From an optimization exercise on the open Yosys and OpenROAD flow, aimed at small area; shortcuts taken in it are not production practice. In this exercise RTL edits were held to simulation tests only and were not proved equivalent to the original. Not every run is shown, and edits may drop behaviour that the tests do not exercise. No activity file was given, so power comes from the tool's default toggle rates.

### design/flow/run.sh
#!/bin/bash
# synth_recipe.tcl (not shown) runs the flow's synth.tcl, then flattens the netlist and writes it again
# the make line also repeats each setting of config.mk as NAME=value (left out here)
make -C /OpenROAD-flow-scripts/flow DESIGN_CONFIG=/design/flow/config.mk WORK_HOME=/design/flow/orfs CLKGATE_MAP_FILE= SYNTH_SCRIPT=/design/flow/synth_recipe.tcl finish
### design/flow/config.mk
export PLATFORM = sky130hd
export DESIGN_NAME = TimeTagger
export DESIGN_NICKNAME = TimeTagger
export VERILOG_FILES = /design/flow/design.v
export SDC_FILE = /design/flow/constraint.sdc
export NUM_CORES = 4
export LEC_CHECK = 0
export CAP_MARGIN = 20
export CORE_MARGIN = 2
export CORE_UTILIZATION = 40
export SLEW_MARGIN = 20
### design/flow/constraint.sdc
create_clock -name core_clock -period 6.0 [get_ports {clk}]
set_input_delay 1.2000 -clock core_clock [delete_from_list [all_inputs] [get_ports {clk}]]
set_output_delay 1.2000 -clock core_clock [all_outputs]
set_load 0.01 [all_outputs]
### design/flow/design.v
`timescale 1ns / 1ps
module ALU_TimeTagger(
    input clk,
    input clear,
    input count,
    input [5:0] dets,
    input [15:0] CoinWindow,
    input [23:0] tA, tB,
    output [31:0] C_0, C_1, C_2, C_3, C_4, C_5,
    output [31:0] CC_01, CC_02, CC_03, CC_04, CC_05,
    output [31:0] CC_12, CC_13, CC_14, CC_15,
    output [31:0] CC_23, CC_24, CC_25,
    output [31:0] CC_34, CC_35,
    output [31:0] CC_45
    );
    reg [29:0] c [0:5];
    reg [29:0] cc [0:14];
    wire [23:0] diff = (tA < tB) ? (tB - tA) : (tA - tB);
    wire coincidence = (diff[23:16] == 8'd0) & (diff[15:0] <= CoinWindow);
    wire [14:0] pair;
    genvar i, j;
    generate
        for (i = 0; i < 6; i = i + 1) begin : gi
            for (j = i + 1; j < 6; j = j + 1) begin : gj
                assign pair[i*(11-i)/2 + j - i - 1] =
                    dets == ((6'd1 << i) | (6'd1 << j));
            end
        end
    endgenerate
    integer k;
    always @(posedge clk) begin
        for (k = 0; k < 6; k = k + 1)
            if (clear)
                c[k] <= 30'd0;
            else if (count & dets[k])
                c[k] <= c[k] + 30'd1;
        for (k = 0; k < 15; k = k + 1)
            if (clear)
                cc[k] <= 30'd0;
            else if (count & coincidence & pair[k])
                cc[k] <= cc[k] + 30'd1;
    end
    assign C_0 = {2'b0, c[0]};
    assign C_1 = {2'b0, c[1]};
    assign C_2 = {2'b0, c[2]};
    assign C_3 = {2'b0, c[3]};
    assign C_4 = {2'b0, c[4]};
    assign C_5 = {2'b0, c[5]};
    assign CC_01 = {2'b0, cc[0]};
    assign CC_02 = {2'b0, cc[1]};
    assign CC_03 = {2'b0, cc[2]};
    assign CC_04 = {2'b0, cc[3]};
    assign CC_05 = {2'b0, cc[4]};
    assign CC_12 = {2'b0, cc[5]};
    assign CC_13 = {2'b0, cc[6]};
    assign CC_14 = {2'b0, cc[7]};
    assign CC_15 = {2'b0, cc[8]};
    assign CC_23 = {2'b0, cc[9]};
    assign CC_24 = {2'b0, cc[10]};
    assign CC_25 = {2'b0, cc[11]};
    assign CC_34 = {2'b0, cc[12]};
    assign CC_35 = {2'b0, cc[13]};
    assign CC_45 = {2'b0, cc[14]};
endmodule
`timescale 1ns / 1ps
module TimeTagger #(parameter [7:0] NTaps = 8'd192)(
    input wire clk,
    input wire [5:0] det,
    input wire [7:0] fine0,
    input wire [7:0] fine1,
    input wire [7:0] fine2,
    input wire [7:0] fine3,
    input wire [7:0] fine4,
    input wire [7:0] fine5,
    output reg enable,
    input wire start,
    input wire a_rst,
    output reg done,
    input wire [31:0] intTime,
    input wire [15:0] samplingWindow,
    input wire [15:0] CoinWindow,
    output wire [31:0] C_0,
    output wire [31:0] C_1,
    output wire [31:0] C_2,
    output wire [31:0] C_3,
    output wire [31:0] C_4,
    output wire [31:0] C_5,
    output wire [31:0] CC_01,
    output wire [31:0] CC_02,
    output wire [31:0] CC_03,
    output wire [31:0] CC_04,
    output wire [31:0] CC_05,
    output wire [31:0] CC_12,
    output wire [31:0] CC_13,
    output wire [31:0] CC_14,
    output wire [31:0] CC_15,
    output wire [31:0] CC_23,
    output wire [31:0] CC_24,
    output wire [31:0] CC_25,
    output wire [31:0] CC_34,
    output wire [31:0] CC_35,
    output wire [31:0] CC_45,
    input wire [15:0] delayTT0,
    input wire [15:0] delayTT1,
    input wire [15:0] delayTT2,
    input wire [15:0] delayTT3,
    input wire [15:0] delayTT4,
    input wire [15:0] delayTT5
    );
    reg [31:0] counter2;     
    reg [15:0] tick;         
    reg        notFirst;     
    reg        winStart;     
    reg [5:0]  dets;         
    reg [23:0] tsLo, tsHi;   
    reg        zLo, zHi;     
    wire integ   = enable & (counter2 != intTime);
    wire count   = enable & (winStart | ~integ);
    wire hasTick = ~winStart;
    wire winEnd  = hasTick & (tick == samplingWindow - 16'd1 - {15'd0, notFirst});
    wire [5:0] curF = winStart ? 6'd0 : dets;
    wire [5:0] g    = curF | det;
    wire [5:0] gLo  = g & ~(g - 6'd1);
    wire [5:0] gHi  = {g[5], g[4] & ~g[5], g[3] & ~|g[5:4], g[2] & ~|g[5:3],
                       g[1] & ~|g[5:2], g[0] & ~|g[5:1]};
    wire wLo = hasTick & |(gLo & det);
    wire wHi = hasTick & |(gHi & det);
    function [23:0] sel_ts;
        input [5:0] s;
        input [23:0] base;
        input [15:0] d0, d1, d2, d3, d4, d5;
        input [7:0]  f0, f1, f2, f3, f4, f5;
        reg [15:0] d;
        reg [7:0]  f;
        begin
            d = ({16{s[0]}} & d0) | ({16{s[1]}} & d1) | ({16{s[2]}} & d2) |
                ({16{s[3]}} & d3) | ({16{s[4]}} & d4) | ({16{s[5]}} & d5);
            f = ({8{s[0]}} & f0) | ({8{s[1]}} & f1) | ({8{s[2]}} & f2) |
                ({8{s[3]}} & f3) | ({8{s[4]}} & f4) | ({8{s[5]}} & f5);
            sel_ts = base + {8'd0, d} - {16'd0, f};
        end
    endfunction
    wire [23:0] base = {1'b0, tick, 7'd0} + {2'b0, tick, 6'd0};
    wire [23:0] newLo = sel_ts(gLo, base, delayTT0, delayTT1, delayTT2, delayTT3, delayTT4, delayTT5,
                               fine0, fine1, fine2, fine3, fine4, fine5);
    wire [23:0] newHi = sel_ts(gHi, base, delayTT0, delayTT1, delayTT2, delayTT3, delayTT4, delayTT5,
                               fine0, fine1, fine2, fine3, fine4, fine5);
    always @(posedge clk) begin
        if (a_rst) begin
            enable <= 1'b0;
            done   <= 1'b0;
        end else if (!enable) begin
            if (start) begin
                enable <= 1'b1;
                done   <= 1'b0;
            end
        end else if (!integ) begin
            enable <= 1'b0;
            done   <= 1'b1;
        end
        if (!enable) begin
            counter2 <= 32'd0;
            tick     <= 16'd0;
            notFirst <= 1'b0;
            winStart <= 1'b0;
            dets     <= 6'd0;
            zLo      <= 1'b1;
            zHi      <= 1'b1;
        end else if (integ) begin
            counter2 <= counter2 + 32'd1;
            winStart <= winEnd;
            if (winEnd) begin
                tick     <= 16'd0;
                notFirst <= 1'b1;
            end else if (hasTick) begin
                tick     <= tick + 16'd1;
            end
            dets <= g;
            if (winStart) begin
                zLo <= 1'b1;
                zHi <= 1'b1;
            end
            if (wLo) begin
                tsLo <= newLo;
                zLo  <= 1'b0;
            end
            if (wHi) begin
                tsHi <= newHi;
                zHi  <= 1'b0;
            end
        end
    end
    ALU_TimeTagger ALU_TimeTagger1(
        .clk(clk),
        .clear(~enable & start),
        .count(count),
        .dets(dets),
        .CoinWindow(CoinWindow),
        .tA(zLo ? 24'd0 : tsLo),
        .tB(zHi ? 24'd0 : tsHi),
        .C_0(C_0), .C_1(C_1), .C_2(C_2), .C_3(C_3), .C_4(C_4), .C_5(C_5),
        .CC_01(CC_01), .CC_02(CC_02), .CC_03(CC_03), .CC_04(CC_04), .CC_05(CC_05),
        .CC_12(CC_12), .CC_13(CC_13), .CC_14(CC_14), .CC_15(CC_15),
        .CC_23(CC_23), .CC_24(CC_24), .CC_25(CC_25),
        .CC_34(CC_34), .CC_35(CC_35),
        .CC_45(CC_45)
    );
endmodule
==> impl_metrics.ini, run 1 <==
[finish]
inv_count = 221
seqAreaFraction = 0.263
nMultiInputCombCells = 4124
seq_area_um2 = 15300
clock_buffers = 131
largest_register_ffs = 450
final_nets = 6707
layout-drive-gt1-share = 0.0958

[clocking]
cts_max_path_buffers = 3
clkTransAtPathRegs_ns = 0.07
clock_latency_ns = 0.69
cts_num_sinks = 738
cts_root_buf = clkbuf_16

[synth]
synth_top_area_frac = 0.318
synth_simple_gate_area_frac = 0.265
synth_ff_type = dfxtp_1
synthesis.area_um2 = 43400
synth_cell_types = 78

[critical_path]
crit_family = simple AND/OR/NAND/NOR gates
startpoint = zHi
cp.depth = 30
r2r_slack_ns = 0.29

[power]
power-top-group = clock
p_clk_frac = 0.406
power.total_mw = 13.4
p_per_area_nw_per_um2 = 231

[route]
dr_wl_met3_um = 12700
drt-wirelength-per-cell_um = 21.0
ant_nets = 0

[timing]
max-slew-margin-rel = 0.307
layout_setup_ws_ns = 0.293

[floorplanning]
start_util = 0.405
die-area_um2 = 111000
taps = 1403
die_h_um = 334

[global_routing]
grt_overflow_total = 0

[placement]
dpl.hpwl_um = 126000

[status]
outcome = timing/DRC/antenna clean
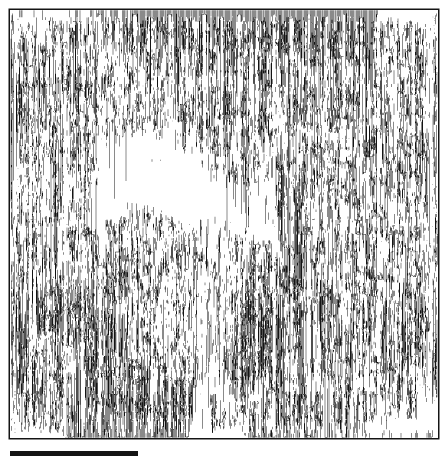
*Met2 routing, run 1*
The bar under the picture is 100 um long.
5580 nets have wire on it. The wires run mostly vertical. The longest straight run is 127 um.
met2 usage: 0.476
routed wire length: 164000 um
Via Count: 43620

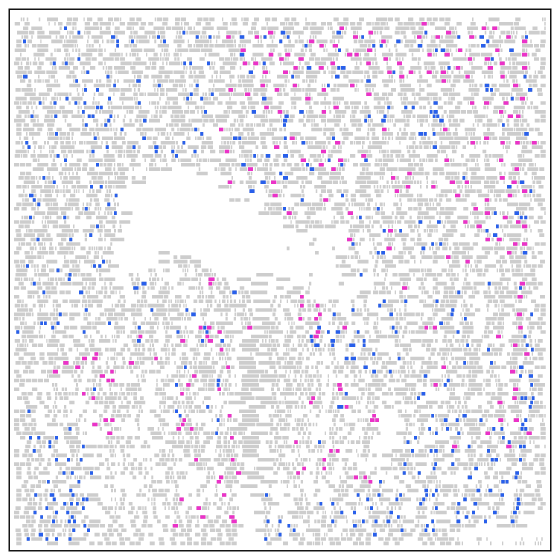
*Gate families picked out, run 1*
Key: AND-OR and OR-AND gates = magenta [cells 236, most used a41o_1, where all over the die]; AND and OR gates = blue [cells 446, most used and3_1, where all over the die]

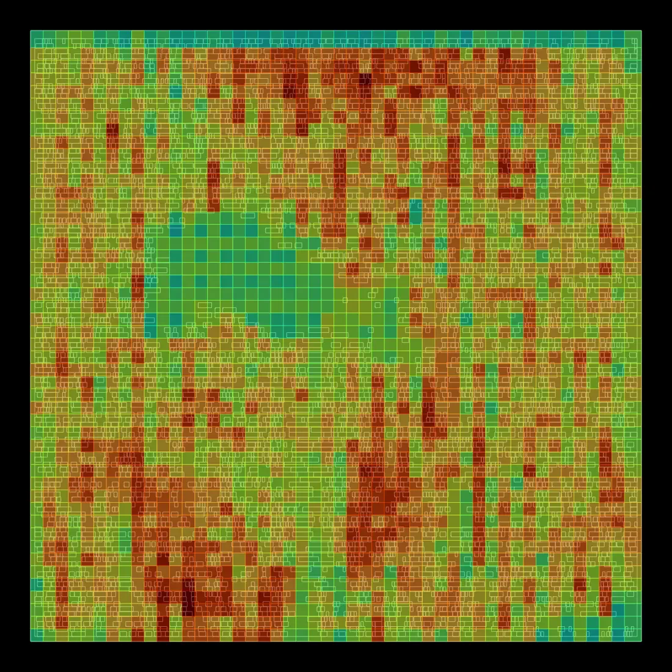
*Routing congestion, run 1*
gr busiest metal: met2
M3 GR Usage: 0.0751
Tot GR Track Use: 0.284
M1 GR Usage: 0.345

## Run 2: what changed since run 1
--- a/design/flow/design.v
+++ b/design/flow/design.v
@@ -15,6 +15,11 @@
     );
-    reg [29:0] c [0:5];
-    reg [29:0] cc [0:14];
     wire [23:0] diff = (tA < tB) ? (tB - tA) : (tA - tB);
-    wire coincidence = (diff[23:16] == 8'd0) & (diff[15:0] <= CoinWindow);
+    reg       countR;
+    reg [5:0] detsR;
+    reg       coincidence;
+    always @(posedge clk) begin
+        countR      <= count & ~clear;
+        detsR       <= dets;
+        coincidence <= (diff[23:16] == 8'd0) & (diff[15:0] <= CoinWindow);
+    end
     wire [14:0] pair;
@@ -25,3 +30,3 @@
                 assign pair[i*(11-i)/2 + j - i - 1] =
-                    dets == ((6'd1 << i) | (6'd1 << j));
+                    detsR == ((6'd1 << i) | (6'd1 << j));
             end
@@ -29,15 +34,12 @@
     endgenerate
-    integer k;
-    always @(posedge clk) begin
-        for (k = 0; k < 6; k = k + 1)
-            if (clear)
-                c[k] <= 30'd0;
-            else if (count & dets[k])
-                c[k] <= c[k] + 30'd1;
-        for (k = 0; k < 15; k = k + 1)
-            if (clear)
-                cc[k] <= 30'd0;
-            else if (count & coincidence & pair[k])
-                cc[k] <= cc[k] + 30'd1;
-    end
+    wire [29:0] c [0:5];
+    wire [29:0] cc [0:14];
+    generate
+        for (i = 0; i < 6; i = i + 1) begin : gc
+            TT_counter u (.clk(clk), .clear(clear), .inc(countR & detsR[i]), .q(c[i]));
+        end
+        for (i = 0; i < 15; i = i + 1) begin : gcc
+            TT_counter u (.clk(clk), .clear(clear), .inc(countR & coincidence & pair[i]), .q(cc[i]));
+        end
+    endgenerate
     assign C_0 = {2'b0, c[0]};
@@ -63,2 +65,24 @@
     assign CC_45 = {2'b0, cc[14]};
+endmodule
+module TT_counter(
+    input clk,
+    input clear,
+    input inc,
+    output reg [29:0] q
+    );
+    reg pend;
+    wire [15:0] tl, th;
+    assign tl[0] = inc;
+    assign th[0] = pend;
+    genvar i;
+    generate
+        for (i = 0; i < 15; i = i + 1) begin : g
+            assign tl[i+1] = tl[i] & q[i];
+            assign th[i+1] = th[i] & q[15+i];
+        end
+    endgenerate
+    always @(posedge clk) begin
+        q    <= {30{~clear}} & (q ^ {th[14:0], tl[14:0]});
+        pend <= ~clear & tl[15];
+    end
 endmodule
@@ -147,2 +171,3 @@
                                fine0, fine1, fine2, fine3, fine4, fine5);
+    reg [1:0] fin;   
     always @(posedge clk) begin
@@ -151,10 +176,15 @@
             done   <= 1'b0;
-        end else if (!enable) begin
-            if (start) begin
-                enable <= 1'b1;
-                done   <= 1'b0;
-            end
-        end else if (!integ) begin
-            enable <= 1'b0;
-            done   <= 1'b1;
+            fin    <= 2'd0;
+        end else begin
+            fin <= {fin[0], enable & ~integ};
+            if (!enable) begin
+                if (start) begin
+                    enable <= 1'b1;
+                    done   <= 1'b0;
+                end
+            end else if (!integ) begin
+                enable <= 1'b0;
+            end
+            if (fin[1])
+                done <= 1'b1;
         end
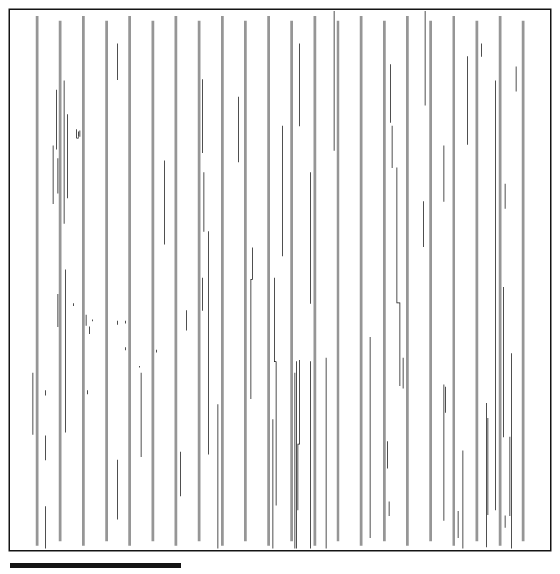
*Metal 4, run 2*
The bar under the picture is 100 um long. Supply wires on this layer in grey.
The longest straight run is 252 um. 49 nets have wire on it. The layer carries 3460 um of wire. The layer holds 2.8% of the routed length.
routed wire length: 125000 um
Via Count: 29274

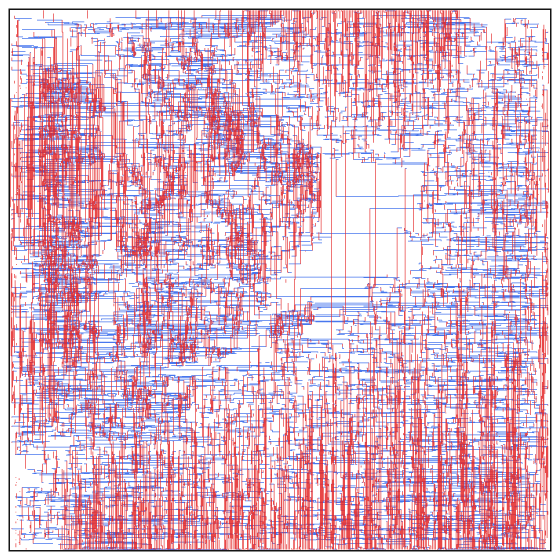
*Metal layers overlaid, run 2*
Two of the layers only.
Key: met1 = blue [wire length 50.7 mm]; met2 = red [wire length 62.2 mm]
Tot GR Track Use: 0.242
drt wl/cell: 20.9 um

==> impl_metrics.ini, run 2 <==
[clocking]
cts_max_path_buffers = 3
cts_num_sinks = 769
cts_root_buf = clkbuf_16
clock_latency_ns = 0.65

[floorplanning]
die_h_um = 317
die-area_um2 = 100000
start_util = 0.404

[finish]
layout-drive-gt1-share = 0.0570
inv_count = 162
seq_area_um2 = 15900
largest_register_ffs = 450
final_nets = 5612
seqAreaFraction = 0.304

[power]
p_clk_frac = 0.418
p_per_area_nw_per_um2 = 254
power-top-group = clock

[synth]
synth_simple_gate_area_frac = 0.176
synth_top_area_frac = 0.369
synthesis.area_um2 = 39100
syn_inst = 3760
syn_avg_cell_area_um2 = 10.4
synth_cell_types = 88

[route]
ant_nets = 0
dr_wl_met3_um = 8570

[worst_hold_path]
hold_depth = 1

[global_routing]
grt_use_met2 = 0.436
busiest_layer = met2
use_met1 = 0.281
grt_overflow_total = 0

[critical_path]
crit_family = compound AO/OA/AOI/OAI gates
cp.depth = 18
cp-endpoint = tsHi[22]
worstRegToRegCells = 19

[status]
outcome = timing/DRC/antenna clean

[timing]
layout_setup_ws_ns = 0.527
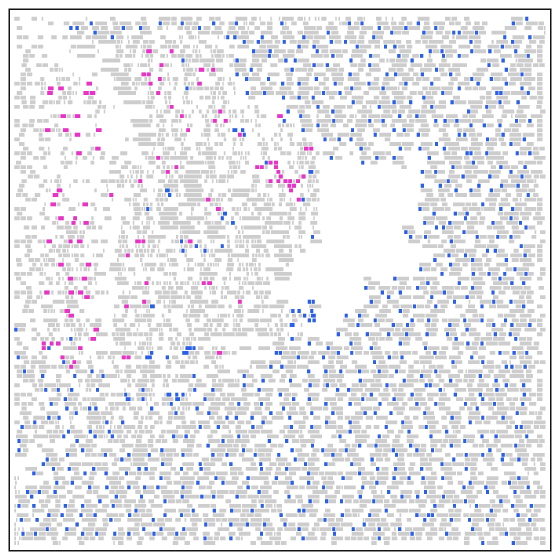
*Gate families picked out, run 2*
Key: AND and OR gates = blue [cells 706, most used and2_1, where all over the die]; AND-OR and OR-AND gates = magenta [cells 103, most used a21o_1]
multi-input gate share of total cell area: 0.420
most common cell after layout, fill and taps aside: clkdlybuf4s50_1

## Run 3: what changed since run 2
--- a/design/flow/design.v
+++ b/design/flow/design.v
@@ -15,3 +15,18 @@
     );
-    wire [23:0] diff = (tA < tB) ? (tB - tA) : (tA - tB);
+    function geq;
+        input [23:0] x, y;
+        input [15:0] w;
+        reg [23:0] a, s, c;
+        reg [24:0] k;
+        integer n;
+        begin
+            a = {8'd0, w};
+            s = x ^ a ^ ~y;
+            c = (x & a) | (x & ~y) | (a & ~y);
+            k[1] = s[0];
+            for (n = 1; n < 24; n = n + 1)
+                k[n+1] = (s[n] & c[n-1]) | (s[n] & k[n]) | (c[n-1] & k[n]);
+            geq = k[24] | c[23];
+        end
+    endfunction
     reg       countR;
@@ -22,3 +37,3 @@
         detsR       <= dets;
-        coincidence <= (diff[23:16] == 8'd0) & (diff[15:0] <= CoinWindow);
+        coincidence <= geq(tB, tA, CoinWindow) & geq(tA, tB, CoinWindow);
     end
@@ -133,13 +148,26 @@
     );
-    reg [31:0] counter2;     
-    reg [15:0] tick;         
-    reg        notFirst;     
-    reg        winStart;     
-    reg [5:0]  dets;         
-    reg [23:0] tsLo, tsHi;   
-    reg        zLo, zHi;     
-    wire integ   = enable & (counter2 != intTime);
+    reg [15:0] remLo, remHi;   
+    reg        remBorrow;      
+    reg [15:0] winLeft;        
+    reg [17:0] base;           
+    reg        winStart;       
+    reg [5:0]  dets;           
+    reg [23:0] tsLo, tsHi;     
+    reg        zLo, zHi;       
+    wire integ   = enable & ~(remLo == 16'd0 & remHi == 16'd0 & ~remBorrow);
     wire count   = enable & (winStart | ~integ);
     wire hasTick = ~winStart;
-    wire winEnd  = hasTick & (tick == samplingWindow - 16'd1 - {15'd0, notFirst});
+    wire winEnd  = winLeft == 16'd1;
+    wire [16:0] bLo, bHi, bWin;
+    assign bLo[0] = 1'b1;
+    assign bHi[0] = remBorrow;
+    assign bWin[0] = 1'b1;
+    genvar i;
+    generate
+        for (i = 0; i < 16; i = i + 1) begin : gdec
+            assign bLo[i+1]  = bLo[i] & ~remLo[i];
+            assign bHi[i+1]  = bHi[i] & ~remHi[i];
+            assign bWin[i+1] = bWin[i] & ~winLeft[i];
+        end
+    endgenerate
     wire [5:0] curF = winStart ? 6'd0 : dets;
@@ -153,3 +181,3 @@
         input [5:0] s;
-        input [23:0] base;
+        input [17:0] b;
         input [15:0] d0, d1, d2, d3, d4, d5;
@@ -163,6 +191,5 @@
                 ({8{s[3]}} & f3) | ({8{s[4]}} & f4) | ({8{s[5]}} & f5);
-            sel_ts = base + {8'd0, d} - {16'd0, f};
+            sel_ts = {b, 6'd0} + {8'd0, d} - {16'd0, f};
         end
     endfunction
-    wire [23:0] base = {1'b0, tick, 7'd0} + {2'b0, tick, 6'd0};
     wire [23:0] newLo = sel_ts(gLo, base, delayTT0, delayTT1, delayTT2, delayTT3, delayTT4, delayTT5,
@@ -191,30 +218,38 @@
         if (!enable) begin
-            counter2 <= 32'd0;
-            tick     <= 16'd0;
-            notFirst <= 1'b0;
-            winStart <= 1'b0;
-            dets     <= 6'd0;
-            zLo      <= 1'b1;
-            zHi      <= 1'b1;
-        end else if (integ) begin
-            counter2 <= counter2 + 32'd1;
-            winStart <= winEnd;
-            if (winEnd) begin
-                tick     <= 16'd0;
-                notFirst <= 1'b1;
-            end else if (hasTick) begin
-                tick     <= tick + 16'd1;
-            end
-            dets <= g;
-            if (winStart) begin
-                zLo <= 1'b1;
-                zHi <= 1'b1;
-            end
-            if (wLo) begin
-                tsLo <= newLo;
-                zLo  <= 1'b0;
-            end
-            if (wHi) begin
-                tsHi <= newHi;
-                zHi  <= 1'b0;
+            remLo     <= intTime[15:0];
+            remHi     <= intTime[31:16];
+            remBorrow <= 1'b0;
+            winLeft   <= samplingWindow;
+            base      <= 18'd0;
+            winStart  <= 1'b0;
+            dets      <= 6'd0;
+            zLo       <= 1'b1;
+            zHi       <= 1'b1;
+        end else begin
+            remLo     <= remLo ^ bLo[15:0];
+            remHi     <= remHi ^ bHi[15:0];
+            remBorrow <= bLo[16];
+            if (integ) begin
+                winStart <= winEnd;
+                if (winEnd) begin
+                    winLeft <= samplingWindow;
+                    base    <= 18'd0;
+                end else begin
+                    winLeft <= winLeft ^ bWin[15:0];
+                    if (hasTick)
+                        base <= base + 18'd3;
+                end
+                dets <= g;
+                if (winStart) begin
+                    zLo <= 1'b1;
+                    zHi <= 1'b1;
+                end
+                if (wLo) begin
+                    tsLo <= newLo;
+                    zLo  <= 1'b0;
+                end
+                if (wHi) begin
+                    tsHi <= newHi;
+                    zHi  <= 1'b0;
+                end
             end
==> design/flow/flow/run.sh (new file) <==
#!/bin/bash
# The standard layout (standard.sh) with two changes:
# - the port buffers that buffer_ports adds use the smallest buffer cell;
# - the clock tree uses clkbuf_4 buffers on sink clusters of at most 10
#   flip-flops within 50 um, without dummy loads.
# Each tool's full output is in the ORFS logs under orfs/logs/; make's own
# output is in standard.log.
export BUFFER_PORTS_ARGS="-buffer_cell sky130_fd_sc_hd__buf_1"
export CTS_ARGS="-sink_clustering_enable -repair_clock_nets -dont_use_dummy_load -buf_list sky130_fd_sc_hd__clkbuf_4 -sink_clustering_size 10 -sink_clustering_max_diameter 50"
bash standard.sh > standard.log 2>&1
==> design/flow/standard.sh (new file) <==
#!/bin/bash
# synth_recipe.tcl (not shown) runs the flow's synth.tcl, then flattens the netlist and writes it again
# the make line also repeats each setting of config.mk as NAME=value (left out here)
make -C /OpenROAD-flow-scripts/flow DESIGN_CONFIG=/design/flow/config.mk WORK_HOME=/design/flow/orfs CLKGATE_MAP_FILE= SYNTH_SCRIPT=/design/flow/synth_recipe.tcl "${@:-finish}"
removed: design/flow/run.sh
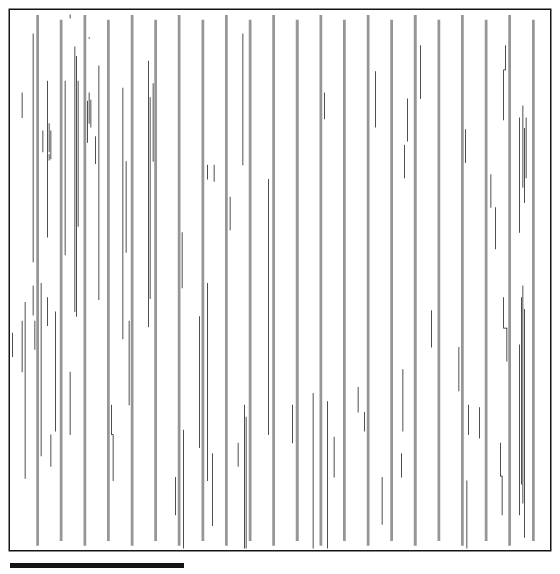
*Metal 4, run 3*
The bar under the picture is 100 um long. Supply wires on this layer in grey.
The layer holds 3.7% of the routed length. The wires run mostly vertical. The layer carries 4180 um of wire. The longest straight run is 153 um.
Via Count: 26930
routed wire length: 112000 um

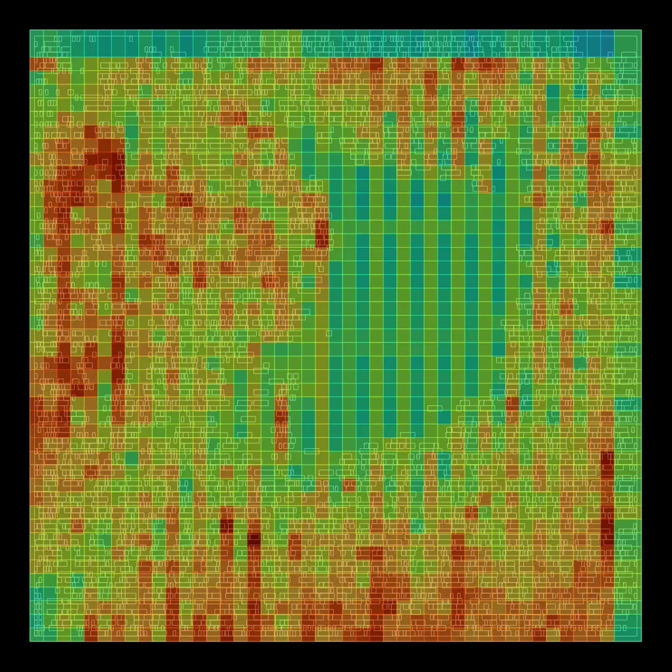
*Routing congestion, run 3*
Tot GR Track Use: 0.225
post-layout util: 0.459
M1 GR Usage: 0.249
drt wl/cell: 20.1 um

==> impl_metrics.ini, run 3 <==
[clocking]
cts_root_buf = clkbuf_4
cts_num_sinks = 787
cts_max_path_buffers = 3

[critical_path]
r2r_slack_ns = 0.83
cp-endpoint = tsHi[20]
startpoint = winStart

[finish]
largest_register_ffs = 450
nMultiInputCombCells = 2362
clock_buffers = 100
layout-drive-gt1-share = 0.0354
final_nets = 5316

[global_routing]
grt_use_met2 = 0.410
grtUsageMet3 = 0.0597
busiest_layer = met2
grt_overflow_total = 0

[timing]
layout_setup_ws_ns = 0.825
max-slew-margin-rel = 0.406

[floorplanning]
start_util = 0.403
taps = 1254
die-area_um2 = 96400
die_h_um = 310

[synth]
synth_simple_gate_area_frac = 0.160
syn_inst = 3468
syn_avg_cell_area_um2 = 10.8
synthesis.area_um2 = 37600

[power]
p_per_area_nw_per_um2 = 221
p_clk_frac = 0.263
power.total_mw = 9.44

[placement]
dpl.hpwl_um = 91200

[status]
outcome = timing/DRC/antenna clean

[route]
ant_nets = 0

[worst_hold_path]
hold_depth = 3
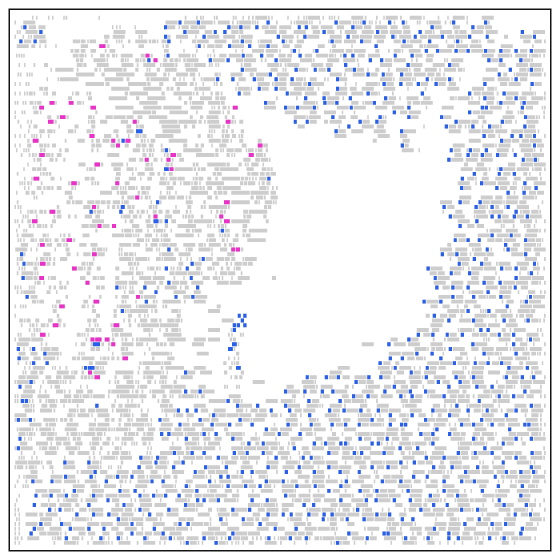
*Gate families picked out, run 3*
Key: AND and OR gates = blue [cells 670, most used and2_1, where all over the die]; AND-OR and OR-AND gates = magenta [cells 60, most used a221o_1]
most common cell after layout, fill and taps aside: buf_1
Final Non-Filler Cells: 5580
multi-input gate share of total cell area: 0.464

## Run 4: what changed since run 3
--- a/design/flow/design.v
+++ b/design/flow/design.v
@@ -155,3 +155,2 @@
     reg [23:0] tsLo, tsHi;     
-    reg        zLo, zHi;       
     wire integ   = enable & ~(remLo == 16'd0 & remHi == 16'd0 & ~remBorrow);
@@ -177,4 +176,6 @@
                        g[1] & ~|g[5:2], g[0] & ~|g[5:1]};
-    wire wLo = hasTick & |(gLo & det);
-    wire wHi = hasTick & |(gHi & det);
+    wire wLo = winStart | |(gLo & det);
+    wire wHi = winStart | |(gHi & det);
+    wire [5:0] sLo = hasTick ? gLo : 6'd0;
+    wire [5:0] sHi = hasTick ? gHi : 6'd0;
     function [23:0] sel_ts;
@@ -194,5 +195,5 @@
     endfunction
-    wire [23:0] newLo = sel_ts(gLo, base, delayTT0, delayTT1, delayTT2, delayTT3, delayTT4, delayTT5,
+    wire [23:0] newLo = sel_ts(sLo, base, delayTT0, delayTT1, delayTT2, delayTT3, delayTT4, delayTT5,
                                fine0, fine1, fine2, fine3, fine4, fine5);
-    wire [23:0] newHi = sel_ts(gHi, base, delayTT0, delayTT1, delayTT2, delayTT3, delayTT4, delayTT5,
+    wire [23:0] newHi = sel_ts(sHi, base, delayTT0, delayTT1, delayTT2, delayTT3, delayTT4, delayTT5,
                                fine0, fine1, fine2, fine3, fine4, fine5);
@@ -225,4 +226,2 @@
             dets      <= 6'd0;
-            zLo       <= 1'b1;
-            zHi       <= 1'b1;
         end else begin
@@ -242,14 +241,6 @@
                 dets <= g;
-                if (winStart) begin
-                    zLo <= 1'b1;
-                    zHi <= 1'b1;
-                end
-                if (wLo) begin
+                if (wLo)
                     tsLo <= newLo;
-                    zLo  <= 1'b0;
-                end
-                if (wHi) begin
+                if (wHi)
                     tsHi <= newHi;
-                    zHi  <= 1'b0;
-                end
             end
@@ -263,4 +254,4 @@
         .CoinWindow(CoinWindow),
-        .tA(zLo ? 24'd0 : tsLo),
-        .tB(zHi ? 24'd0 : tsHi),
+        .tA(tsLo),
+        .tB(tsHi),
         .C_0(C_0), .C_1(C_1), .C_2(C_2), .C_3(C_3), .C_4(C_4), .C_5(C_5),
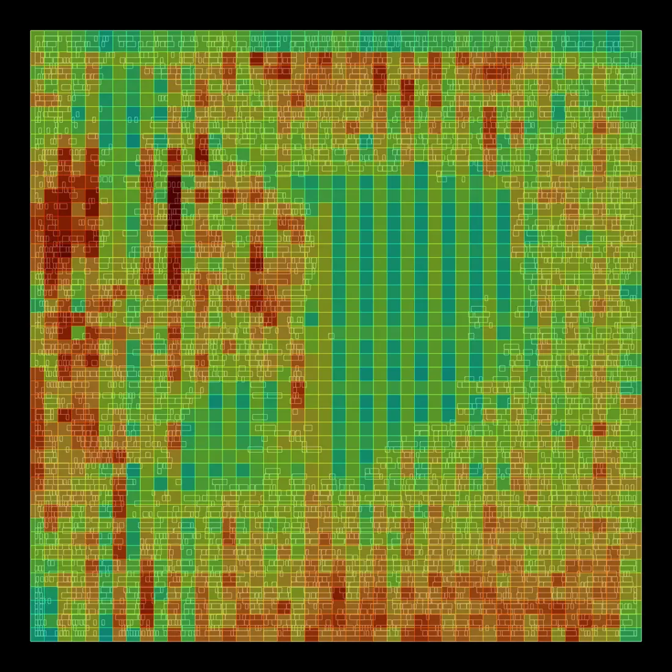
*Routing congestion, run 4*
met2 usage: 0.393
drt wl/cell: 19.2 um
M1 GR Usage: 0.231

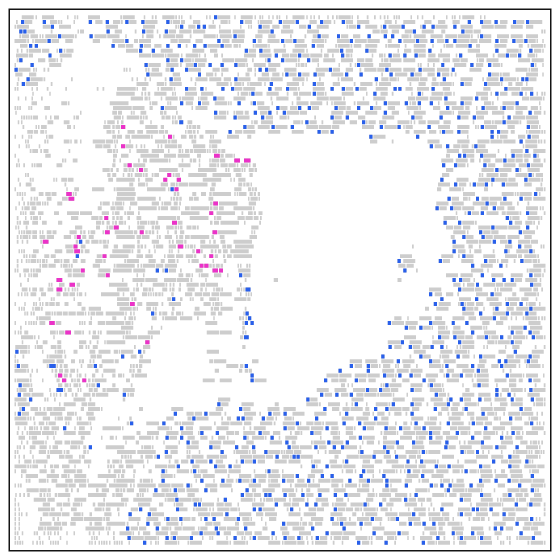
*Gate families picked out, run 4*
Key: AND and OR gates = blue [cells 656, most used and2_1, where all over the die]; AND-OR and OR-AND gates = magenta [cells 46, most used a21o_1, where left middle]
multi-input gate share of total cell area: 0.454
Final Non-Filler Cells: 5422

==> impl_metrics.ini, run 4 <==
[power]
p_clk_frac = 0.260
pg_clk_mw = 2.47
power.total_mw = 9.49
power-top-group = registers
p_per_area_nw_per_um2 = 226

[finish]
seqAreaFraction = 0.389
nMultiInputCombCells = 2247
clock_buffers = 100
final_util = 0.461
largest_register_ffs = 450
diodes = 8
final_nets = 5228
inv_count = 204
area_delta_synth_final_pct = 14.3
fillers = 8870
seq_area_um2 = 16400
largest-register = ALU_TimeTagger1.gcc.u.q
final_common_cell = buf_1

[timing]
max-slew-margin-rel = 0.263
final-setup-viol-count = 0
layout_setup_ws_ns = 0.764

[global_routing]
busiest_layer = met2
grtUsageTotal = 0.214
grt_overflow_total = 0
grtUsageMet3 = 0.0604

[critical_path]
cp.depth = 20
crit_family = compound AO/OA/AOI/OAI gates
worstRegToRegCells = 20
cp-endpoint = tsHi[21]
startpoint = winStart
r2r_slack_ns = 0.76

[synth]
synth_top_area_frac = 0.392
synthesis.area_um2 = 36800
synth_cell_types = 67
syn_inst = 3355
synth_simple_gate_area_frac = 0.155
synth_top_family_by_area = adder cells
syn_avg_cell_area_um2 = 11.0
synth_ff_type = dfxtp_1
yosysSeqAreaShare = 0.444

[status]
outcome = timing/DRC/antenna clean

[clocking]
cts_max_level = 3
clkTransAtPathRegs_ns = 0.09
cts_root_buf = clkbuf_4
clock_latency_ns = 0.97
cts_num_sinks = 785

[route]
ant_nets = 0
dr_wl_met3_um = 7810

[floorplanning]
die_h_um = 307
die-area_um2 = 94500
start_util = 0.403

[placement]
dpl.hpwl_um = 85300

[worst_hold_path]
hold_depth = 2
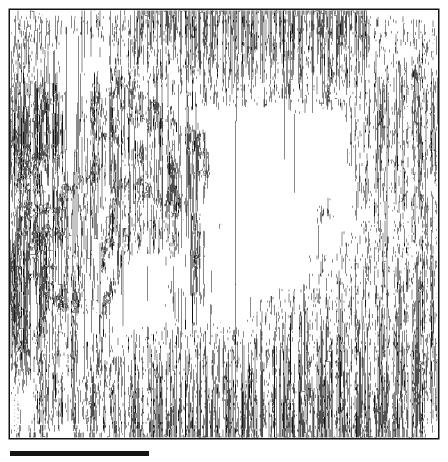
*Met2 routing, run 4*
The bar under the picture is 100 um long.
The longest straight run is 267 um. The layer holds 50% of the routed length.
Via Count: 26255
routed wire length: 104000 um

## Run 5: what changed since run 4
--- a/design/flow/design.v
+++ b/design/flow/design.v
@@ -148,5 +148,5 @@
     );
-    reg [15:0] remLo, remHi;   
-    reg        remBorrow;      
-    reg [15:0] winLeft;        
+    reg [15:0] nRemLo, nRemHi;  
+    reg        remCarry;        
+    reg [15:0] nWin;            
     reg [17:0] base;           
@@ -155,16 +155,16 @@
     reg [23:0] tsLo, tsHi;     
-    wire integ   = enable & ~(remLo == 16'd0 & remHi == 16'd0 & ~remBorrow);
+    wire integ   = enable & ~(&nRemLo & &nRemHi & ~remCarry);
     wire count   = enable & (winStart | ~integ);
     wire hasTick = ~winStart;
-    wire winEnd  = winLeft == 16'd1;
-    wire [16:0] bLo, bHi, bWin;
-    assign bLo[0] = 1'b1;
-    assign bHi[0] = remBorrow;
-    assign bWin[0] = 1'b1;
+    wire winEnd  = nWin == 16'hfffe;
+    wire [16:0] cLo, cHi, cWin;
+    assign cLo[0] = 1'b1;
+    assign cHi[0] = remCarry;
+    assign cWin[0] = 1'b1;
     genvar i;
     generate
-        for (i = 0; i < 16; i = i + 1) begin : gdec
-            assign bLo[i+1]  = bLo[i] & ~remLo[i];
-            assign bHi[i+1]  = bHi[i] & ~remHi[i];
-            assign bWin[i+1] = bWin[i] & ~winLeft[i];
+        for (i = 0; i < 16; i = i + 1) begin : ginc
+            assign cLo[i+1]  = cLo[i] & nRemLo[i];
+            assign cHi[i+1]  = cHi[i] & nRemHi[i];
+            assign cWin[i+1] = cWin[i] & nWin[i];
         end
@@ -199,2 +199,15 @@
                                fine0, fine1, fine2, fine3, fine4, fine5);
+    wire [17:0] base3;
+    wire [17:2] c3;
+    assign base3[0] = ~base[0];
+    assign base3[1] = ~(base[1] ^ base[0]);
+    assign c3[2] = base[1] | base[0];
+    generate
+        for (i = 2; i < 18; i = i + 1) begin : gb3
+            assign base3[i] = base[i] ^ c3[i];
+            if (i < 17) begin : gc
+                assign c3[i+1] = base[i] & c3[i];
+            end
+        end
+    endgenerate
     reg [1:0] fin;   
@@ -219,30 +232,24 @@
         if (!enable) begin
-            remLo     <= intTime[15:0];
-            remHi     <= intTime[31:16];
-            remBorrow <= 1'b0;
-            winLeft   <= samplingWindow;
-            base      <= 18'd0;
-            winStart  <= 1'b0;
-            dets      <= 6'd0;
+            nRemLo   <= ~intTime[15:0];
+            nRemHi   <= ~intTime[31:16];
+            remCarry <= 1'b0;
         end else begin
-            remLo     <= remLo ^ bLo[15:0];
-            remHi     <= remHi ^ bHi[15:0];
-            remBorrow <= bLo[16];
-            if (integ) begin
-                winStart <= winEnd;
-                if (winEnd) begin
-                    winLeft <= samplingWindow;
-                    base    <= 18'd0;
-                end else begin
-                    winLeft <= winLeft ^ bWin[15:0];
-                    if (hasTick)
-                        base <= base + 18'd3;
-                end
-                dets <= g;
-                if (wLo)
-                    tsLo <= newLo;
-                if (wHi)
-                    tsHi <= newHi;
-            end
-        end
+            nRemLo   <= nRemLo ^ cLo[15:0];
+            nRemHi   <= nRemHi ^ cHi[15:0];
+            remCarry <= cLo[16];
+        end
+        if (!enable | winEnd)
+            nWin <= ~samplingWindow;
+        else
+            nWin <= nWin ^ cWin[15:0];
+        if (!enable | winEnd | winStart)
+            base <= 18'd0;
+        else
+            base <= base3;
+        winStart <= enable & winEnd;
+        dets     <= enable ? g : 6'd0;
+        if (wLo)
+            tsLo <= newLo;
+        if (wHi)
+            tsHi <= newHi;
     end
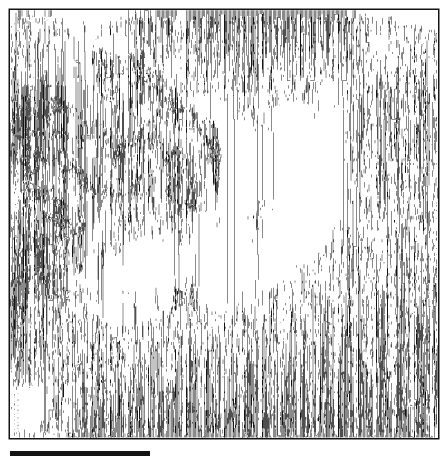
*Met2 routing, run 5*
The bar under the picture is 100 um long.
The longest straight run is 150 um. The layer holds 49% of the routed length. The layer carries 53.3 mm of wire. 4198 nets have wire on it.
Via Count: 25860
routed wire length: 108000 um
met2 usage: 0.403

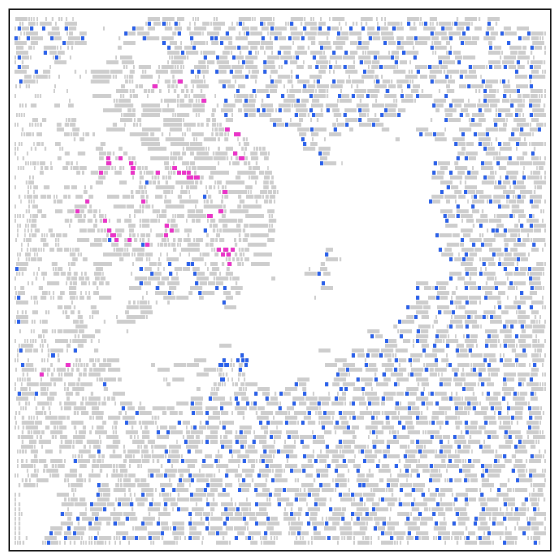
*Gate families picked out, run 5*
Key: AND-OR and OR-AND gates = magenta [cells 44, most used a21o_1]; AND and OR gates = blue [cells 665, most used and2_1, where all over the die]

==> impl_metrics.ini, run 5 <==
[critical_path]
r2r_slack_ns = 0.99
crit_family = compound AO/OA/AOI/OAI gates
cp.depth = 17
cp-endpoint = tsLo[19]
startpoint = winStart
worstRegToRegCells = 17

[synth]
syn_avg_cell_area_um2 = 11.1
synth_cell_types = 69
synth_simple_gate_area_frac = 0.158
syn_inst = 3292
synthesis.area_um2 = 36400
synth_ff_type = dfxtp_1
synth_top_family_by_area = adder cells

[finish]
fin_cells = 5333
final_nets = 5160
multi_input_area_share = 0.461
seqAreaFraction = 0.389
largest-register = ALU_TimeTagger1.gcc.u.q
layout-drive-gt1-share = 0.0376
final_util = 0.461
diodes = 6
nMultiInputCombCells = 2254
largest_register_ffs = 450
seq_area_um2 = 16200
fillers = 8755
inv_count = 130
final_common_cell = buf_1

[clocking]
cts_num_sinks = 785
clock_latency_ns = 0.97
cts_max_level = 3
cts_max_path_buffers = 3
clkTransAtPathRegs_ns = 0.11
cts_root_buf = clkbuf_4

[floorplanning]
die_h_um = 306
die-area_um2 = 93400
start_util = 0.404

[power]
power-top-group = registers
pg_clk_mw = 2.53
power.total_mw = 10.2
p_per_area_nw_per_um2 = 245
p_clk_frac = 0.247

[global_routing]
use_met1 = 0.245
busiest_layer = met2
grt_overflow_total = 0
grtUsageMet3 = 0.0619

[status]
outcome = timing/DRC/antenna clean

[worst_hold_path]
hold_depth = 2

[timing]
layout_setup_ws_ns = 0.991
max-slew-margin-rel = 0.369

[route]
dr_wl_met3_um = 7560
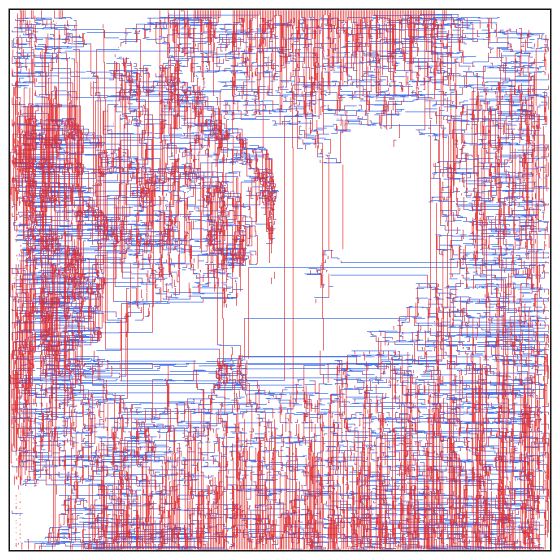
*Metal layers overlaid, run 5*
Two of the layers only.
Key: met1 = blue [wire length 42.1 mm]; met2 = red [wire length 53.3 mm]

## Run 6: what changed since run 5
--- a/design/flow/design.v
+++ b/design/flow/design.v
@@ -35,3 +35,3 @@
     always @(posedge clk) begin
-        countR      <= count & ~clear;
+        countR      <= count;
         detsR       <= dets;
@@ -100,3 +100,3 @@
         q    <= {30{~clear}} & (q ^ {th[14:0], tl[14:0]});
-        pend <= ~clear & tl[15];
+        pend <= tl[15];
     end
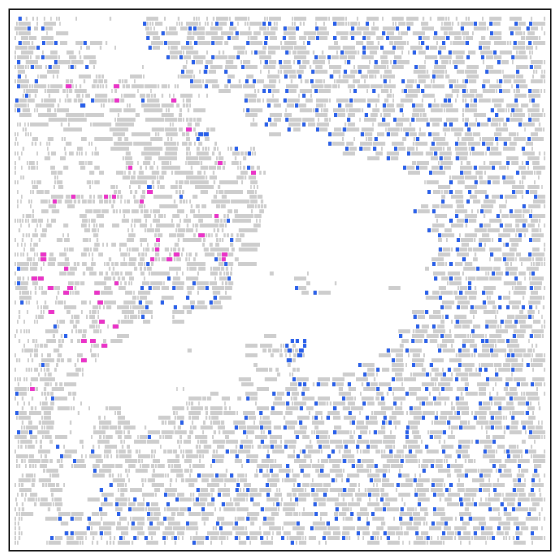
*Gate families picked out, run 6*
Key: AND and OR gates = blue [cells 659, most used and2_1, where all over the die]; AND-OR and OR-AND gates = magenta [cells 42, most used a221o_1, where left middle]
Final Non-Filler Cells: 5326
multi-input gate share of total cell area: 0.460

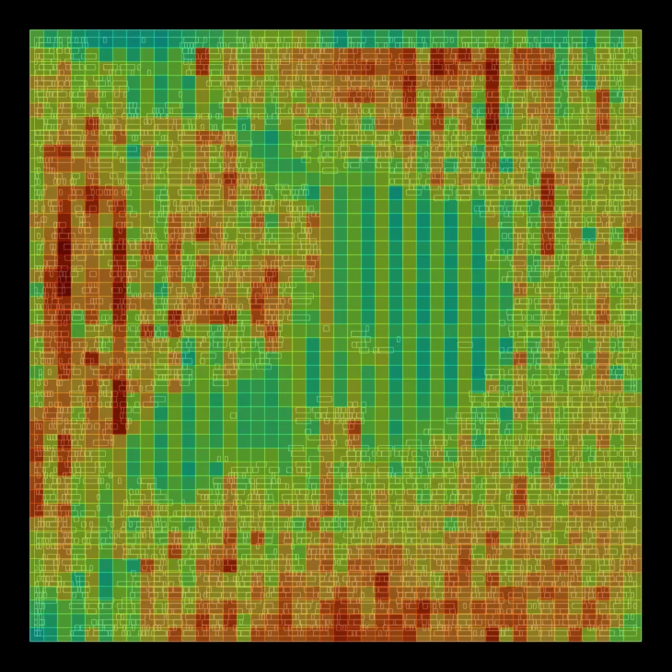
*Routing congestion, run 6*
Tot GR Track Use: 0.223
met2 usage: 0.410
M3 GR Usage: 0.0631
post-layout util: 0.461
M1 GR Usage: 0.244

==> impl_metrics.ini, run 6 <==
[finish]
diodes = 9
final_common_cell = buf_1
seqAreaFraction = 0.390
largest_register_ffs = 450
area_delta_synth_final_pct = 14.2
fillers = 8696
clock_buffers = 104
largest-register = ALU_TimeTagger1.gcc.u.q
inv_count = 137
final_nets = 5150
layout-drive-gt1-share = 0.0372
seq_area_um2 = 16200

[power]
power-top-group = registers
pg_clk_mw = 2.51
power.total_mw = 10.2
p_per_area_nw_per_um2 = 246
p_clk_frac = 0.246

[synth]
synth_top_family_by_area = adder cells
yosysSeqAreaShare = 0.445
synthXorXnorAreaFrac = 0.0147
synth_simple_gate_area_frac = 0.157
yosysMostFrequentCell = ha_1
syn_avg_cell_area_um2 = 11.1
synth_top_area_frac = 0.406
synth_cell_types = 79
synth_ff_type = dfxtp_1

[floorplanning]
start_util = 0.404
taps = 1176
die-area_um2 = 93400
die_h_um = 306

[route]
dr_wl_met3_um = 7840
drt-total-wl_um = 107000
drt-wirelength-per-cell_um = 20.0

[status]
outcome = timing/DRC/antenna clean

[clocking]
cts_max_level = 3
cts_max_path_buffers = 3
clkTransAtPathRegs_ns = 0.08
cts_num_sinks = 785
cts_root_buf = clkbuf_4

[critical_path]
crit_family = compound AO/OA/AOI/OAI gates
worstRegToRegCells = 16
r2r_slack_ns = 1.29
cp-endpoint = tsLo[22]
startpoint = winStart

[timing]
rsz0062_at_grt = false
final-setup-viol-count = 0
max-slew-margin-rel = 0.313
layout_setup_ws_ns = 1.29
fin_crit_ns = 4.71

[global_routing]
grt_overflow_total = 0
busiest_layer = met2

[placement]
dpl.hpwl_um = 86700
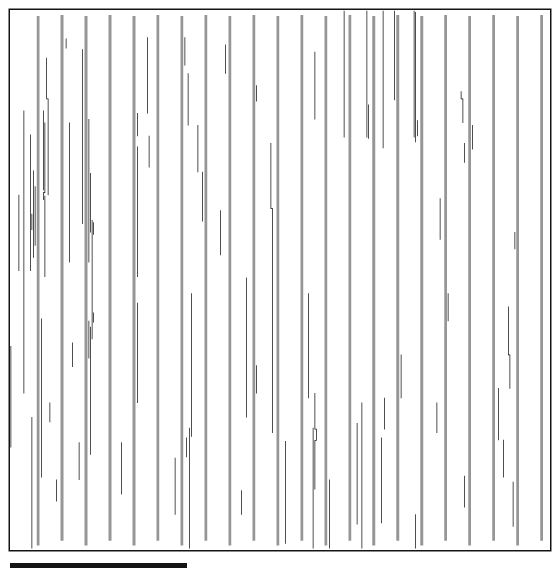
*Metal 4, run 6*
The bar under the picture is 100 um long. Supply wires on this layer in grey.
The wires run mostly vertical. The layer carries 3440 um of wire.

## Run 7: what changed since run 6
--- a/design/flow/flow/run.sh
+++ b/design/flow/flow/run.sh
@@ -4,3 +4,5 @@
 # - the clock tree uses clkbuf_4 buffers on sink clusters of at most 10
-#   flip-flops within 50 um, without dummy loads.
+#   flip-flops within 50 um, without dummy loads;
+# - the constant-0 outputs share synthesis's single tie cell instead of
+#   getting one tie cell each (SKIP_REPAIR_TIE_FANOUT).
 # Each tool's full output is in the ORFS logs under orfs/logs/; make's own
@@ -9,2 +11,3 @@
 export CTS_ARGS="-sink_clustering_enable -repair_clock_nets -dont_use_dummy_load -buf_list sky130_fd_sc_hd__clkbuf_4 -sink_clustering_size 10 -sink_clustering_max_diameter 50"
+export SKIP_REPAIR_TIE_FANOUT=1
 bash standard.sh > standard.log 2>&1
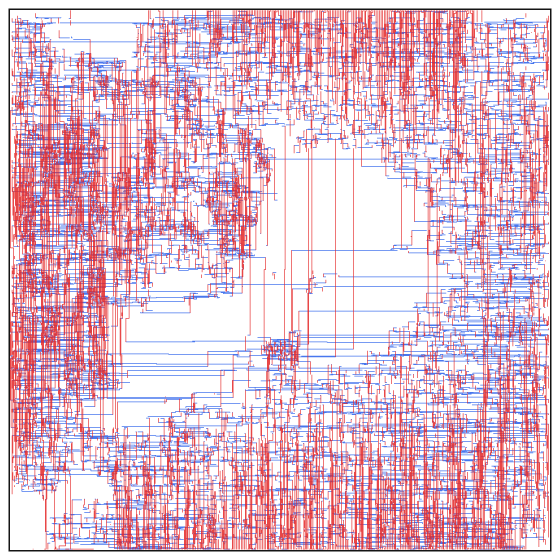
*Metal layers overlaid, run 7*
Two of the layers only.
Key: met1 = blue [wire length 41.5 mm]; met2 = red [wire length 53.5 mm]
Tot GR Track Use: 0.223
drt wl/cell: 20.2 um
routed wire length: 107000 um

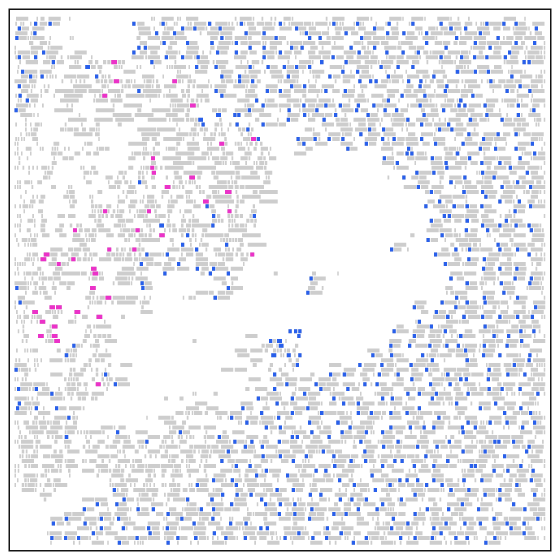
*Gate families picked out, run 7*
Key: AND-OR and OR-AND gates = magenta [cells 42, most used a221o_1]; AND and OR gates = blue [cells 659, most used and2_1, where all over the die]

==> impl_metrics.ini, run 7 <==
[status]
outcome = timing/DRC/antenna clean

[floorplanning]
start_util = 0.404
die-area_um2 = 93400
taps = 1176
die_h_um = 306

[timing]
final-setup-viol-count = 0
max-slew-margin-rel = 0.308
layout_setup_ws_ns = 1.10
fin_crit_ns = 4.90

[global_routing]
busiest_layer = met2
use_met1 = 0.244
grt_use_met2 = 0.409

[finish]
clock_buffers = 104
final_common_cell = buf_1
largest-register = ALU_TimeTagger1.gcc.u.q
largest_register_ffs = 450
final_nets = 5109
seqAreaFraction = 0.392
fin_cells = 5279
multi_input_area_share = 0.458
seq_area_um2 = 16200

[critical_path]
crit_family = compound AO/OA/AOI/OAI gates
startpoint = dets[5]
cp-endpoint = tsLo[21]
r2r_slack_ns = 1.10
worstRegToRegCells = 15
cp.depth = 15

[synth]
yosysMostFrequentCell = ha_1
syn_inst = 3281
synth_top_family_by_area = adder cells
synth_simple_gate_area_frac = 0.157
syn_avg_cell_area_um2 = 11.1
yosysSeqAreaShare = 0.445

[power]
power-top-group = registers
p_clk_frac = 0.245

[clocking]
clock_latency_ns = 0.94
clkTransAtPathRegs_ns = 0.11

[route]
dr_total_vias = 25815

[worst_hold_path]
hold_depth = 2

[placement]
dpl.hpwl_um = 86500
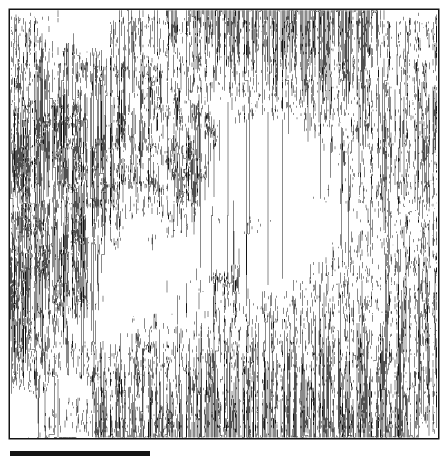
*Met2 routing, run 7*
The bar under the picture is 100 um long.
The layer carries 53.5 mm of wire. 4195 nets have wire on it. The layer holds 50% of the routed length. The wires run mostly vertical. The longest straight run is 123 um.

## Run 8: what changed since run 7
==> design/flow/flow/run.sh (replaced) <==
#!/bin/bash
# The standard layout (standard.sh) with two changes:
# - the port buffers that buffer_ports adds use the smallest buffer cell;
# - the clock tree uses clkbuf_4 buffers on sink clusters of at most 10
#   flip-flops within 70 um, without dummy loads.
# Each tool's full output is in the ORFS logs under orfs/logs/; make's own
# output is in standard.log.
export BUFFER_PORTS_ARGS="-buffer_cell sky130_fd_sc_hd__buf_1"
export CTS_ARGS="-sink_clustering_enable -repair_clock_nets -dont_use_dummy_load -buf_list sky130_fd_sc_hd__clkbuf_4 -sink_clustering_size 10 -sink_clustering_max_diameter 70"
bash standard.sh > standard.log 2>&1
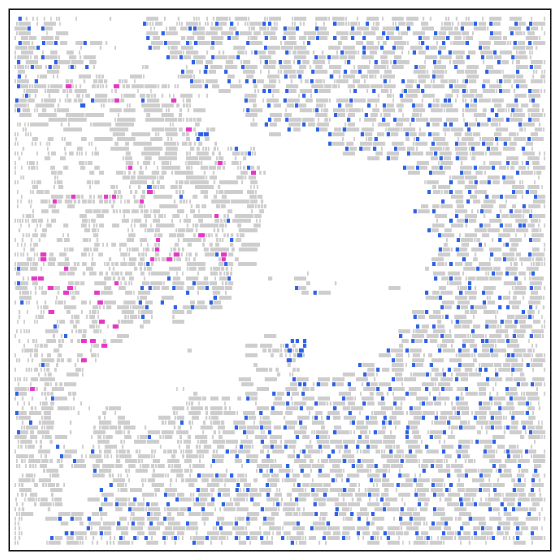
*Gate families picked out, run 8*
Key: AND-OR and OR-AND gates = magenta [cells 42, most used a221o_1, where left middle]; AND and OR gates = blue [cells 659, most used and2_1, where all over the die]

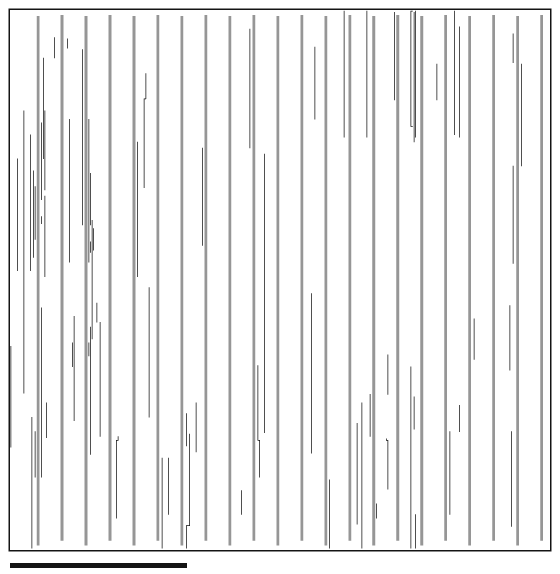
*Metal 4, run 8*
The bar under the picture is 100 um long. Supply wires on this layer in grey.
The layer holds 3.4% of the routed length. The wires run mostly vertical. The longest straight run is 160 um. The layer carries 3680 um of wire.
routed wire length: 107000 um
Via Count: 25901

==> impl_metrics.ini, run 8 <==
[synth]
synth_cell_types = 79
synth_ff_type = dfxtp_1
synthXorXnorAreaFrac = 0.0147
yosysMostFrequentCell = ha_1
synth_top_area_frac = 0.406

[finish]
nMultiInputCombCells = 2237
seq_area_um2 = 16200
area_delta_synth_final_pct = 13.9
seqAreaFraction = 0.391
final_common_cell = buf_1
layout-drive-gt1-share = 0.0349

[clocking]
cts_max_path_buffers = 3
cts_max_level = 3
clock_latency_ns = 0.95
clkTransAtPathRegs_ns = 0.11

[power]
p_per_area_nw_per_um2 = 245
power-top-group = registers
pg_clk_mw = 2.43

[global_routing]
grtUsageMet3 = 0.0616
busiest_layer = met2
use_met1 = 0.245

[status]
outcome = timing/DRC/antenna clean

[route]
drt-wirelength-per-cell_um = 20.1

[floorplanning]
die-area_um2 = 93400

[timing]
rsz0062_at_grt = false

[placement]
dpl.hpwl_um = 86700
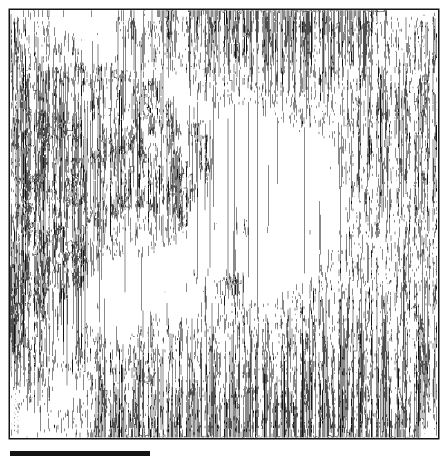
*Met2 routing, run 8*
The bar under the picture is 100 um long.
The layer carries 53.9 mm of wire. The longest straight run is 166 um. The wires run mostly vertical.
met2 usage: 0.409

## Run 9: what changed since run 8
==> design/flow/flow/run.sh (replaced) <==
#!/bin/bash
# The standard layout (standard.sh) with these changes:
# - the port buffers that buffer_ports adds use the smallest buffer cell;
# - the clock tree uses clkbuf_4 buffers on sink clusters of at most 9
#   flip-flops within 40 um, without dummy loads;
export BUFFER_PORTS_ARGS="-buffer_cell sky130_fd_sc_hd__buf_1"
export CTS_ARGS="-sink_clustering_enable -repair_clock_nets -dont_use_dummy_load -buf_list sky130_fd_sc_hd__clkbuf_4 -sink_clustering_size 9 -sink_clustering_max_diameter 40"
export SKIP_REPAIR_TIE_FANOUT=1
bash standard.sh > standard.log 2>&1
--- a/design/flow/config.mk
+++ b/design/flow/config.mk
@@ -8,4 +8,5 @@
 export CAP_MARGIN = 20
+export CORE_ASPECT_RATIO = 2.5
 export CORE_MARGIN = 2
-export CORE_UTILIZATION = 40
+export CORE_UTILIZATION = 55
 export SLEW_MARGIN = 20
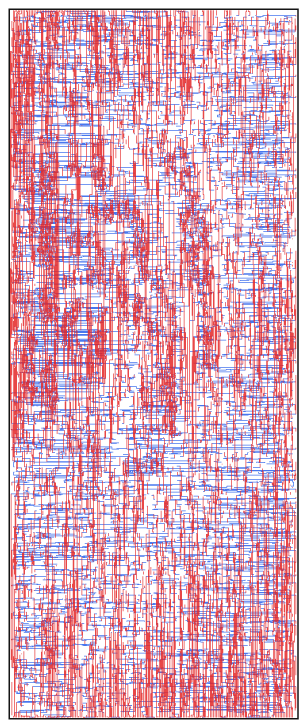
*Metal layers overlaid, run 9*
Two of the layers only.
Key: met1 = blue [wire length 36.8 mm]; met2 = red [wire length 52.2 mm]

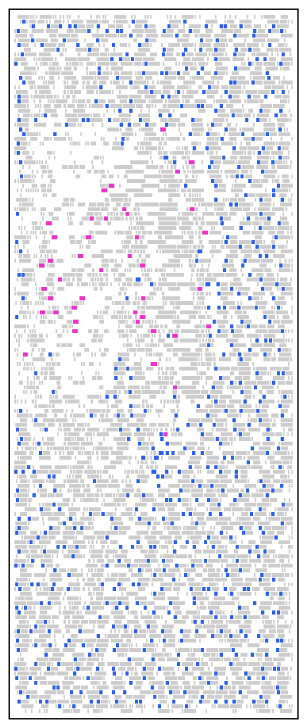
*Gate families picked out, run 9*
Key: AND-OR and OR-AND gates = magenta [cells 42, most used a221o_1]; AND and OR gates = blue [cells 659, most used and2_1, where all over the die]

==> impl_metrics.ini, run 9 <==
[status]
outcome = timing/DRC/antenna clean

[power]
pg_clk_mw = 2.41
p_clk_frac = 0.238
p_per_area_nw_per_um2 = 248

[finish]
multi_input_area_share = 0.464
largest_register_ffs = 450
layout-drive-gt1-share = 0.0342
inv_count = 137
largest-register = ALU_TimeTagger1.gcc.u.q
final_nets = 5097
clock_buffers = 97
final_common_cell = buf_1
seqAreaFraction = 0.397

[global_routing]
use_met1 = 0.307
busiest_layer = met2
grtUsageMet3 = 0.0933

[floorplanning]
die-area_um2 = 68400
taps = 830

[critical_path]
cp.depth = 18
crit_family = compound AO/OA/AOI/OAI gates
r2r_slack_ns = 0.94
worstRegToRegCells = 18

[synth]
synthesis.area_um2 = 36400
synth_simple_gate_area_frac = 0.157
yosysMostFrequentCell = ha_1
yosysSeqAreaShare = 0.445
synth_top_family_by_area = adder cells
synthXorXnorAreaFrac = 0.0147
syn_avg_cell_area_um2 = 11.1
synth_ff_type = dfxtp_1

[route]
ant_nets = 0
drt-wirelength-per-cell_um = 21.0

[worst_hold_path]
hold_depth = 0

[clocking]
clock_latency_ns = 0.90

[timing]
fin_crit_ns = 5.06
max-slew-margin-rel = 0.353
final-setup-viol-count = 0
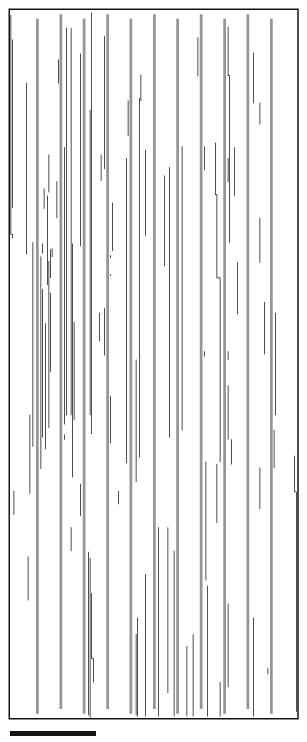
*Metal 4, run 9*
The bar under the picture is 50 um long. Supply wires on this layer in grey.
The longest straight run is 244 um. The layer holds 5.3% of the routed length. 64 nets have wire on it.
routed wire length: 104000 um
Via Count: 26261


==> layout pictures side by side <==
Routing congestion.
Plate I
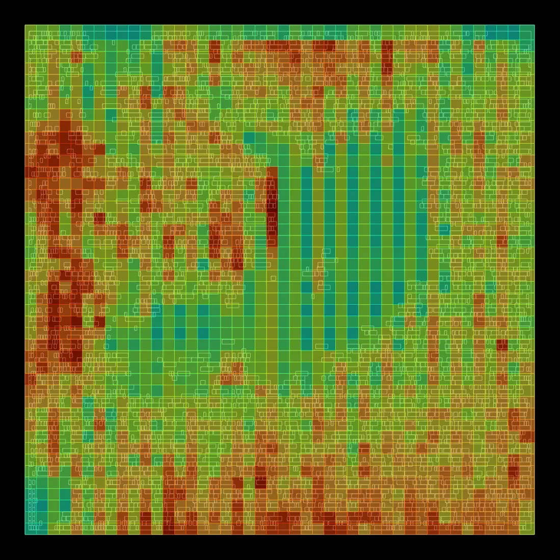
Plate II
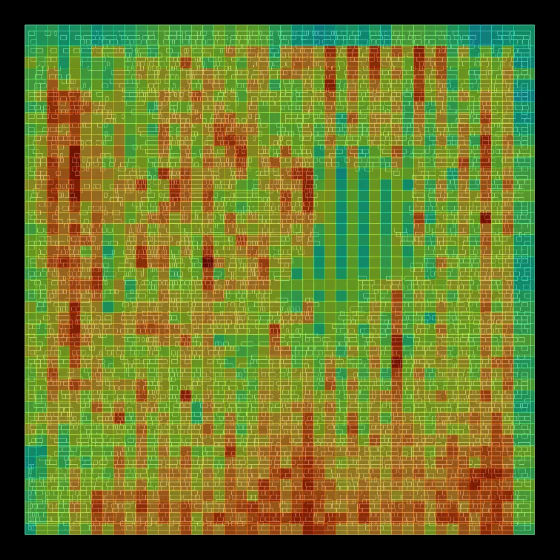
Plate II comes from run 2.
Plate I comes from run 5.
The one with the highest utilization is Plate II.


## Gallery

Met2 routing.
image #1
The bar under the picture is 100 um long.
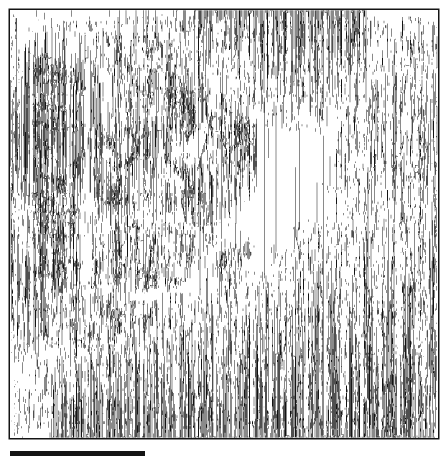
image #2
The bar under the picture is 50 um long.
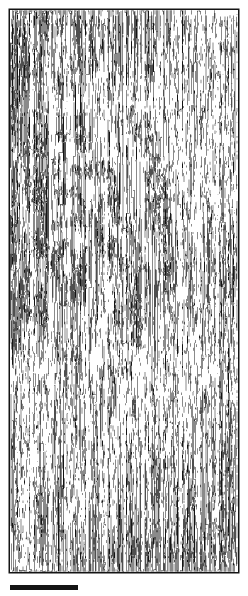
Run 2 is image #1.
Run 9 is image #2.
- largest die: image #1

## port drivers added, routing unchanged
In the flow no input, the clock included, has a driving cell. The finished layouts below were timed again as built, in two steps.
Step 1 assumes that a clkbuf_16 drives the clock port and a buf_2 every other input.
Step 2, shift: input delay + t, output delay - t, t = (earliest + latest rising clock arrival at the registers) / 2. This alone moves slack from input paths to output paths.
Slacks: ideal / step 1 / step 2; pairs: ideal / step 1.
run | t, ns | setup slack, ns | worst setup path at the end | latest minus earliest clock arrival (ns)
run 1 | 0.740 | 0.293 / 0.293 / -0.385 | input to register | 0.051 / 0.051
run 2 | 0.709 | 0.527 / 0.565 / -0.132 | input to register | 0.035 / 0.034
run 3 | 0.962 | 0.825 / 0.825 / 0.167 | input to register | 0.141 / 0.141
run 4 | 0.972 | 0.764 / 0.764 / -0.070 | input to register | 0.117 / 0.117
run 5 | 0.964 | 0.991 / 0.991 / 0.145 | input to register | 0.131 / 0.132
run 6 | 0.952 | 1.291 / 1.291 / 0.387 | input to register | 0.177 / 0.176
run 7 | 0.956 | 1.105 / 1.105 / 0.169 | input to register | 0.131 / 0.131
run 8 | 0.962 | 1.228 / 1.228 / 0.350 | input to register | 0.151 / 0.151
run 9 | 0.911 | 0.944 / 0.944 / 0.281 | input to register | 0.104 / 0.104
Met with ideal ports but missed after step 2: setup timing in run 1, run 2 and run 4. The setup slack of run 7, which loses most, moves by 0.000 ns with the drivers and by -0.936 ns with both steps.
